Background: an optimization exercise with open tools, aiming at small area, a short achievable clock period and few clock cycles. Do not read the settings as production practice. Only simulation tests tie the RTL to the original design; equivalence was not proved. The series may have gaps, and a smaller design here may also do less where the tests do not look. Power and IR drop assume default switching activity.

**Run 1: met4 routing**

Drawn at 1.5 px/um. Supply wires on this layer in grey.
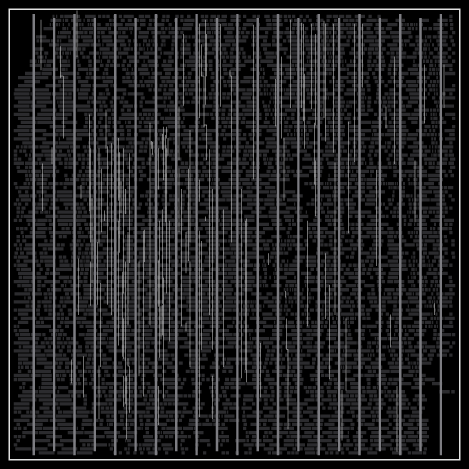
**Run 1: worst path highlighted**

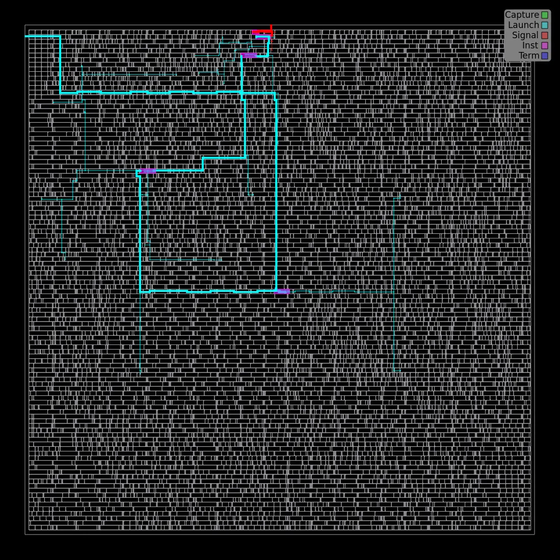
**Run 1: pin map**

Drawn at 1.5 px/um. Pins as bars across the die edge, other pins in grey.
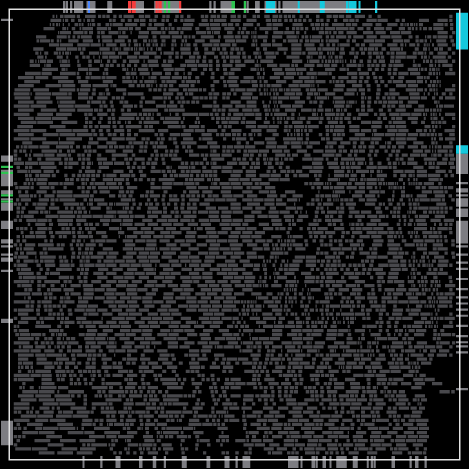
## flow/design.v in outline (module list and top-level ports)
// module nn_image_top: 4540 lines
// module nn_fa: 4 lines
// module nn_bsel: 3 lines
// module nn_bseln: 3 lines
// module nn_ha: 4 lines
module nn_image_top #(
 parameter int IMG_W = 8,
 parameter int IMG_H = 8
)(
 input logic clk,
 input logic rst,
 input logic in_valid,
 input logic signed [8:0] in_pixel,
 input logic signed [7:0] k00, k01, k02,
 input logic signed [7:0] k10, k11, k12,
 input logic signed [7:0] k20, k21, k22,
 input logic signed [7:0] bias,
 input logic signed [7:0] scale,
 input logic signed [7:0] offset,
 input logic signed [7:0] w0,
 input logic signed [7:0] w1,
 input logic signed [7:0] w2,
 output logic out_valid,
 output logic signed [21:0] conv_result,
 output logic signed [21:0] norm_result,
 output logic signed [39:0] acc0,
 output logic signed [39:0] acc1,
 output logic signed [39:0] acc2,
 output logic [2:0] out_x,
 output logic [2:0] out_y
);
  // ...
==> flow/flow/run.sh <==
#!/bin/bash
# Own layout flow: the standard ORFS flow (standard.sh), with two changes to how the
# layout is made, none to the design's constraints:
#  1. synthesis maps logic with ORFS's ABC speed script minus its final buffer/upsize/dnsize
#     steps (the registers are exactly the standard synthesis's; only gate sizes differ);
#  2. the port buffers that ORFS inserts at global placement are buf_4 cells.
# Each tool's output goes to a log file in this folder.
set -euo pipefail
W=$(pwd)
mkdir -p "$W/scripts_mod"
cp -r "$FLOW_HOME/scripts/." "$W/scripts_mod/"
sed -i -e '/^buffer -c$/d' -e '/^upsize -c$/d' -e '/^dnsize -c$/d' "$W/scripts_mod/abc_speed.script"
SCRIPTS_DIR="$W/scripts_mod" bash standard.sh synth > "$W/synth.log" 2>&1
SETUP_SLACK_MARGIN=8.4 BUFFER_PORTS_ARGS="-buffer_cell sky130_fd_sc_hd__buf_4" bash standard.sh > "$W/layout.log" 2>&1
test -f "$W/out/final.def"
==> flow/standard.sh <==
#!/bin/bash
# synth_recipe.tcl (not shown) runs the flow's synth.tcl, then flattens the netlist and writes it again
# the make line also repeats each setting of config.mk as NAME=value (left out here)
make -C /OpenROAD-flow-scripts/flow DESIGN_CONFIG=/design/flow/config.mk WORK_HOME=/design/flow/orfs CLKGATE_MAP_FILE= SYNTH_SCRIPT=/design/flow/synth_recipe.tcl "${@:-finish}"
==> flow/config.mk <==
export PLATFORM = sky130hd
export DESIGN_NAME = nn_image_top
export DESIGN_NICKNAME = nn_image_top
export VERILOG_FILES = /design/flow/design.v
export SDC_FILE = /design/flow/constraint.sdc
export NUM_CORES = 4
export LEC_CHECK = 0
export CAP_MARGIN = 20
export CORE_MARGIN = 2
export CORE_UTILIZATION = 62
export CTS_CLUSTER_DIAMETER = 100
export CTS_CLUSTER_SIZE = 20
export PLACE_DENSITY = 0.72
export SLEW_MARGIN = 20
export SYNTH_HIERARCHICAL = 1
==> flow/constraint.sdc <==
create_clock -name core_clock -period 12.0 [get_ports {clk}]
set_input_delay 2.4000 -clock core_clock [delete_from_list [all_inputs] [get_ports {clk}]]
set_output_delay 2.4000 -clock core_clock [all_outputs]
set_load 0.01 [all_outputs]
==> flow_summary.yaml, run 1 <==
logic_synthesis:
  synth_top_family_by_area: "adder cells"
  async_reset_ff_frac: 0
  synth.distinct_cells: 57
  synth_compound_area_frac: 0.132
  avgSynthCellArea_um2: 12.5
  dominantRegCellSynth: "dfxtp_1"
  synth-seq-area-share: 0.415
  synth_xor_area_frac: 0.139
  synth_edf_count: 162
  synth_area_um2: 54100
critical_path:
  crit_fanout: 6
  worstSetupPathType: "flip-flop to output port"
  cp.required_ns: 9.60
  crit_buf_inv: 1
  r2r_setup_slack_ns: 8.67
  critPathMaxStageDelay_ns: 0.41
  crit_family: "flip-flops"
  cp_slowest_cell: "dfxtp_4"
  endpoint_kind: "output port"
power:
  powerDensity_nw_per_um2: 315
  peakVddDrop_mv: 0.279
  pwr-share-comb: 0.586
  intPower_mw: 10.9
  seq_power_share: 0.307
  power.switching_mw: 7.87
  leakagePower_nw: 22.7
  sw_frac_of_total: 0.419
timing:
  finClkSkew_ns: 0.0320
  setup_viol: 0
  worst_slew_pin_slew_ns: 1.09
  rsz0062_at_grt: "yes"
  finalMaxSlewViolations: 0
  fin_crit_sh: 0.300
  finalHoldViolations: 0
  clock.fmax_ghz: 0.278
  slew_headroom: 0.273
clock_tree:
  clkTransAtPathRegs_ns: 0.09
  clkSinkCount: 1041
  post_cts_resized: 74
  clk_path_buf_depth: 3
  hold_buffers: 0
  cts_setup_buffers: 2
  htreeDepth: 2
  root_buffer: "clkbuf_16"
  cts_buffers: 58
global_route:
  grt_max_degree: 78
  track_usage: 0.302
floorplanning:
  core_area_um2: 86600
  rows: 108
  die_area_um2: 89600
  initial_core_util: 0.624
  ioPinCount: 303
cells_and_area:
  largest_reg_flops: 162
  syn2layout_area_growth_pct: 10.2
  layout-drive-gt1-share: 0.0931
  nets: 5599
  mostFrequentLayoutCells: "847 x dfxtp_1, 746 x xnor2_1, 649 x a22oi_1, 541 x fa_1, 303 x buf_4"
routing:
  post_drt_wl_per_cell_um: 22.9
  dr.pass1.iters: 6
  viasPerCell: 5.99
  final_antenna_net_count: 0
hold_path:
  hold_depth: 0
  hp-class: "flip-flop to flip-flop"
job:
  drv_cap: 0
outcome:
  run_status: "timing/DRC/antenna clean"
placement:
  gp_congestion: 0.948
Testbench counts for the RTL of run 1, summed over its fixed seeds: cycles 8,256.
-- 'met4 routing' (at the start) --
94 nets have wire on it. The layer holds 4.8% of the routed length. The layer carries 6,360 um of wire. The longest straight run is 135 um.
via count: 35,100
WL final: 134,000 um

-- 'worst path highlighted' (at the start) --
Tmin final: 3.60 ns
non-filler cells, final: 5,861
Setup WS post-layout: 8.40 ns
setup_tns: 0 ns
Layout Utilization: 0.688

-- 'pin map' (at the start) --
out_valid: shown in blue, pins 1, direction output, edge north. in_pixel: shown in green, pins 9, direction input, edge 5 north, 4 west. w0: shown in red, pins 8, direction input, edge north. acc1: shown in cyan, pins 40, direction output, edge 22 east, 18 north.
All pins by edge: 128 north, 71 east, 57 south, 47 west.
die width: 299 um
IO Port Bufs: 301
DIE HEIGHT: 299 um

-- run 1: cells in the mapped netlist (3+ instances only) --
library cell	instances	area [um2]
mux2i_1	4	40.0
o31ai_1	3	22.5
o21ai_0	94	470
ha_1	242	3030
o21a_1	19	143
o21bai_1	10	75.1
nor2b_1	30	188
edfxtp_1	162	4860
nand3b_1	39	293
a21oi_1	104	521
fa_1	541	10800
a22oi_1	649	4870
or3_1	8	50.1
a211oi_1	13	97.6
or2_0	6	37.5
o31a_1	3	26.3
a31o_1	5	43.8
nor2_1	88	330
a211o_1	7	61.3
a311oi_1	6	52.6
nor3_1	33	165
a31oi_1	15	93.8
and2_0	3	18.8
clkinv_1	122	458
nand4_1	11	68.8
nand3_1	20	100
nand2b_1	49	307
a221oi_1	6	52.6
or4_1	3	22.5
o22ai_1	3	18.8
nor4_1	6	37.5
a2111oi_0	3	26.3
buf_4	35	263
nand2_1	131	492
o211ai_1	10	75.1
a21o_1	46	345
o2111ai_1	3	26.3
and3_1	20	125
dfxtp_1	879	17600
xor2_1	115	1010
xnor2_1	746	6530
nor3b_1	4	30.0
-- run 1: power groups by stage --
stage | registers, mW | logic (mW) | clock network (mW)
final | 5.77 | 11.0 | 2.02
after global routing | 5.88 | 12.5 | 2.18
after CTS | 5.77 | 11.0 | 2.07
after detailed placement | 5.83 | 10.9 | 0
after global placement | 5.81 | 10.7 | 0
after floorplan | 5.80 | 7.35 | 0
-- run 1: final cells by class --
type / instances / area (um2)
antenna: 1 / 2.50
tap: 1155 / 1450
timing repair buffer: 342 / 2710
fill: 6396 / 27000
sequential: 1041 / 22500
clock buffer: 76 / 1530
inverter: 122 / 458
clock inverter: 5 / 53.8
multi-input combinational: 3119 / 30900
-- run 1: stage by stage --
step	worst slack, ns	std cells	total power, mW	instance area (um2)
4_1_cts	8.36	5860	18.9	59600
6_report	8.40	5861	18.8	59600
3_3_place_gp	8.74	5777	16.5	57800
2_1_floorplan	9.00	4317	13.2	54100
5_1_grt	8.36	5860	20.5	59600
3_5_place_dp	8.72	5777	16.8	57800
-- run 1: per-layer routing --
layer	global-route usage	vias to the layer above	share of wire
li1	-	16000	-
met4	0.134	2	0.047
met5	0	-	0.000075
met1	0.397	17500	0.40
met2	0.503	1325	0.49
met3	0.0404	261	0.065
**Run 1: a small window of the routed layout**

Window x 140 to 160, y 200 to 220 um. Cells in grey, sequential cells in the stronger grey; small squares are vias.
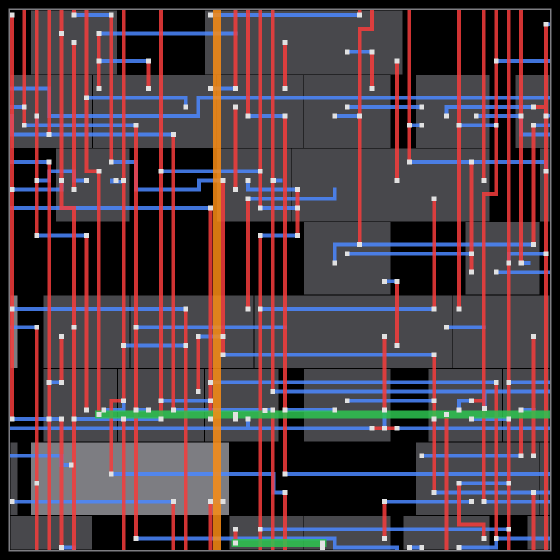

==> run 2, diff against run 1 <==
--- a/flow/design.v
+++ b/flow/design.v
@@ -4516,12 +4516,14 @@
   for (int i = 1; i < 2; i++) norm_d[i] <= norm_d[i-1];
  end
  logic [28:0] a0_q, a1_q, a2_q;
- logic a0_s, a1_s, a2_s;
+ logic a0_s, a1_s, a2_s, a0_e, a1_e, a2_e, a0_t, a1_t, a2_t;
  logic ov;
  logic [2:0] ox, oy;
  always_ff @(posedge clk) begin
   a0_q <= fc_sum0; a1_q <= fc_sum1; a2_q <= fc_sum2;
   a0_s <= (|norm_d[0]) & wb0_neg[3]; a1_s <= (|norm_d[0]) & wb1_neg[3]; a2_s <= (|norm_d[0]) & wb2_neg[3];
+  a0_e <= (|norm_q) & wb0_neg[3]; a1_e <= (|norm_q) & wb1_neg[3]; a2_e <= (|norm_q) & wb2_neg[3];
+  a0_t <= a0_e; a1_t <= a1_e; a2_t <= a2_e;
   ov <= vp[5] & ~rst_q & ~rst;
  end
  always_ff @(posedge clk) begin
@@ -4539,9 +4541,9 @@
  assign out_y = oy;
  assign conv_result = {conv_d[3][20], conv_d[3]};
  assign norm_result = {1'b0, norm_d[1]};
- assign acc0 = {{6{a0_s}}, {5{a0_q[28]}}, a0_q};
- assign acc1 = {{6{a1_s}}, {5{a1_q[28]}}, a1_q};
- assign acc2 = {{6{a2_s}}, {5{a2_q[28]}}, a2_q};
+ assign acc0 = {{4{a0_t}}, {4{a0_s}}, {3{a0_q[28]}}, a0_q};
+ assign acc1 = {{4{a1_t}}, {4{a1_s}}, {3{a1_q[28]}}, a1_q};
+ assign acc2 = {{4{a2_t}}, {4{a2_s}}, {3{a2_q[28]}}, a2_q};
 endmodule
 module nn_fa (input logic a, b, c, output logic s, co);
  assign s = a ^ b ^ c;
==> flow/flow/run.sh (replaced) <==
#!/bin/bash
# Own layout flow: the standard ORFS flow (standard.sh), with these changes to how the
# layout is made, none to the design's constraints (clock period, I/O delays, loads):
#  1. synthesis maps logic with ORFS's ABC speed script minus its final buffer/upsize/dnsize
#     steps (the registers are exactly the standard synthesis's; only gate sizes differ);
#  2. the port buffers that ORFS inserts at global placement are buf_4 cells;
#  3. repair_timing works on every path slower than about 3.5 ns (SETUP_SLACK_MARGIN),
#     not only on paths that miss the 12 ns clock.
# Each tool's output goes to a log file in this folder.
set -euo pipefail
W=$(pwd)
mkdir -p "$W/scripts_mod"
cp -r "$FLOW_HOME/scripts/." "$W/scripts_mod/"
sed -i -e '/^buffer -c$/d' -e '/^upsize -c$/d' -e '/^dnsize -c$/d' "$W/scripts_mod/abc_speed.script"
SCRIPTS_DIR="$W/scripts_mod" bash standard.sh synth > "$W/synth.log" 2>&1
SETUP_SLACK_MARGIN=8.5 BUFFER_PORTS_ARGS="-buffer_cell sky130_fd_sc_hd__buf_4" bash standard.sh > "$W/layout.log" 2>&1
test -f "$W/out/final.def"
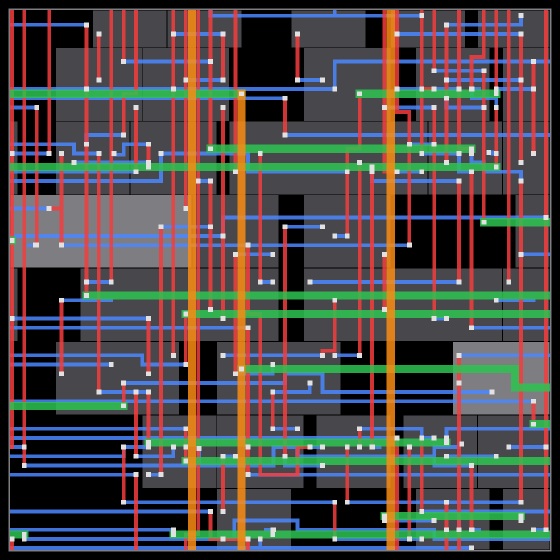
**Above:** run 2 (a small window of the routed layout).
Window x 140 to 160, y 199 to 219 um. Cells in grey, sequential cells in the stronger grey; small squares are vias.
met3: shown in green. met4: shown in orange. met2: shown in red. met1: shown in blue.
Most frequent: a22oi_1 (12), xnor2_1 (12), fa_1 (3). 30 logic cells have their middle in the window. Sequential cells in the window: 1.

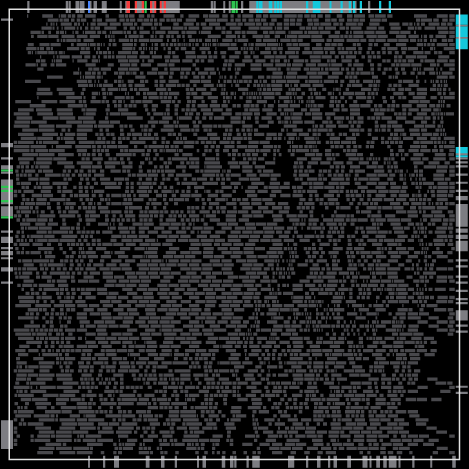
**Above:** run 2 (pin map).
Drawn at 1.5 px/um. Pins as bars across the die edge, other pins in grey.
w0: shown in red, pins 8, direction input, edge north. in_pixel: shown in green, pins 9, direction input, edge 5 west, 4 north. acc1: shown in cyan, pins 40, direction output, edge 21 north, 19 east. out_valid: shown in blue, pins 1, direction output, edge north.
All pins by edge: 132 north, 66 east, 54 south, 51 west.
die width: 299 um
DIE HEIGHT: 299 um

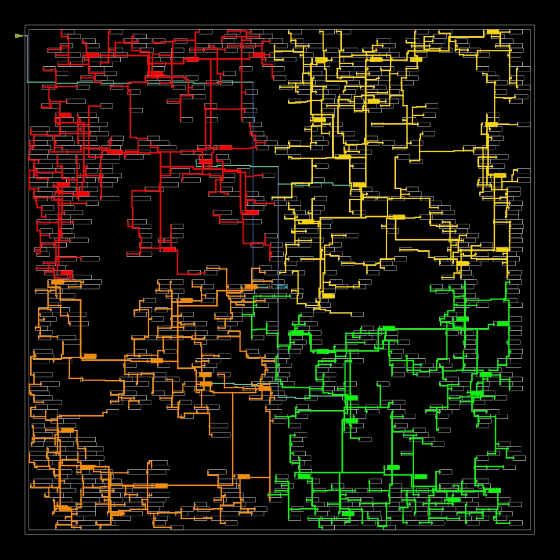
**Above:** run 2 (CTS result over the die).
Root Driver: clkbuf_16
num sequential: 1,047
H-tree depth: 2
CTS sink cnt: 1,047
total CTS buffers: 58

==> run 2 against run 1 <==
  * Cell area grew 1.0%
  * Global-route usage about the same
  * First-iteration DRC count down 11%
  * Area after synthesis is 0.17% lower
  * Worst hold slack got worse by 0.0029 ns
  * Critical path depth stayed put
  * Clock power barely moved
  * Sequential cell count up 6
==> flow_summary.yaml, run 2 <==
power:
  peakVddDrop_mv: 0.313
  p_clk_frac: 0.107
  intPower_mw: 11.0
  power.switching_mw: 7.79
  pwr-share-comb: 0.585
  leakagePower_nw: 22.9
  powerDensity_nw_per_um2: 313
  sw_frac_of_total: 0.414
  seq_power_share: 0.309
timing:
  rsz0062_at_grt: "yes"
  finalHoldViolations: 0
  fin_ws_ns: 8.44
  setup_viol: 0
  clock.fmax_ghz: 0.281
  setup_tns_ns: 0
  slew_headroom: 0.311
  finalMaxSlewViolations: 0
  fin_crit_sh: 0.297
  min_period_ns: 3.56
  finClkSkew_ns: 0.0394
  worst_slew_pin_slew_ns: 1.03
critical_path:
  cp.required_ns: 9.60
  crit_chain: "buf_6"
  crit_fanout: 4
  crit_buf_inv: 1
  r2r_setup_slack_ns: 8.61
  reg2reg_depth: 6
  worstSetupPathType: "flip-flop to output port"
  endpoint_kind: "output port"
  cp_slowest_cell: "dfxtp_4"
  critPathMaxStageDelay_ns: 0.39
  crit_family: "flip-flops"
floorplanning:
  die_area_um2: 89500
  ioPinCount: 303
  initial_core_util: 0.624
  core_area_um2: 86500
  rows: 108
cells_and_area:
  nets: 5580
  final_util: 0.697
  syn2layout_area_growth_pct: 11.6
  mostFrequentLayoutCells: "747 x dfxtp_1, 740 x xnor2_1, 649 x a22oi_1, 541 x fa_1, 242 x ha_1"
  regArea_um2: 22800
  multiInputGateArea_um2: 30700
  final_area_um2: 60300
  layout-drive-gt1-share: 0.118
  nFillCells: 6279
  largest_reg_flops: 162
logic_synthesis:
  yosysMostFrequentCell: "dfxtp_1"
  synth_top_area_share: 0.328
  async_reset_ff_frac: 0
  synth_compound_area_frac: 0.130
  synth.area.top_cells: "dfxtp_1 33%, fa_1 20%, xnor2_1 12%"
  yosys-top-cells-count: "885 x dfxtp_1, 740 x xnor2_1, 649 x a22oi_1, 541 x fa_1, 242 x ha_1"
  synth.distinct_cells: 57
  synth_edf_count: 162
  synth_area_um2: 54000
  yosys.area.top_type: "dfxtp_1"
  synth_top_family_by_area: "adder cells"
  dominantRegCellSynth: "dfxtp_1"
  synth-seq-area-share: 0.418
  synthMuxAreaShare: 0.000371
  synth_xor_area_frac: 0.139
  avgSynthCellArea_um2: 12.6
clock_tree:
  clkTransAtPathRegs_ns: 0.08
  cts_tree: "yes"
  clk_path_buf_depth: 3
  clock_latency_ns: 0.67
hold_path:
  hold_depth: 0
  hp-class: "flip-flop to flip-flop"
placement:
  gp_congestion: 0.959
  numPortBuffers: 301
  place_area_um2: 57800
  place_ws_ns: 8.64
routing:
  post_drt_wl_per_cell_um: 23.0
  dr.pass1.iters: 6
  drt-total-wl_um: 134000
  viasPerCell: 5.99
  final_antenna_net_count: 0
  num_vias: 35000
global_route:
  track_usage: 0.302
  grt_max_degree: 77
outcome:
  run_status: "timing/DRC/antenna clean"
job:
  drv_cap: 0
Testbench counts for the RTL of run 2, summed over its fixed seeds: cycles 8,256.
==> run 2: changes by cell type after synthesis, sizes merged, moves of 7 or more <==
cell	before	now
a211o	7	0
a21o	46	53
a21oi	104	84
and3	20	10
nand2	131	114
nor2	88	107
nor4	6	13
o21ai	94	83
==> run 2: timing repair <==
action,in CTS,in global routing
hold buffers,0,0
pin swaps,0,1
gates resized for setup,264,55
endpoints found under the setup margin,170,183
buffers inserted,7,2
==> run 2: cell type report <==
cell class / count / share of cell area
flip-flops and latches: 1047 / 0.378
well taps: 1155 / 0.0240
multi-input cells: 3081 / 0.510
clock buffers: 75 / 0.0255
clock inverters: 3 / 0.000436
diodes: 5 / 0.000208
repair buffers: 351 / 0.0543
inverters: 126 / 0.00785
==> run 2: kinds of logic after synthesis <==
family          after synthesis
xor+xnor                    856
buf+inv                     161
mux                           2
other cells                   2
flops                      1047
simple gates                451
compound gates              987
fa+ha+maj                   783
==> run 2: per-layer routing <==
layer,global-route usage,share of wire
met1,0.401,0.40
met2,0.502,0.48
met3,0.0436,0.071
met4,0.120,0.044
met5,0,0
==> run 2: through the flow <==
step                power [mW]  cells
finish                    18.8   5843
global route              20.5   5841
detailed placement        16.6   5751
global placement          16.2   5751
CTS                       18.8   5836
floorplan                 12.9   4289
==> run 2: power groups by stage <==
| stage | Clock [mW] | Combinational (mW) | Sequential (mW) |
|---|---|---|---|
| CTS | 2.06 | 11.0 | 5.81 |
| finish | 2.01 | 11.0 | 5.82 |
| floorplan | 0 | 7.11 | 5.80 |
| global route | 2.18 | 12.4 | 5.93 |
| global placement | 0 | 10.4 | 5.79 |
| detailed placement | 0 | 10.8 | 5.81 |
**Run 2: where the registers sit**

Drawn at 1.5 px/um. Other sequential cells in the stronger grey, the rest of the logic in the fainter grey.
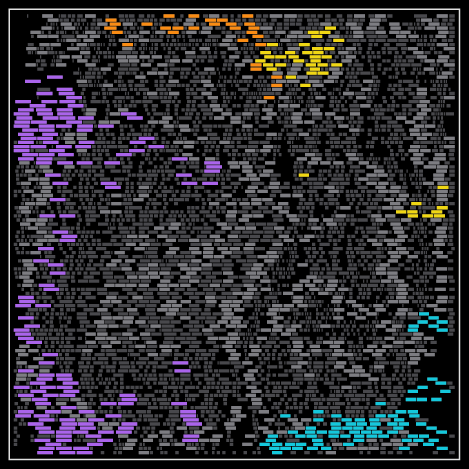

==> run 3: too many edits to list; what changed since run 2 <==
flow/design.v: 4561 -> 5772 lines; modules unchanged: 4
  nn_image_top: edited, 4542 -> 5746 lines
  nn_gp: new, 4 lines
  nn_g: new, 3 lines
==> module nn_gp as of run 3 <==
module nn_gp (input logic gh, ph, gl, pl, output logic g, p);
 assign g = gh | (ph & gl);
 assign p = ph & pl;
endmodule
==> module nn_g as of run 3 <==
module nn_g (input logic gh, ph, gl, output logic g);
 assign g = gh | (ph & gl);
endmodule
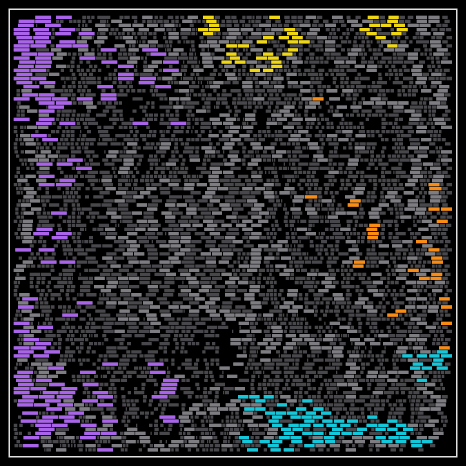
**Above:** run 3 (where the registers sit).
Drawn at 1.5 px/um. Other sequential cells in the stronger grey, the rest of the logic in the fainter grey.
norm_d: shown in yellow, sequential cells 42. conv_d: shown in cyan, sequential cells 84. SR: shown in purple, sequential cells 162. a0_q: shown in orange, sequential cells 29, where east.
Seq area share: 0.383
register area: 22,800 um2

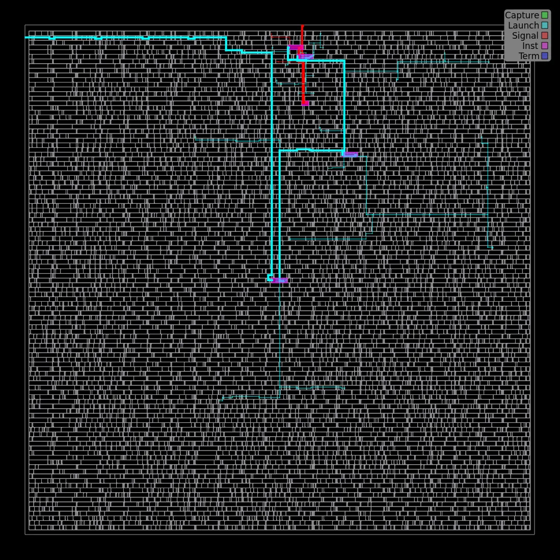
**Above:** run 3 (worst path highlighted).
Tmin final: 3.56 ns
non-filler cells, final: 5,622
Setup WS post-layout: 8.44 ns
Layout Utilization: 0.700

==> run 3 against run 2 <==
  * Still clean on timing, DRC and antenna
  * Clock skew shrank 0.011 ns
  * Critical path depth did not move
  * Sequential cell count stayed put
  * Via count fell by 5.5%
  * Utilization grew 0.29 points
  * Global-route usage rose by 0.16 points
  * First-iteration DRC count is 13% lower
  * Largest power group unchanged
==> flow_summary.yaml, run 3 <==
logic_synthesis:
  synth_xor_area_frac: 0.144
  async_reset_ff_frac: 0
  synth.distinct_cells: 29
  synth.area.top_cells: "dfxtp_1 33%, fa_1 20%, xnor2_1 11%"
  synthMuxAreaShare: 0.000563
  synth_top_area_share: 0.332
  synth_top_family_by_area: "adder cells"
  avgSynthCellArea_um2: 13.1
  yosys.area.top_type: "dfxtp_1"
  synth_warnings: 17
  synth_area_um2: 53300
  yosysMostFrequentCell: "dfxtp_1"
  synth_compound_area_frac: 0.126
  dominantRegCellSynth: "dfxtp_1"
  synth-seq-area-share: 0.423
  synth_simple_gate_area_share: 0.0334
  ys_seq_elements: 1047
  synthCells: 4076
  synth_fa_ha_area_frac: 0.260
  synth_edf_count: 162
  yosys-top-cells-count: "885 x dfxtp_1, 696 x xnor2_1, 648 x a22oi_1, 540 x fa_1, 245 x ha_1"
global_route:
  track_usage: 0.303
  grt_max_degree: 82
  antenna_found_initial: 6
  grt-ovfl-total: 0
  grt_pass1_vias: 33700
  grt_pass1_wl_um: 205000
placement:
  gp_congestion: 0.960
  numPortBuffers: 301
  dpl.hpwl_um: 100000
cells_and_area:
  mostFrequentLayoutCells: "746 x dfxtp_1, 696 x xnor2_1, 648 x a22oi_1, 540 x fa_1, 245 x ha_1"
  nets: 5370
  layout-drive-gt1-share: 0.124
  largest_reg_flops: 162
  syn2layout_area_growth_pct: 11.7
  final_common_cell: "dfxtp_1"
clock_tree:
  root_buffer: "clkbuf_16"
  cts_tree: "yes"
  clk_path_buf_depth: 3
  hold_buffers: 0
  htreeDepth: 2
  clkTransAtPathRegs_ns: 0.08
  clock_latency_ns: 0.67
  cts_buffers: 58
  clkSinkCount: 1047
routing:
  viasPerCell: 5.89
  drtIter0Drc: 2746
  post_drt_wl_per_cell_um: 23.8
  post-route-drc-count: 0
  dr.pass1.iters: 6
  final_antenna_net_count: 0
timing:
  finalHoldViolations: 0
  slew_headroom: 0.261
  worst_slew_pin_slew_ns: 1.11
  finalMaxSlewViolations: 0
  finClkSkew_ns: 0.0282
  setup_viol: 0
  setup_tns_ns: 0
  clock.fmax_ghz: 0.281
  rsz0062_at_grt: "yes"
  fin_crit_sh: 0.297
power:
  peakVddDrop_mv: 0.282
  pwr-share-comb: 0.575
  p_clk_frac: 0.109
  powerDensity_nw_per_um2: 310
  power.switching_mw: 7.52
  sw_frac_of_total: 0.407
  leakagePower_nw: 23.8
  seq_power_share: 0.316
  intPower_mw: 10.9
floorplanning:
  core_area_um2: 85100
  die_h_um: 297
  ioPinCount: 303
  initial_core_util: 0.626
  rows: 107
  die_area_um2: 88400
  die_w_um: 297
critical_path:
  critPathMaxStageDelay_ns: 0.40
  crit_fanout: 4
  crit_chain: "buf_6"
  worstSetupPathType: "flip-flop to output port"
  crit_buf_inv: 1
  r2r_setup_slack_ns: 8.70
  cp_slowest_cell: "dfxtp_4"
  cp.required_ns: 9.60
  endpoint_kind: "output port"
  crit_family: "flip-flops"
  reg2reg_depth: 5
  crit_cells: 1
outcome:
  run_status: "timing/DRC/antenna clean"
hold_path:
  hp-class: "flip-flop to flip-flop"
  hold_depth: 0
job:
  drv_cap: 0
Testbench counts for the RTL of run 3, summed over its fixed seeds: cycles 8,256.
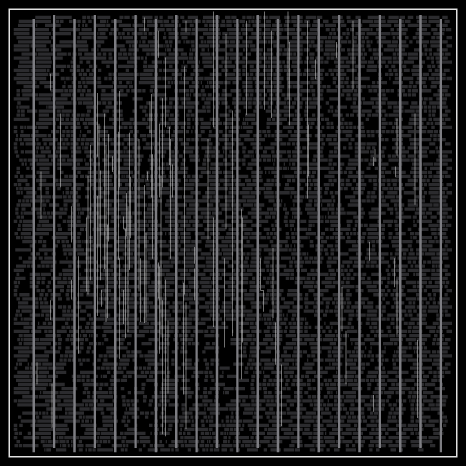
**Above:** run 3 (met4 routing).
Drawn at 1.5 px/um. Supply wires on this layer in grey.
The layer carries 4,950 um of wire. The layer holds 3.7% of the routed length. The longest straight run is 152 um. 71 nets have wire on it. The wires run mostly vertical.
via count: 33,100
WL final: 134,000 um

==> run 3: metrics by stage <==
stage | setup slack, ns | total power, mW | cell area (um2) | std cells | hold WS, ns
2_1_floorplan | 9.00 | 12.5 | 53300 | 4076 | 0.310
3_3_place_gp | 8.72 | 15.9 | 57100 | 5527 | 0.310
3_5_place_dp | 8.70 | 16.3 | 57100 | 5527 | 0.312
4_1_cts | 8.41 | 18.5 | 59500 | 5616 | 0.316
5_1_grt | 8.39 | 20.0 | 59600 | 5622 | 0.330
6_report | 8.44 | 18.5 | 59600 | 5622 | 0.322
==> run 3: power groups by stage <==
stage	Clock [mW]	Sequential, mW	Combinational (mW)
after floorplan	0	5.79	6.71
after global placement	0	5.81	10.1
after detailed placement	0	5.83	10.4
after CTS	2.06	5.83	10.6
after global routing	2.19	5.95	11.8
final	2.02	5.84	10.6
==> run 3: cells by family (layout without fill, tap and decap cells) <==
| kind of cell | count (synthesis) | count (layout) |
|---|---|---|
| flops | 1047 | 1047 |
| buf+inv | 133 | 532 |
| xor+xnor | 877 | 877 |
| compound gates | 915 | 915 |
| other cells | 2 | 5 |
| fa+ha+maj | 785 | 785 |
| mux | 3 | 3 |
| simple gates | 314 | 314 |
==> run 3: repair_timing <==
item	4_1_cts	5_1_grt
resized for setup	271	44
setup endpoints to repair	170	171
setup buffers	7	3
==> run 3: layout make-up <==
type / count / area [um2]
antenna: 3 / 7.51
clock buffer: 77 / 1530
clock inverter: 5 / 47.5
fill: 6203 / 25600
inverter: 98 / 368
multi-input combinational: 2896 / 30100
sequential: 1047 / 22800
tap: 1144 / 1430
timing repair buffer: 352 / 3270
==> run 3: per-layer routing <==
layer	share of wire	GRT usage
met4	0.037	0.102
met3	0.054	0.0311
met1	0.40	0.402
met2	0.50	0.524
met5	0	0
**Run 3: CTS result over the die**

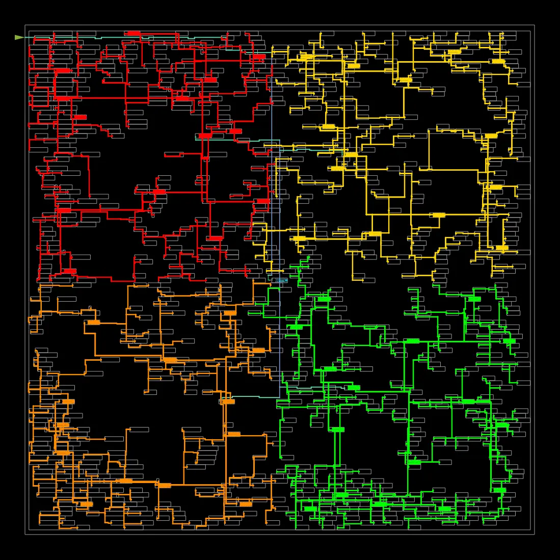

--- run 4: outline of the changes from run 3 ---
flow/design.v: 5772 -> 5606 lines; modules unchanged: 6
  nn_image_top: edited, 5746 -> 5580 lines
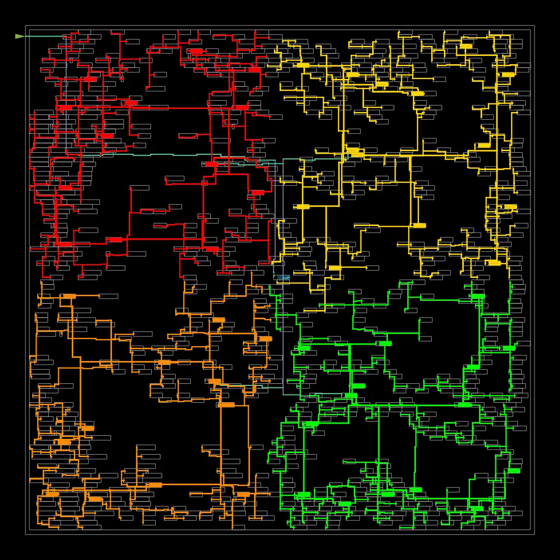
**Above:** run 4 (CTS result over the die).
CTS sink cnt: 988
num sequential: 988
total CTS buffers: 55

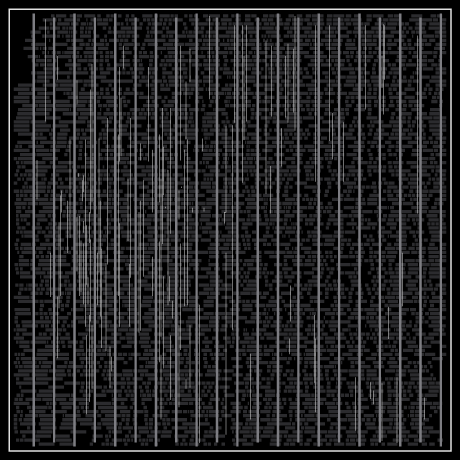
**Above:** run 4 (met4 routing).
Drawn at 1.5 px/um. Supply wires on this layer in grey.
The longest straight run is 136 um. The layer holds 4.7% of the routed length. The wires run mostly vertical. The layer carries 5,880 um of wire.
via count: 32,500
WL final: 125,000 um

==> run 4 against run 3 <==
  * Worst setup slack better by 0.029 ns
  * Still clean on timing, DRC and antenna
  * Total power is 8.2% lower
  * Worst hold slack hardly changed
  * Utilization is 0.29 points lower
  * Clock power is 5% lower
==> flow_summary.yaml, run 4 <==
logic_synthesis:
  synth.area.top_cells: "dfxtp_1 32%, fa_1 21%, xnor2_1 12%"
  dominantRegCellSynth: "dfxtp_1"
  synthCells: 4006
  ys_seq_elements: 988
  synth_edf_count: 162
  synth_area_um2: 52000
  yosys.area.top_type: "dfxtp_1"
  synth-seq-area-share: 0.412
  yosys-top-cells-count: "826 x dfxtp_1, 696 x xnor2_1, 648 x a22oi_1, 540 x fa_1, 234 x ha_1"
  yosysMostFrequentCell: "dfxtp_1"
  async_reset_ff_frac: 0
  synth_warnings: 17
  avgSynthCellArea_um2: 13.0
  synth_top_area_share: 0.318
  synth.distinct_cells: 29
timing:
  setup_tns_ns: 0
  rsz0062_at_grt: "yes"
  finClkSkew_ns: 0.0186
  finalMaxSlewViolations: 0
  min_period_ns: 3.53
  fin_crit_sh: 0.295
  clock.fmax_ghz: 0.283
  fin_ws_ns: 8.47
  worst_slew_pin_slew_ns: 1.17
  slew_headroom: 0.219
  finalHoldViolations: 0
  hold_ws_ns: 0.323
  setup_viol: 0
clock_tree:
  clock_latency_ns: 0.64
  htreeDepth: 2
  cts_tree: "yes"
  root_buffer: "clkbuf_16"
  clkTransAtPathRegs_ns: 0.09
  clk_path_buf_depth: 3
placement:
  place_area_um2: 55600
  place_ws_ns: 8.63
  gp_congestion: 0.964
  dpl.hpwl_um: 94000
critical_path:
  critPathMaxStageDelay_ns: 0.37
  crit_chain: "buf_6"
  cp.required_ns: 9.60
  endpoint_kind: "output port"
  crit_buf_inv: 1
  r2r_setup_slack_ns: 8.57
  worstSetupPathType: "flip-flop to output port"
  reg2reg_depth: 6
  cp_slowest_cell: "dfxtp_4"
  crit_family: "flip-flops"
  crit_cells: 1
routing:
  viasPerCell: 5.93
  post_drt_wl_per_cell_um: 22.8
  drtIter0Drc: 2574
  dr.pass1.iters: 6
  final_antenna_net_count: 0
  post-route-drc-count: 0
cells_and_area:
  nets: 5280
  final_common_cell: "xnor2_1"
  syn2layout_area_growth_pct: 11.6
  largest_reg_flops: 162
  final_area_um2: 58000
  mostFrequentLayoutCells: "696 x xnor2_1, 694 x dfxtp_1, 648 x a22oi_1, 540 x fa_1, 234 x ha_1"
  layout-drive-gt1-share: 0.122
floorplanning:
  die_h_um: 294
  die_area_um2: 86200
  core_area_um2: 83300
  rows: 106
  die_w_um: 294
  initial_core_util: 0.624
  ioPinCount: 303
outcome:
  run_status: "timing/DRC/antenna clean"
global_route:
  grt_pass1_wl_um: 194000
  grt_max_degree: 76
  grt-ovfl-total: 0
  track_usage: 0.294
  antenna_found_initial: 7
  grt_pass1_vias: 32800
power:
  leakagePower_nw: 23.1
  total_power_mw: 17.0
  peakVddDrop_mv: 0.164
hold_path:
  hp-class: "flip-flop to flip-flop"
  hold_depth: 0
job:
  drv_cap: 0
Testbench counts for the RTL of run 4, summed over its fixed seeds: cycles 8,256.
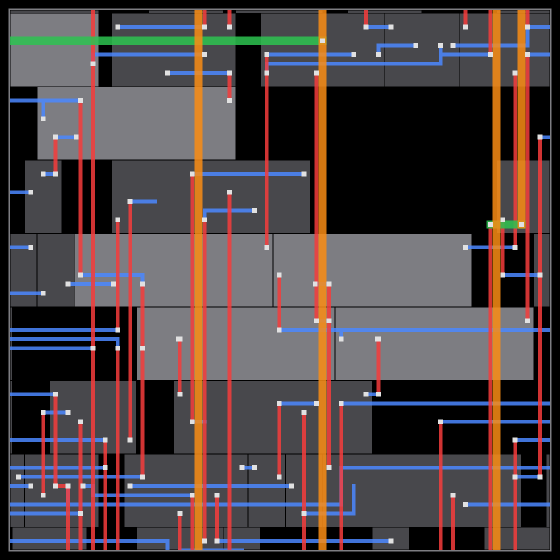
**Above:** run 4 (a small window of the routed layout).
Window x 137 to 157, y 195 to 215 um. Cells in grey, sequential cells in the stronger grey; small squares are vias.
met1: shown in blue. met2: shown in red. met4: shown in orange. met3: shown in green.
Sequential cells in the window: 5. 19 logic cells have their middle in the window. Most frequent: dfxtp_1 (5), clkinv_1 (4), ha_1 (4).

## run 4: changes by cell type after synthesis
cell	change
a21o_1	-3
and2_0	-1
clkinv_1	+7
conb_1	-1
dfxtp_1	-59
ha_1	-11
xor2_1	-2
## run 4: layout make-up
cell class,instances,area (um2)
sequential,988,21600
multi-input combinational,2878,29900
antenna,4,10.0
inverter,105,394
fill,6095,25300
clock inverter,4,40.0
timing repair buffer,346,3240
tap,1080,1350
clock buffer,73,1470
## run 4: stage by stage
stage                      util  std cells
after floorplan               -       4006
after global placement    0.668       5390
after detailed placement  0.668       5390
after CTS                 0.696       5472
after global routing      0.697       5476
final                     0.697       5478
## run 4: logic make-up (layout without fill, tap and decap cells)
| family | Yosys count | count (layout) | share of synthesized area |
|---|---|---|---|
| AOI/OAI and AO/OA | 912 | 912 | 0.129 |
| muxes | 3 | 3 | 0.000578 |
| DFF | 988 | 988 | 0.412 |
| and+or+nand+nor | 313 | 313 | 0.0341 |
| other | 1 | 5 | 0.0000721 |
| xor gates and xnor gates | 875 | 875 | 0.147 |
| buffers and inverters | 140 | 528 | 0.0126 |
| adders and majority gates | 774 | 774 | 0.264 |
## run 4: per-layer routing
metal	global-route usage	routed length, um	vias up
li1	-	-	14700
met1	0.381	49400	16300
met2	0.501	62200	1185
met3	0.0380	7290	247
met4	0.121	5880	8
met5	0	59	-
## run 4: what timing repair did
item | CTS | global route
pin swaps | 0 | 0
endpoints found under the hold margin | 0 | 0
resized for setup | 282 | 32
setup endpoints to repair | 170 | 166
hold buffers | 0 | 0
setup buffers | 5 | 2
## run 4: power breakdown
group	internal, mW	switching (mW)	leakage (nW)
combinational	4.56	4.98	13.9
sequential	4.77	0.750	8.48
clock	0.853	1.06	0.730
total	10.2	6.78	23.1
**Run 4: pin map**

Drawn at 1.5 px/um. Pins as bars across the die edge, other pins in grey.
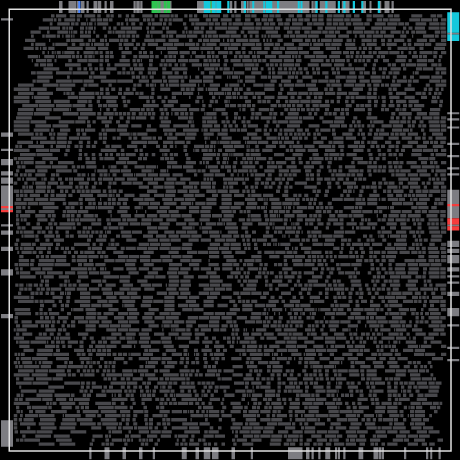

==> run 5, diff against run 4 <==
==> flow/flow/run.sh (replaced) <==
#!/bin/bash
# Own layout flow: the standard ORFS flow (standard.sh), with these changes to how the
# layout is made, none to the design's constraints (clock period, I/O delays, loads):
#  1. synthesis maps logic with ORFS's ABC speed script minus its final buffer/upsize/dnsize
#     steps (the registers are exactly the standard synthesis's; only gate sizes differ);
#  2. the port buffers that ORFS inserts at global placement are buf_1 cells (timing repair
#     then sizes them up where needed);
#  3. repair_timing works on every path slower than about 3.5 ns (SETUP_SLACK_MARGIN),
#     not only on paths that miss the 12 ns clock.
# Each tool's output goes to a log file in this folder.
set -euo pipefail
W=$(pwd)
mkdir -p "$W/scripts_mod"
cp -r "$FLOW_HOME/scripts/." "$W/scripts_mod/"
sed -i -e '/^buffer -c$/d' -e '/^upsize -c$/d' -e '/^dnsize -c$/d' "$W/scripts_mod/abc_speed.script"
SCRIPTS_DIR="$W/scripts_mod" bash standard.sh synth > "$W/synth.log" 2>&1
SETUP_SLACK_MARGIN=8.5 BUFFER_PORTS_ARGS="-buffer_cell sky130_fd_sc_hd__buf_1" bash standard.sh > "$W/layout.log" 2>&1
test -f "$W/out/final.def"
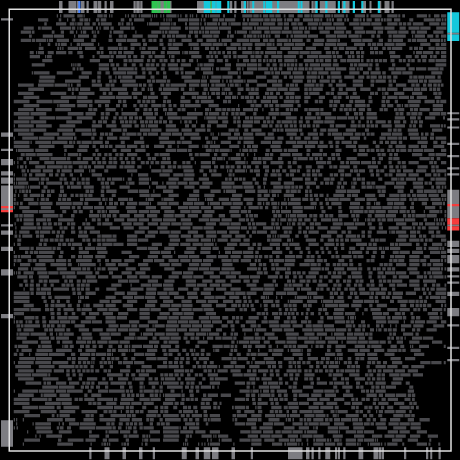
**Above:** run 5 (pin map).
Drawn at 1.5 px/um. Pins as bars across the die edge, other pins in grey.
in_pixel: shown in green, pins 9, direction input, edge north. out_valid: shown in blue, pins 1, direction output, edge north. acc1: shown in cyan, pins 40, direction output, edge 27 north, 13 east. w0: shown in red, pins 8, direction input, edge 6 east, 2 west.
All pins by edge: 135 north, 63 east, 57 south, 48 west.
die width: 294 um
DIE HEIGHT: 294 um

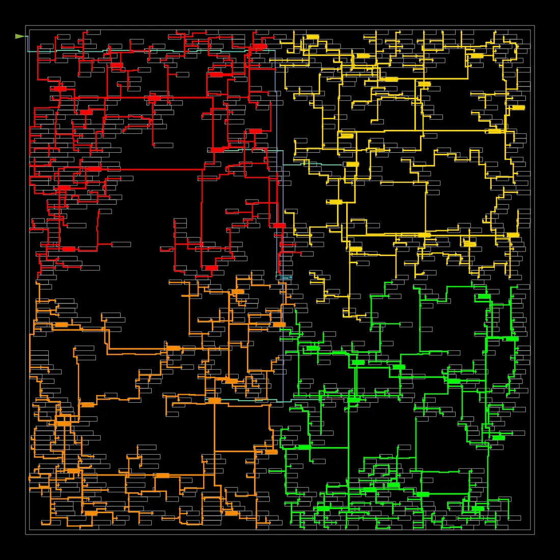
**Above:** run 5 (CTS result over the die).

==> run 5 against run 4 <==
  * Still clean on timing, DRC and antenna
  * Clock-buffer cell count is the same
  * First-iteration DRC count grew 16%
  * Cell area shrank 1.9%
  * Synthesized cell count is the same
  * Die area is the same
  * Combinational power shrank 1%
  * Highest routed layer unchanged
==> flow_summary.yaml, run 5 <==
outcome:
  run_status: "timing/DRC/antenna clean"
global_route:
  track_usage: 0.293
  grt_pass1_wl_um: 193000
  grt-ovfl-total: 0
  grt_pass1_vias: 32700
  antenna_found_initial: 4
critical_path:
  worstSetupPathType: "flip-flop to output port"
  endpoint_kind: "output port"
  cp.required_ns: 9.60
  crit_buf_inv: 1
  crit_family: "flip-flops"
  r2r_setup_slack_ns: 8.65
  cp_slowest_cell: "dfxtp_4"
  crit_cells: 1
  reg2reg_depth: 6
  critPathMaxStageDelay_ns: 0.39
  crit_chain: "buf_6"
logic_synthesis:
  yosysMostFrequentCell: "dfxtp_1"
  synth_compound_area_frac: 0.129
  synth.distinct_cells: 29
  yosys.area.top_type: "dfxtp_1"
  synth_top_family_by_area: "adder cells"
  synth_warnings: 17
  synth_edf_count: 162
  synth-seq-area-share: 0.412
  synthMuxAreaShare: 0.000578
  dominantRegCellSynth: "dfxtp_1"
  synth_fa_ha_area_frac: 0.264
  synth_simple_gate_area_share: 0.0341
  synth_top_area_share: 0.318
  synth_xor_area_frac: 0.147
  yosys-top-cells-count: "826 x dfxtp_1, 696 x xnor2_1, 648 x a22oi_1, 540 x fa_1, 234 x ha_1"
  synth_area_um2: 52000
  synthCells: 4006
  synth.area.top_cells: "dfxtp_1 32%, fa_1 21%, xnor2_1 12%"
routing:
  drt-met1-wl_um: 50400
  dr.pass1.iters: 8
  top_layer_used: "met5"
  drtIter0Drc: 2992
  viasPerCell: 5.93
  route.met2.wl_um: 62000
  post-route-drc-count: 0
  post_drt_wl_per_cell_um: 22.9
  final_antenna_net_count: 0
cells_and_area:
  final_cells: 5478
  final_area_um2: 56900
  final_util: 0.684
  mostFrequentLayoutCells: "752 x dfxtp_1, 696 x xnor2_1, 648 x a22oi_1, 540 x fa_1, 234 x ha_1"
  layout-drive-gt1-share: 0.0801
  final_common_cell: "dfxtp_1"
  nets: 5284
  largest_reg_flops: 162
hold_path:
  hp-class: "flip-flop to flip-flop"
floorplanning:
  die_area_um2: 86200
  rows: 106
  ioPinCount: 303
  core_area_um2: 83300
  initial_core_util: 0.624
timing:
  rsz0062_at_grt: "yes"
  slew_headroom: 0.236
  min_period_ns: 3.53
  finalHoldViolations: 0
  finClkSkew_ns: 0.0318
  finalMaxSlewViolations: 0
  setup_tns_ns: 0
  setup_viol: 0
  hold_ws_ns: 0.320
  fin_ws_ns: 8.47
  clock.fmax_ghz: 0.283
  worst_slew_pin_slew_ns: 1.14
  fin_crit_sh: 0.294
power:
  seq_power_share: 0.326
  p_clk_frac: 0.114
  power.switching_mw: 6.76
  intPower_mw: 10.0
  leakagePower_nw: 22.5
  pwr-share-comb: 0.561
  sw_frac_of_total: 0.403
  total_power_mw: 16.8
  peakVddDrop_mv: 0.157
placement:
  place_area_um2: 54500
  gp_congestion: 0.964
  place_ws_ns: 8.66
  dpl.hpwl_um: 93500
  dp_cells: 5393
clock_tree:
  clk_path_buf_depth: 3
  htreeDepth: 2
  clkTransAtPathRegs_ns: 0.09
  clock_latency_ns: 0.65
  cts_buffers: 55
  cts_tree: "yes"
  root_buffer: "clkbuf_16"
  clkSinkCount: 988
job:
  drv_cap: 0
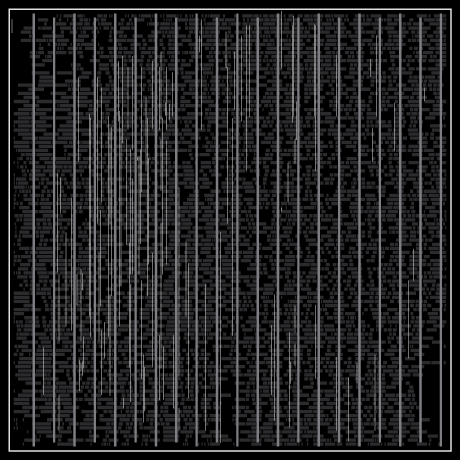
**Above:** run 5 (met4 routing).
Drawn at 1.5 px/um. Supply wires on this layer in grey.
96 nets have wire on it. The layer carries 5,960 um of wire. The layer holds 4.8% of the routed length.
WL final: 125,000 um
via count: 32,500

run 5: power by group through the flow:
stage | Clock [mW] | Combinational (mW) | Sequential [mW]
floorplan | 0 | 6.26 | 5.49
global placement | 0 | 8.97 | 5.48
detailed placement | 0 | 9.25 | 5.50
CTS | 1.96 | 9.43 | 5.44
global route | 2.07 | 10.6 | 5.56
finish | 1.91 | 9.41 | 5.46
run 5: cells by family (layout without fill, tap and decap cells):
logic type | after synthesis | count (layout)
AO/OA/AOI/OAI | 912 | 912
multiplexers | 3 | 3
buffers and inverters | 140 | 530
flip-flops | 988 | 988
AND/OR/NAND/NOR | 313 | 313
other | 1 | 3
adder cells (fa/ha/maj) | 774 | 774
XOR/XNOR | 875 | 875
run 5: layout make-up:
class	count	area [um2]
antenna	2	5.00
tap	1080	1350
multi-input combinational	2878	29900
timing repair buffer	350	2260
sequential	988	21500
inverter	105	394
clock buffer	73	1490
fill	6186	26300
clock inverter	2	13.8
run 5: routing by layer:
metal	vias to the layer above	GRT usage
li1	14700	-
met1	16300	0.384
met2	1178	0.496
met3	229	0.0344
met4	2	0.121
met5	-	0
run 5: repair_timing:
action	CTS	global route
setup endpoints to repair	170	155
buffers inserted	7	1
gates resized for setup	274	65
pin swaps	0	0
hold buffers	0	0
hold endpoints to repair	0	0
run 5: worst reg2reg max path, stage by stage (launching register included):
cell and delay [ns]:
edfxtp_1 0.71, a22oi_1 0.20, xnor2_1 0.18, fa_1 0.47, fa_1 0.71, fa_1 0.49, fa_1 0.48
**Run 5: where the registers sit**

Drawn at 1.5 px/um. Other sequential cells in the stronger grey, the rest of the logic in the fainter grey.
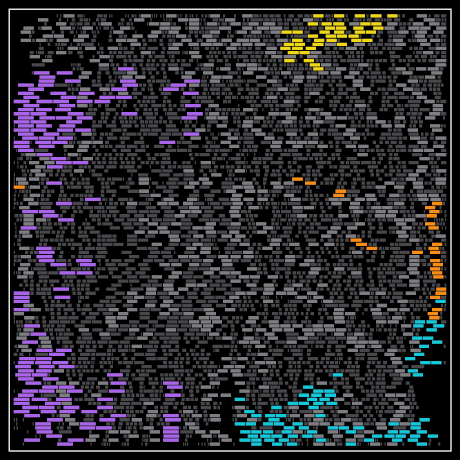

==> run 6, diff against run 5 <==
--- a/flow/config.mk
+++ b/flow/config.mk
@@ -8,8 +8,8 @@
 export CAP_MARGIN = 20
 export CORE_MARGIN = 2
 export CORE_UTILIZATION = 62
-export CTS_CLUSTER_DIAMETER = 100
-export CTS_CLUSTER_SIZE = 20
+export CTS_CLUSTER_DIAMETER = 120
+export CTS_CLUSTER_SIZE = 25
 export PLACE_DENSITY = 0.72
 export SLEW_MARGIN = 20
 export SYNTH_HIERARCHICAL = 1
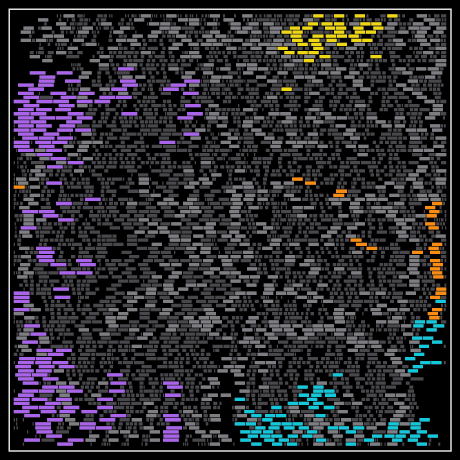
**Above:** run 6 (where the registers sit).
Drawn at 1.5 px/um. Other sequential cells in the stronger grey, the rest of the logic in the fainter grey.
conv_d: shown in cyan, sequential cells 84. a0_q: shown in orange, sequential cells 29. SR: shown in purple, sequential cells 162. norm_d: shown in yellow, sequential cells 42, where north-east.
Another 671 sequential cells are not coloured.
Seq area share: 0.380
Seq power: 5.45 mW
Layout Utilization: 0.680
register area: 21,500 um2

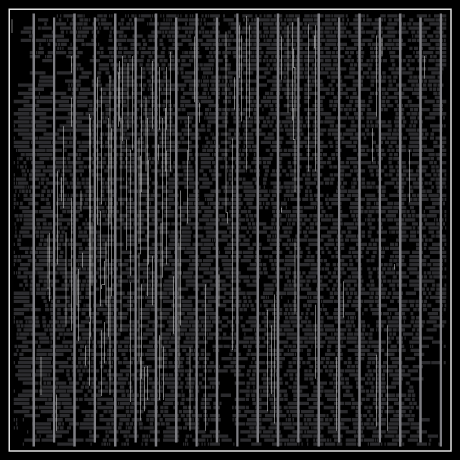
**Above:** run 6 (met4 routing).
Drawn at 1.5 px/um. Supply wires on this layer in grey.
The layer holds 4.7% of the routed length. The longest straight run is 146 um. The wires run mostly vertical. The layer carries 5,820 um of wire.
via count: 32,500
WL final: 125,000 um

==> run 6 against run 5 <==
  * Register-to-register slack worse by 0.02 ns
  * Clock-buffer cell count fell by 12
  * Area after synthesis did not move
==> flow_summary.yaml, run 6 <==
outcome:
  run_status: "timing/DRC/antenna clean"
cells_and_area:
  nets: 5273
  final_cells: 5465
  largest_reg_flops: 162
placement:
  place_ws_ns: 8.66
  dp_cells: 5393
logic_synthesis:
  dominantRegCellSynth: "dfxtp_1"
  synth.area.top_cells: "dfxtp_1 32%, fa_1 21%, xnor2_1 12%"
  synth-seq-area-share: 0.412
  synthCells: 4006
  yosysMostFrequentCell: "dfxtp_1"
  synth_warnings: 17
  synth_top_area_share: 0.318
  synth_area_um2: 52000
  yosys.area.top_type: "dfxtp_1"
  synth_edf_count: 162
power:
  peakVddDrop_mv: 0.153
  leakagePower_nw: 22.3
  total_power_mw: 16.6
global_route:
  antenna_found_initial: 6
  grt_pass1_wl_um: 193000
  track_usage: 0.292
floorplanning:
  rows: 106
  die_area_um2: 86200
  initial_core_util: 0.624
critical_path:
  worstSetupPathType: "flip-flop to output port"
  cp.required_ns: 9.60
  crit_family: "flip-flops"
  crit_chain: "buf_2"
  r2r_setup_slack_ns: 8.63
  cp_slowest_cell: "dfxtp_2"
  crit_buf_inv: 1
timing:
  finClkSkew_ns: 0.0312
  fin_ws_ns: 8.48
  min_period_ns: 3.52
  setup_tns_ns: 0
  setup_viol: 0
  finalHoldViolations: 0
  rsz0062_at_grt: "yes"
  worst_slew_pin_slew_ns: 1.12
clock_tree:
  cts_tree: "yes"
  hold_buffers: 0
  clk_path_buf_depth: 3
  root_buffer: "clkbuf_16"
  clock_latency_ns: 0.64
  htreeDepth: 2
  clkSinkCount: 988
routing:
  post-route-drc-count: 0
  post_drt_wl_per_cell_um: 22.9
  drtIter0Drc: 3020
job:
  drv_cap: 0
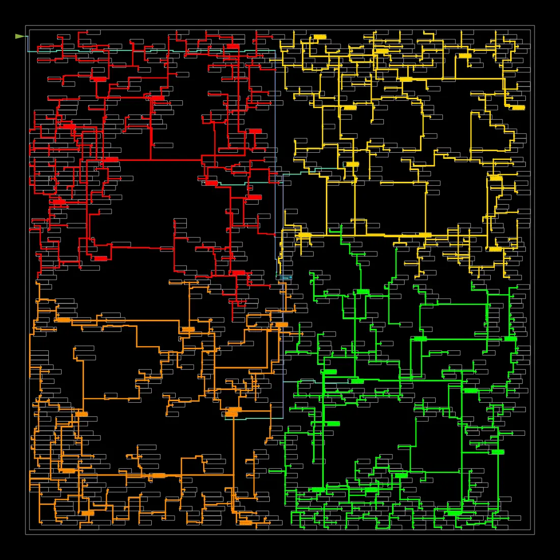
**Above:** run 6 (CTS result over the die).
total CTS buffers: 45

## run 6: cell counts after synthesis
No cell type changed its count.
## run 6: kinds of logic after synthesis
family,Yosys count,share of synthesized area
simple gates,313,0.0341
xor+xnor,875,0.147
mux,3,0.000578
compound gates,912,0.129
flops,988,0.412
buf+inv,140,0.0126
other cells,1,0.0000721
fa+ha+maj,774,0.264
## run 6: layer usage
layer  up-vias  global-route usage  wire length, um
met5         -                   0               26
met4         4               0.119             5820
met3       223              0.0349             7360
met2      1183               0.495            62000
met1     16400               0.384            49900
li1      14700                   -                -
## run 6: per-stage QoR
stage               hold slack, ns   util  instance area [um2]
global route                 0.334  0.680                56600
global placement             0.310  0.655                54500
CTS                          0.323  0.677                56400
finish                       0.320  0.680                56600
detailed placement           0.312  0.655                54500
floorplan                    0.310      -                52000
## run 6: timing repair
item,4_1_cts,5_1_grt
setup endpoints to repair,170,140
resized for setup,268,59
buffers inserted,7,0
hold endpoints to repair,0,0
## run 6: cell type report
class	instances	area, um2	share of cell area
antenna	2	5.00	0.0000884
clock buffer	61	1250	0.0221
clock inverter	2	17.5	0.000309
inverter	105	394	0.00696
multi-input combinational	2878	29900	0.528
sequential	988	21500	0.380
tap	1080	1350	0.0239
timing repair buffer	349	2200	0.0388
## run 6: report_power, final
part / leakage, nW / internal [mW] / total [mW] / switching, mW
combinational: 13.2 / 4.40 / 9.40 / 5.00
sequential: 8.47 / 4.74 / 5.45 / 0.712
clock: 0.616 / 0.734 / 1.76 / 1.03
**Run 6: a small window of the routed layout**

Window x 137 to 157, y 195 to 215 um. Cells in grey, sequential cells in the stronger grey; small squares are vias.
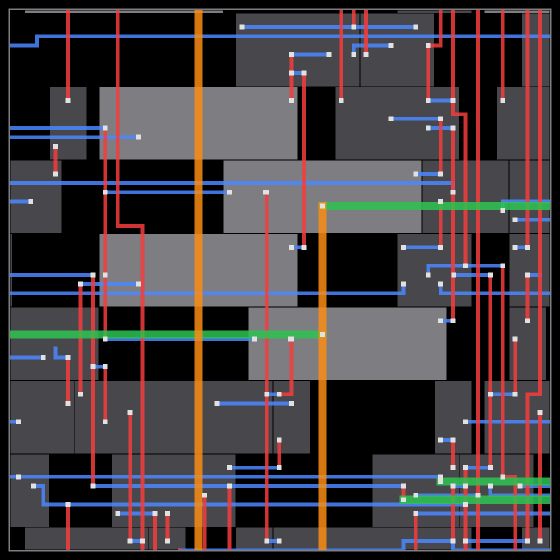

==> run 7, diff against run 6 <==
--- a/flow/design.v
+++ b/flow/design.v
@@ -5555,6 +5555,8 @@
  end
  logic [28:0] a0_q, a1_q, a2_q;
  logic a0_s, a1_s, a2_s, a0_e, a1_e, a2_e, a0_t, a1_t, a2_t;
+ logic ws2_0, ws2_1, ws2_2, ws3_0, ws3_1, ws3_2;
+ logic a0_u, a1_u, a2_u, a0_f, a1_f, a2_f, a0_v, a1_v, a2_v, a0_x, a1_x, a2_x;
  logic ov;
  logic [2:0] ox, oy;
  always_ff @(posedge clk) begin
@@ -5562,6 +5564,18 @@
   a0_s <= (|norm_d[0]) & wb0_neg[3]; a1_s <= (|norm_d[0]) & wb1_neg[3]; a2_s <= (|norm_d[0]) & wb2_neg[3];
   a0_e <= (|norm_q) & wb0_neg[3]; a1_e <= (|norm_q) & wb1_neg[3]; a2_e <= (|norm_q) & wb2_neg[3];
   a0_t <= a0_e; a1_t <= a1_e; a2_t <= a2_e;
+  ws2_0 <= wb0_neg[3]; ws3_0 <= ws2_0;
+  a0_u <= (|norm_d[0]) & ws2_0;
+  a0_f <= (|norm_q) & ws2_0; a0_v <= a0_f;
+  a0_x <= (|norm_d[0]) & ws3_0;
+  ws2_1 <= wb1_neg[3]; ws3_1 <= ws2_1;
+  a1_u <= (|norm_d[0]) & ws2_1;
+  a1_f <= (|norm_q) & ws2_1; a1_v <= a1_f;
+  a1_x <= (|norm_d[0]) & ws3_1;
+  ws2_2 <= wb2_neg[3]; ws3_2 <= ws2_2;
+  a2_u <= (|norm_d[0]) & ws2_2;
+  a2_f <= (|norm_q) & ws2_2; a2_v <= a2_f;
+  a2_x <= (|norm_d[0]) & ws3_2;
   ov <= vp[5] & ~rst_q & ~rst;
  end
  always_ff @(posedge clk) begin
@@ -5579,9 +5593,9 @@
  assign out_y = oy;
  assign conv_result = {conv_d[3][20], conv_d[3]};
  assign norm_result = {1'b0, norm_d[1]};
- assign acc0 = {{4{a0_t}}, {4{a0_s}}, {3{a0_q[28]}}, a0_q};
- assign acc1 = {{4{a1_t}}, {4{a1_s}}, {3{a1_q[28]}}, a1_q};
- assign acc2 = {{4{a2_t}}, {4{a2_s}}, {3{a2_q[28]}}, a2_q};
+ assign acc0 = {{2{a0_x}}, {2{a0_v}}, {2{a0_u}}, {2{a0_t}}, {2{a0_s}}, a0_q[28], a0_q};
+ assign acc1 = {{2{a1_x}}, {2{a1_v}}, {2{a1_u}}, {2{a1_t}}, {2{a1_s}}, a1_q[28], a1_q};
+ assign acc2 = {{2{a2_x}}, {2{a2_v}}, {2{a2_u}}, {2{a2_t}}, {2{a2_s}}, a2_q[28], a2_q};
 endmodule
 module nn_fa (input logic a, b, c, output logic s, co);
  assign s = a ^ b ^ c;
--- a/flow/config.mk
+++ b/flow/config.mk
@@ -8,8 +8,8 @@
 export CAP_MARGIN = 20
 export CORE_MARGIN = 2
 export CORE_UTILIZATION = 62
-export CTS_CLUSTER_DIAMETER = 120
-export CTS_CLUSTER_SIZE = 25
+export CTS_CLUSTER_DIAMETER = 100
+export CTS_CLUSTER_SIZE = 20
 export PLACE_DENSITY = 0.72
 export SLEW_MARGIN = 20
 export SYNTH_HIERARCHICAL = 1
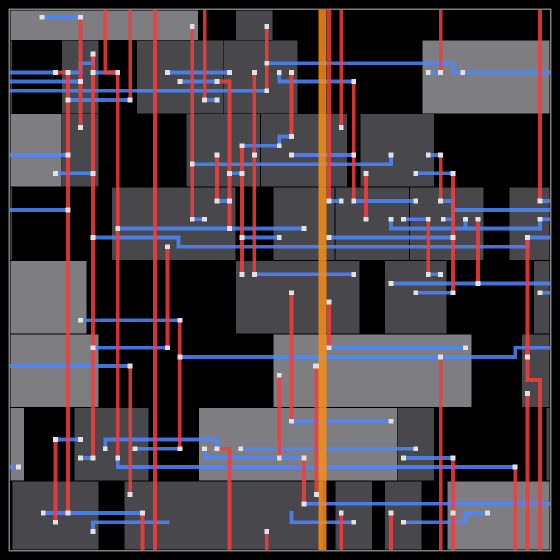
**Above:** run 7 (a small window of the routed layout).
Window x 137 to 157, y 196 to 216 um. Cells in grey, sequential cells in the stronger grey; small squares are vias.
met1: shown in blue. met4: shown in orange. met2: shown in red.
23 logic cells have their middle in the window. Sequential cells in the window: 4. Most frequent: a21o_1 (5), clkinv_1 (4), dfxtp_1 (3).

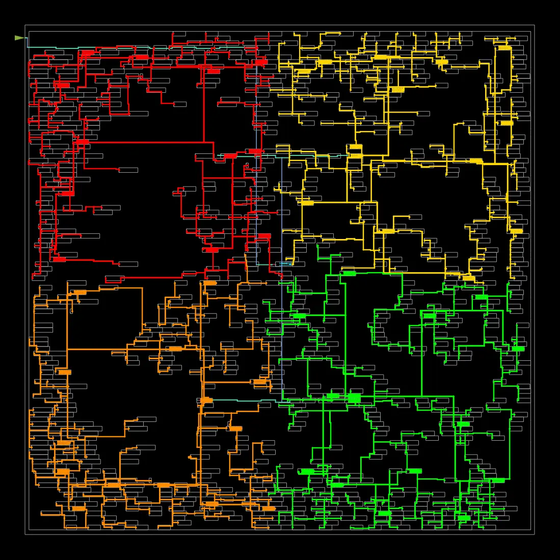
**Above:** run 7 (CTS result over the die).
total CTS buffers: 56
num sequential: 1,006
CTS sink cnt: 1,006

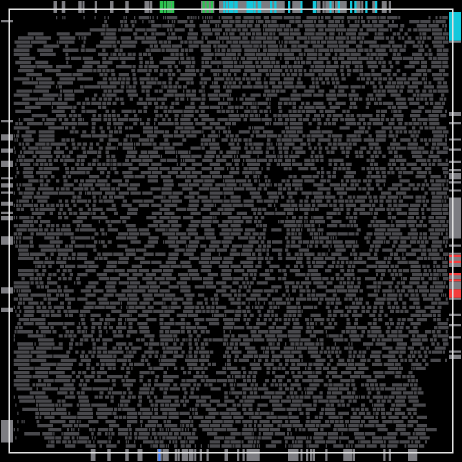
**Above:** run 7 (pin map).
Drawn at 1.5 px/um. Pins as bars across the die edge, other pins in grey.
w0: shown in red, pins 8, direction input, edge east. in_pixel: shown in green, pins 9, direction input, edge north. out_valid: shown in blue, pins 1, direction output, edge south. acc1: shown in cyan, pins 40, direction output, edge 26 north, 14 east.
die width: 295 um
DIE HEIGHT: 295 um

==> run 7 against run 6 <==
  * Still clean
  * Clock-buffer cell count up 14
  * Total power is 1.4% higher
  * Sequential cell count up 18
  * Final cell count rose by 1.7%
  * First-iteration DRC count up 2.7%
  * Largest power group unchanged
  * Highest routed layer is now met4
==> flow_summary.yaml, run 7 <==
routing:
  drt-total-wl_um: 128000
  post-route-drc-count: 0
  post_drt_wl_per_cell_um: 23.1
  num_vias: 32700
  dr.pass1.iters: 7
  drtIter0Drc: 3102
  final_antenna_net_count: 0
  viasPerCell: 5.89
timing:
  finClkSkew_ns: 0.0239
  finalMaxSlewViolations: 0
  rsz0062_at_grt: "yes"
  fin_crit_sh: 0.295
  finalHoldViolations: 0
  hold_ws_ns: 0.314
  min_period_ns: 3.54
  worst_slew_pin_slew_ns: 1.09
  slew_headroom: 0.273
  clock.fmax_ghz: 0.282
  setup_viol: 0
  setup_tns_ns: 0
critical_path:
  reg2reg_depth: 6
  crit_arrival_ns: 1.14
  crit_buf_inv: 1
  r2r_setup_slack_ns: 8.60
  critPathMaxStageDelay_ns: 0.37
  crit_chain: "buf_6"
  crit_family: "flip-flops"
  cp_slowest_cell: "dfxtp_4"
  endpoint_kind: "output port"
  cp.required_ns: 9.60
  critPathLaunchType: "flip-flop"
  worstSetupPathType: "flip-flop to output port"
  crit_fanout: 2
  crit_cells: 1
outcome:
  run_status: "timing/DRC/antenna clean"
floorplanning:
  ioPinCount: 303
  initial_core_util: 0.626
  core_area_um2: 83700
  rows: 106
  die_area_um2: 86900
placement:
  dpl.hpwl_um: 94300
  gp_congestion: 0.954
  dp_cells: 5471
  numPortBuffers: 301
global_route:
  grt_pass1_wl_um: 198000
  grt-ovfl-total: 0
  grt_max_degree: 82
  antenna_found_initial: 2
  track_usage: 0.299
  grt_pass1_vias: 33500
power:
  powerDensity_nw_per_um2: 293
  leakagePower_nw: 22.7
  peakVddDrop_mv: 0.156
  total_power_mw: 16.9
logic_synthesis:
  synth_top_area_share: 0.322
  ys_seq_elements: 1006
  synthCells: 4033
  yosysMostFrequentCell: "dfxtp_1"
  synth.area.top_cells: "dfxtp_1 32%, fa_1 21%, xnor2_1 12%"
  synth-seq-area-share: 0.415
  synth_area_um2: 52400
  dominantRegCellSynth: "dfxtp_1"
  async_reset_ff_frac: 0
  yosys-top-cells-count: "844 x dfxtp_1, 696 x xnor2_1, 648 x a22oi_1, 540 x fa_1, 234 x ha_1"
  yosys.area.top_type: "dfxtp_1"
  synth_warnings: 17
  avgSynthCellArea_um2: 13.0
  synth.distinct_cells: 30
  synth_edf_count: 162
clock_tree:
  clk_path_buf_depth: 3
  clock_latency_ns: 0.66
  htreeDepth: 2
  root_buffer: "clkbuf_16"
  clkTransAtPathRegs_ns: 0.08
  cts_tree: "yes"
cells_and_area:
  largest_reg_flops: 162
  syn2layout_area_growth_pct: 9.92
  final_cells: 5558
  layout-drive-gt1-share: 0.0839
  nets: 5308
  nFillCells: 6115
  mostFrequentLayoutCells: "749 x dfxtp_1, 696 x xnor2_1, 648 x a22oi_1, 540 x fa_1, 234 x ha_1"
  final_common_cell: "dfxtp_1"
job:
  drv_cap: 0
hold_path:
  hold_depth: 0
  hp-class: "flip-flop to flip-flop"
Testbench counts for the RTL of run 7, summed over its fixed seeds: cycles 8,256.
run 7: cell count changes in the layout (fill, tap and decap cells not counted), moves of 2 or more:
cell,before,now
buf_4,48,45
dfxtp_2,71,91
clkbuf_1,13,17
buf_6,79,108
dfxtp_1,751,749
inv_6,2,0
buf_2,91,62
a21boi_0,0,9
clkbuf_16,48,58
run 7: timing repair:
action	in CTS	in global routing
resized for setup	321	50
setup endpoints to repair	170	169
hold buffers	0	0
setup buffers	6	1
run 7: where the power goes:
group | internal (mW) | switching [mW] | total, mW
registers | 4.81 | 0.744 | 5.56
logic | 4.39 | 4.95 | 9.34
clock network | 0.880 | 1.08 | 1.96
total | 10.1 | 6.77 | 16.9
run 7: cell families after synthesis:
group / count (synthesis) / synth area share
flip-flops: 1006 / 0.415
buffers and inverters: 140 / 0.0125
AND/OR/NAND/NOR: 313 / 0.0339
AO/OA/AOI/OAI: 921 / 0.129
other: 1 / 0.0000715
XOR/XNOR: 875 / 0.146
adder cells (fa/ha/maj): 774 / 0.262
multiplexers: 3 / 0.000573
run 7: stage by stage:
stage / area (um2) / util / setup slack [ns]
after floorplan: 52400 / - / 9.03
after global placement: 55000 / 0.657 / 8.64
after detailed placement: 55000 / 0.657 / 8.64
after CTS: 57400 / 0.686 / 8.41
after global routing: 57600 / 0.688 / 8.42
final: 57600 / 0.688 / 8.46
run 7: cell type report:
cell class | instances | area [um2] | area share
tap | 1134 | 1420 | 0.0246
multi-input combinational | 2887 | 30000 | 0.521
clock inverter | 2 | 32.5 | 0.000565
sequential | 1006 | 21900 | 0.380
inverter | 105 | 394 | 0.00684
timing repair buffer | 346 | 2360 | 0.0409
clock buffer | 75 | 1520 | 0.0263
antenna | 3 | 7.51 | 0.000130
run 7: layer usage:
| metal | routed length (um) | GRT usage | part of all wire |
|---|---|---|---|
| met2 | 63700 | 0.511 | 0.50 |
| met5 | 0 | 0 | 0 |
| met3 | 7220 | 0.0318 | 0.056 |
| met4 | 5540 | 0.116 | 0.043 |
| met1 | 51800 | 0.392 | 0.40 |
**Run 7: worst path highlighted**

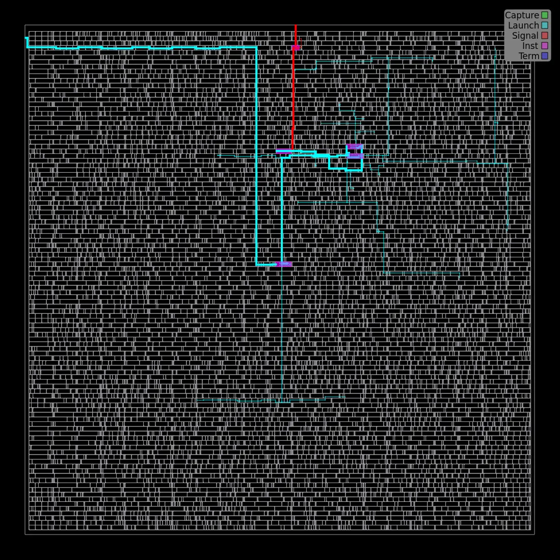

==> run 8, diff against run 7 <==
--- a/flow/config.mk
+++ b/flow/config.mk
@@ -8,8 +8,8 @@
 export CAP_MARGIN = 20
 export CORE_MARGIN = 2
 export CORE_UTILIZATION = 62
-export CTS_CLUSTER_DIAMETER = 100
-export CTS_CLUSTER_SIZE = 20
+export CTS_CLUSTER_DIAMETER = 120
+export CTS_CLUSTER_SIZE = 25
 export PLACE_DENSITY = 0.72
 export SLEW_MARGIN = 20
 export SYNTH_HIERARCHICAL = 1
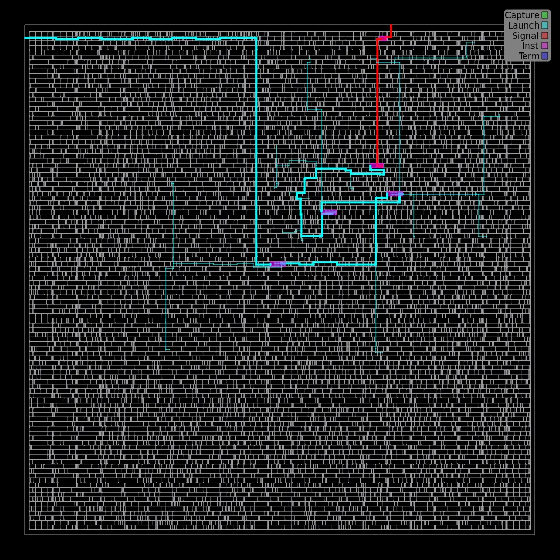
**Above:** run 8 (worst path highlighted).
Setup WS post-layout: 8.47 ns
non-filler cells, final: 5,548
Layout Utilization: 0.685
Tmin final: 3.53 ns

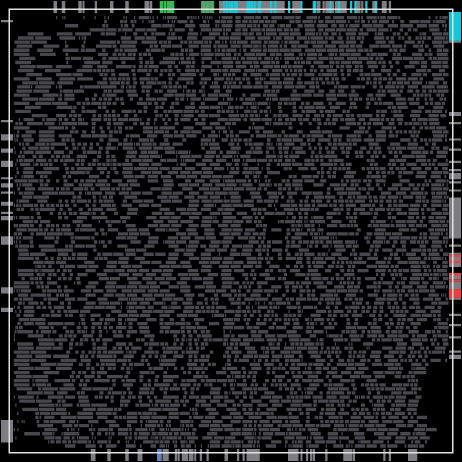
**Above:** run 8 (pin map).
Drawn at 1.5 px/um. Pins as bars across the die edge, other pins in grey.
in_pixel: shown in green, pins 9, direction input, edge north. w0: shown in red, pins 8, direction input, edge east. out_valid: shown in blue, pins 1, direction output, edge south. acc1: shown in cyan, pins 40, direction output, edge 26 north, 14 east.

==> run 8 against run 7 <==
  * Final cell count decreased by 0.18%
  * Critical path depth unchanged
  * Sequential share of layout area increased by 0.17 points
  * Die area unchanged
  * Worst setup slack improved by 0.011 ns
  * Via count about the same
  * Total power decreased by 1.1%
  * Worst hold slack improved by 0.012 ns
  * Largest cell class unchanged
==> flow_summary.yaml, run 8 <==
outcome:
  run_status: "timing/DRC/antenna clean"
timing:
  finalHoldViolations: 0
  finClkSkew_ns: 0.0294
  finalMaxSlewViolations: 0
  hold_ws_ns: 0.326
  worst_slew_pin_slew_ns: 1.10
  slew_headroom: 0.264
  clock.fmax_ghz: 0.283
  setup_tns_ns: 0
  fin_crit_sh: 0.294
  setup_viol: 0
  rsz0062_at_grt: "yes"
global_route:
  grt_pass1_vias: 33400
  track_usage: 0.297
  antenna_found_initial: 5
  grt_pass1_wl_um: 197000
critical_path:
  worstSetupPathType: "flip-flop to output port"
  reg2reg_depth: 6
  critPathLaunchType: "flip-flop"
  crit_buf_inv: 1
  crit_fanout: 1
  crit_cells: 1
  crit_arrival_ns: 1.13
  endpoint_kind: "output port"
  r2r_setup_slack_ns: 8.57
  cp_slowest_cell: "dfxtp_2"
  crit_chain: "buf_6"
  crit_family: "flip-flops"
  critPathMaxStageDelay_ns: 0.38
floorplanning:
  rows: 106
  die_w_um: 295
  ioPinCount: 303
  core_area_um2: 83700
  die_area_um2: 86900
  initial_core_util: 0.626
  die_h_um: 295
logic_synthesis:
  yosys.area.top_type: "dfxtp_1"
  async_reset_ff_frac: 0
  synth_edf_count: 162
  avgSynthCellArea_um2: 13.0
  synth_xor_area_frac: 0.146
  synth_top_area_share: 0.322
  synthCells: 4033
  synthMuxAreaShare: 0.000573
  dominantRegCellSynth: "dfxtp_1"
  synth_simple_gate_area_share: 0.0339
  synth_warnings: 17
  yosysMostFrequentCell: "dfxtp_1"
  synth_fa_ha_area_frac: 0.262
  synth_area_um2: 52400
  yosys-top-cells-count: "844 x dfxtp_1, 696 x xnor2_1, 648 x a22oi_1, 540 x fa_1, 234 x ha_1"
  synth.distinct_cells: 30
  synth_top_family_by_area: "adder cells"
  ys_seq_elements: 1006
  synth_compound_area_frac: 0.129
  synth.area.top_cells: "dfxtp_1 32%, fa_1 21%, xnor2_1 12%"
clock_tree:
  clkSinkCount: 1006
  clock_latency_ns: 0.65
  root_buffer: "clkbuf_16"
  clk_path_buf_depth: 3
  htreeDepth: 2
  clkTransAtPathRegs_ns: 0.10
  cts_tree: "yes"
placement:
  dpl.hpwl_um: 94300
  gp_congestion: 0.954
  numPortBuffers: 301
  place_ws_ns: 8.64
  place_area_um2: 55000
cells_and_area:
  nets: 5299
  layout-drive-gt1-share: 0.0823
  final_area_um2: 57400
  syn2layout_area_growth_pct: 9.45
  largest_reg_flops: 162
  multiInputGateArea_um2: 30000
  final_common_cell: "dfxtp_1"
  regArea_um2: 21900
routing:
  post_drt_wl_per_cell_um: 23.0
  post-route-drc-count: 0
  num_vias: 32800
  dr.pass1.iters: 6
  drtIter0Drc: 3009
  drt-total-wl_um: 127000
  final_antenna_net_count: 0
  viasPerCell: 5.90
power:
  powerDensity_nw_per_um2: 290
  total_power_mw: 16.7
  peakVddDrop_mv: 0.186
  leakagePower_nw: 22.6
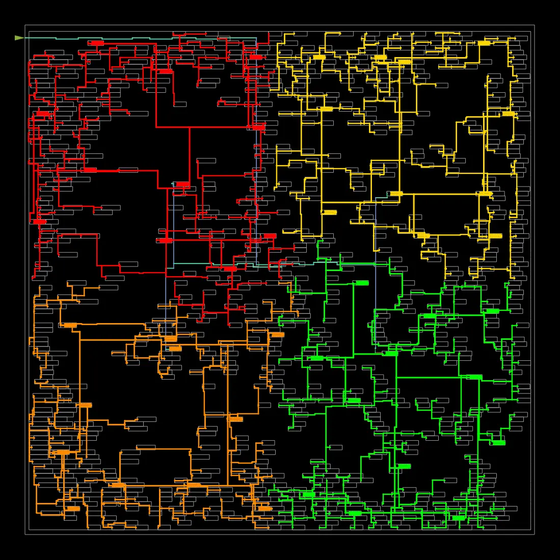
**Above:** run 8 (CTS result over the die).
total CTS buffers: 46

run 8: cell types whose count changed in the layout (fill, tap and decap cells not counted), moves of 2 or more:
cell,previous run,this run
clkbuf_16,58,49
diode_2,3,5
clkbuf_1,17,13
inv_8,0,2
run 8: cell type report:
class,count,area share
Sequential cell,1006,0.382
Tap cell,1134,0.0247
Clock inverter,2,0.000393
Timing Repair Buffer,347,0.0411
Multi-Input combinational cell,2887,0.523
Antenna cell,5,0.000218
Inverter,105,0.00687
Clock buffer,62,0.0222
run 8: cells by family (layout without fill, tap and decap cells):
kind of cell,Yosys count,count (layout)
and+or+nand+nor,313,313
adders and majority gates,774,774
buffers and inverters,140,516
xor gates and xnor gates,875,875
other,1,6
muxes,3,3
AOI/OAI and AO/OA,921,921
DFF,1006,1006
run 8: what timing repair did:
action                     4_1_cts  5_1_grt
setup buffers                    6        2
gates cloned                     0        0
setup endpoints to repair      170      153
gates resized for setup        317       55
run 8: where the power goes:
| group | internal, mW | total, mW | leakage, nW | switching (mW) |
|---|---|---|---|---|
| clock network | 0.749 | 1.80 | 0.631 | 1.05 |
| logic | 4.39 | 9.32 | 13.3 | 4.93 |
| registers | 4.81 | 5.55 | 8.63 | 0.740 |
run 8: per-layer routing:
metal	share of wire	GRT usage	vias up
met3	0.056	0.0279	234
met2	0.50	0.505	1215
met5	0.000094	0	-
met4	0.047	0.122	2
li1	-	-	14800
met1	0.40	0.392	16500
**Run 8: a small window of the routed layout**

Window x 137 to 157, y 196 to 216 um. Cells in grey, sequential cells in the stronger grey; small squares are vias.
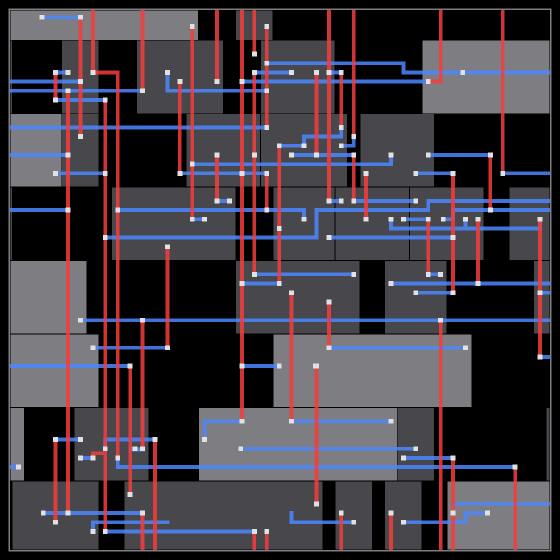

## Run 9: large edit since run 8, in outline
flow/design.v: 5620 -> 7297 lines; modules unchanged: 2
  nn_image_top: edited, 5594 -> 7284 lines
  removed: nn_bsel, nn_bseln, nn_gp, nn_g
==> flow/run.sh (new file) <==
#!/bin/bash
# synth_recipe.tcl (not shown) runs the flow's synth.tcl, then flattens the netlist and writes it again
# the make line also repeats each setting of config.mk as NAME=value (left out here)
make -C /OpenROAD-flow-scripts/flow DESIGN_CONFIG=/design/flow/config.mk WORK_HOME=/design/flow/orfs CLKGATE_MAP_FILE= SYNTH_SCRIPT=/design/flow/synth_recipe.tcl finish
--- a/flow/config.mk
+++ b/flow/config.mk
@@ -8,8 +8,5 @@
 export CAP_MARGIN = 20
 export CORE_MARGIN = 2
-export CORE_UTILIZATION = 62
-export CTS_CLUSTER_DIAMETER = 120
-export CTS_CLUSTER_SIZE = 25
-export PLACE_DENSITY = 0.72
+export CORE_UTILIZATION = 40
 export SLEW_MARGIN = 20
 export SYNTH_HIERARCHICAL = 1
removed: flow/flow/run.sh
removed: flow/standard.sh
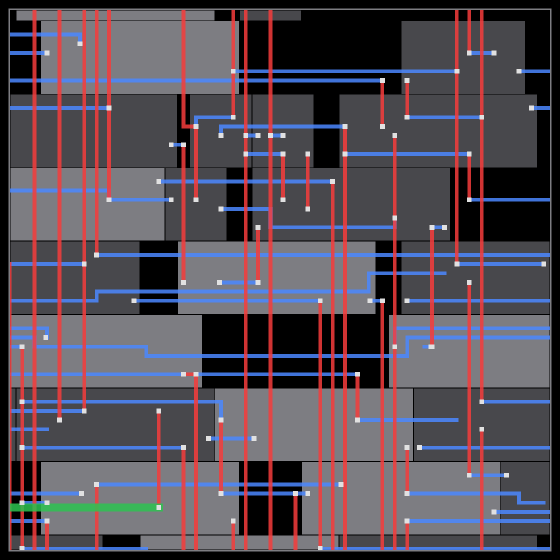
**Above:** run 9 (a small window of the routed layout).
Window x 187 to 207, y 266 to 286 um. Cells in grey, sequential cells in the stronger grey; small squares are vias.
met1: shown in blue. met2: shown in red. met3: shown in green.
Sequential cells in the window: 8. 19 logic cells have their middle in the window. Most frequent: dfxtp_1 (8), fa_1 (6), and2_1 (3).

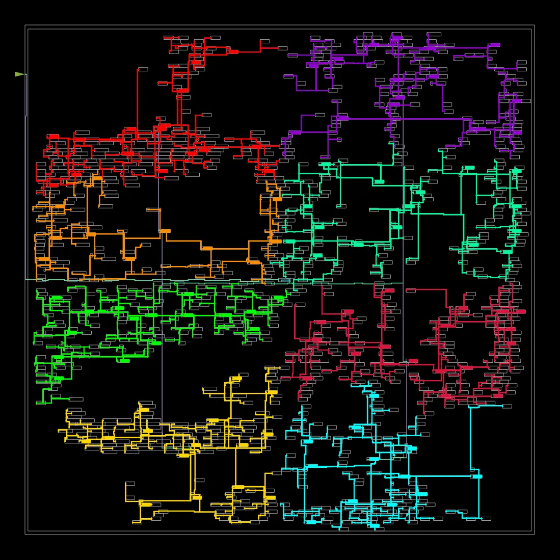
**Above:** run 9 (CTS result over the die).
num sequential: 1,096
CTS sink cnt: 1,096
total CTS buffers: 121
H-tree depth: 3

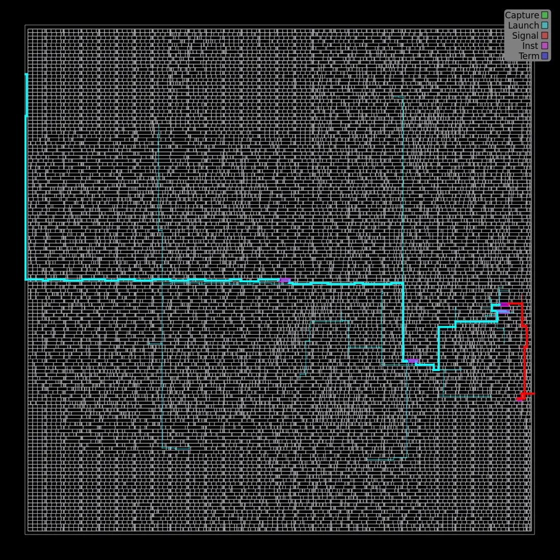
**Above:** run 9 (worst path highlighted).
non-filler cells, final: 7,061
Setup WS post-layout: 7.66 ns

==> run 9 against run 8 <==
  * Maximum frequency decreased by 19%
  * Critical endpoint is now acc0[35]
  * Global-route usage decreased by 8.7 points
  * Worst hold slack got worse by 0.0084 ns
  * Routed wire length increased by 26%
  * Total power increased by 31%
  * Largest cell class unchanged
==> flow_summary.yaml, run 9 <==
outcome:
  run_status: "timing/DRC/antenna clean"
power:
  powerDensity_nw_per_um2: 311
  total_power_mw: 21.9
  peakVddDrop_mv: 0.205
  leakagePower_nw: 29.2
routing:
  final_antenna_net_count: 0
  num_vias: 35500
  drtIter0Drc: 2115
  post_drt_wl_per_cell_um: 22.7
  viasPerCell: 5.02
  dr.pass1.iters: 7
  post-route-drc-count: 0
  drt-total-wl_um: 160000
floorplanning:
  die_h_um: 395
  die_w_um: 395
  rows: 143
  initial_core_util: 0.403
global_route:
  grt_pass1_vias: 39900
  busiest_layer: "met2"
  track_usage: 0.210
  grt_util_met1: 0.253
  grt_pass1_wl_um: 245000
  use_met3: 0.0404
  antenna_found_initial: 9
placement:
  dpl.hpwl_um: 121000
  numPortBuffers: 301
  place_area_um2: 66000
  gp_congestion: 0.875
critical_path:
  crit_cells: 1
  crit_family: "buffers and inverters"
  critPathLaunchType: "flip-flop"
  critPathMaxStageDelay_ns: 0.62
  cp_slowest_cell: "clkdlybuf4s50_1"
  worstSetupPathType: "flip-flop to output port"
  crit_fanout: 12
  crit_chain: "clkdlybuf4s50_1"
  r2r_setup_slack_ns: 8.32
  crit_arrival_ns: 1.94
  endpoint_kind: "output port"
timing:
  rsz0062_at_grt: "no"
  min_period_ns: 4.34
  worst_slew_pin_slew_ns: 1.09
  finClkSkew_ns: 0.0281
  finalMaxSlewViolations: 0
  clock.fmax_ghz: 0.230
  setup_tns_ns: 0
  slew_headroom: 0.271
  fin_crit_sh: 0.362
  finalHoldViolations: 0
  setup_viol: 0
logic_synthesis:
  synth_area_um2: 61100
  yosys.area.top_type: "fa_1"
  dominantRegCellSynth: "dfxtp_1"
  synth_top_area_share: 0.359
  synth.distinct_cells: 71
  async_reset_ff_frac: 0
  synthCells: 4647
  synth_warnings: 12
  synth_edf_count: 162
  ys_seq_elements: 1096
  yosys-top-cells-count: "1,100 x and2_1, 1,097 x fa_1, 934 x dfxtp_1, 283 x nand2_1, 188 x ha_1"
  synth.area.top_cells: "fa_1 36%, dfxtp_1 31%, and2_1 11%"
  avgSynthCellArea_um2: 13.1
cells_and_area:
  largest_reg_flops: 162
  final_util: 0.463
  final_common_cell: "and2_1"
  syn2layout_area_growth_pct: 15.1
clock_tree:
  post_cts_resized: 0
  root_buffer: "clkbuf_16"
  cts_setup_buffers: 0
  cts_tree: "yes"
  clk_path_buf_depth: 3
  clock_latency_ns: 0.76
  clkTransAtPathRegs_ns: 0.06
Testbench counts for the RTL of run 9, summed over its fixed seeds: cycles 8,256.
==> run 9: changes by cell type in the layout (fill, tap and decap cells not counted), sizes merged, moves of 215 or more <==
cell           previous run  this run
fa                      540      1097
and2                     96      1100
xnor2                   696        75
buf                     347        19
clkdlybuf4s50             0       301
a22oi                   648         0
nand2                    68       283
==> run 9: layer usage <==
layer,part of all wire,wire [um]
met3,0.069,11100
met5,0,0
met4,0.039,6300
met2,0.51,81700
met1,0.38,61000
==> run 9: kinds of logic after synthesis <==
| family | Yosys count | share of synthesized area |
|---|---|---|
| AOI/OAI and AO/OA | 337 | 0.0365 |
| adders and majority gates | 1285 | 0.398 |
| xor gates and xnor gates | 107 | 0.0153 |
| muxes | 4 | 0.000655 |
| DFF | 1096 | 0.386 |
| and+or+nand+nor | 1602 | 0.148 |
| buffers and inverters | 214 | 0.0156 |
| other | 2 | 0.000123 |
==> run 9: cell type report <==
cell class / count / area, um2 / share of cell area
sequential: 1096 / 23600 / 0.335
clock inverter: 73 / 926 / 0.0132
clock buffer: 154 / 3350 / 0.0477
inverter: 31 / 116 / 0.00165
multi-input combinational: 3354 / 36700 / 0.521
antenna: 3 / 7.51 / 0.000107
tap: 2030 / 2540 / 0.0361
timing repair buffer: 320 / 3160 / 0.0449
==> run 9: stage by stage <==
| stage | worst slack (ns) | hold WS [ns] |
|---|---|---|
| after CTS | 7.55 | 0.322 |
| after detailed placement | 8.35 | 0.312 |
| final | 7.66 | 0.317 |
| after global routing | 7.52 | 0.319 |
| after global placement | 8.31 | 0.311 |
| after floorplan | 7.35 | 0.310 |
==> run 9: worst reg2reg max path, cell delays in order, from the launching register on <==
cell and delay [ns]:
dfxtp_1 0.32, fa_1 0.50, fa_1 0.54, fa_1 0.45, a21oi_1 0.15, o21bai_1 0.10, a21oi_1 0.20, o21ai_0 0.24
a2111oi_0 0.62, o21bai_1 0.15, a21oi_1 0.20, xnor2_1 0.13
==> run 9: power by group <==
part	total [mW]	switching (mW)	leakage [nW]	internal (mW)
clock	3.93	1.61	2.09	2.32
sequential	5.92	0.768	9.35	5.16
combinational	12.0	6.54	17.8	5.48

## Gallery

Met4 routing.
panel A
Drawn at 1.5 px/um. Supply wires on this layer in grey.
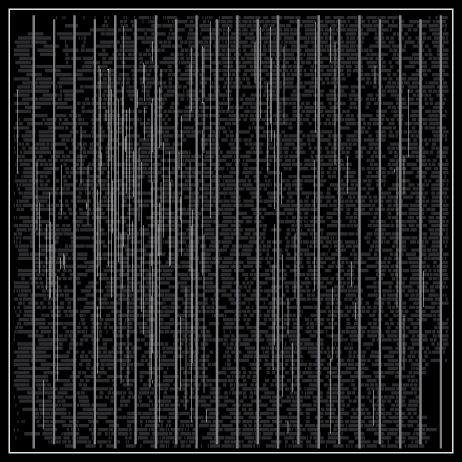
panel B
Drawn at 1 px/um. Supply wires on this layer in grey.
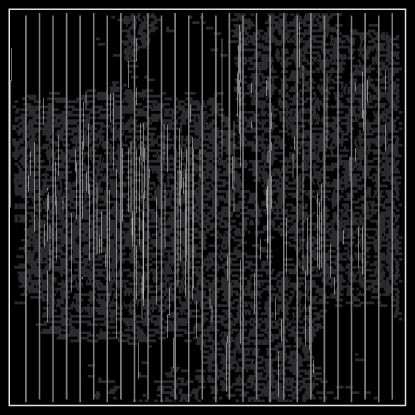
panel C
Drawn at 1.5 px/um. Supply wires on this layer in grey.
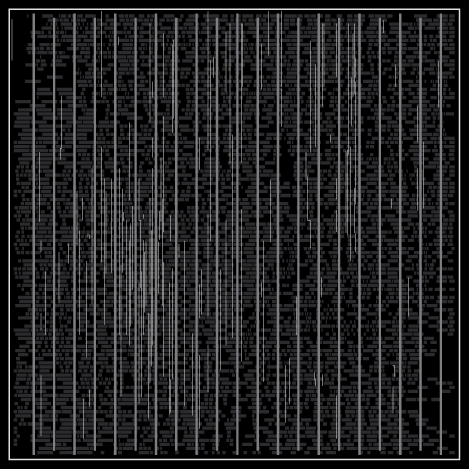
| picture | from |
|---|---|
| panel B | run 9 |
| panel C | run 2 |
| panel A | run 8 |


## Gallery

Where the registers sit.
image #1
Drawn at 1.5 px/um. Other sequential cells in the stronger grey, the rest of the logic in the fainter grey.
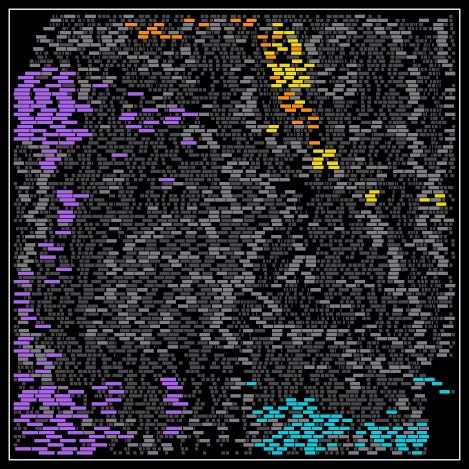
image #2
Drawn at 1 px/um. Other sequential cells in the stronger grey, the rest of the logic in the fainter grey.
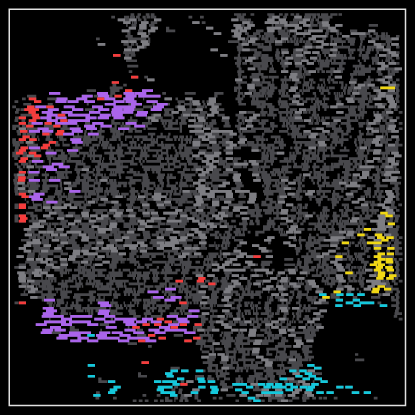
image #3
Drawn at 1.5 px/um. Other sequential cells in the stronger grey, the rest of the logic in the fainter grey.
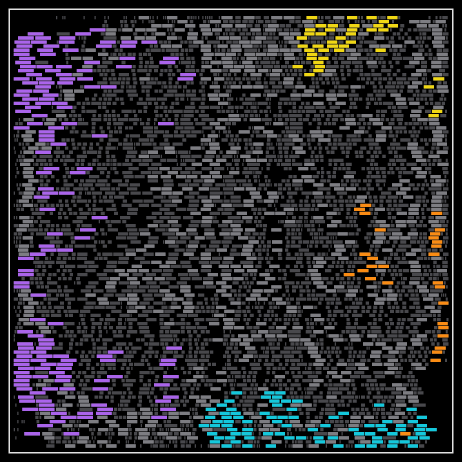
- image #3 = run 7
- image #2 = run 9
- image #1 = run 1
Of these, most cells: image #2
Of these, largest die: image #2

## what the ideal ports hide
How much do the figures lean on ideal ports? The routed layouts below were timed once more, with nothing changed but the port constraints.
Step 1: set_driving_cell puts a clkbuf_16 on clk and a buf_2 on each other input, an assumption about the parent block.
Step 2 moves the port delays by t, midway between the first and last clock arrival at a register: inputs arrive t later, outputs are due t later. That takes back most of the time a late clock gives input paths.
Slacks: ideal / step 1 / step 2; pairs: ideal / step 1.
run | t, ns | slack for setup (ns) | slew at the worst register clock pin (ns) | worst data-port slew with drivers (ns)
run 1 | 0.744 | 8.405 / 8.331 / 8.674 | 0.10 / 0.10 | 0.08
run 2 | 0.717 | 8.438 / 8.368 / 8.606 | 0.09 / 0.09 | 0.10
run 3 | 0.722 | 8.436 / 8.364 / 8.697 | 0.09 / 0.09 | 0.09
run 4 | 0.704 | 8.465 / 8.396 / 8.574 | 0.10 / 0.10 | 0.16
run 5 | 0.700 | 8.467 / 8.396 / 8.649 | 0.09 / 0.09 | 0.19
run 6 | 0.695 | 8.477 / 8.407 / 8.631 | 0.11 / 0.11 | 0.18
run 7 | 0.708 | 8.459 / 8.395 / 8.596 | 0.10 / 0.10 | 0.14
run 8 | 0.700 | 8.470 / 8.406 / 8.570 | 0.11 / 0.11 | 0.14
run 9 | 0.825 | 7.661 / 7.587 / 8.322 | 0.07 / 0.07 | 0.15
After both steps setup and hold are still met in every run listed.
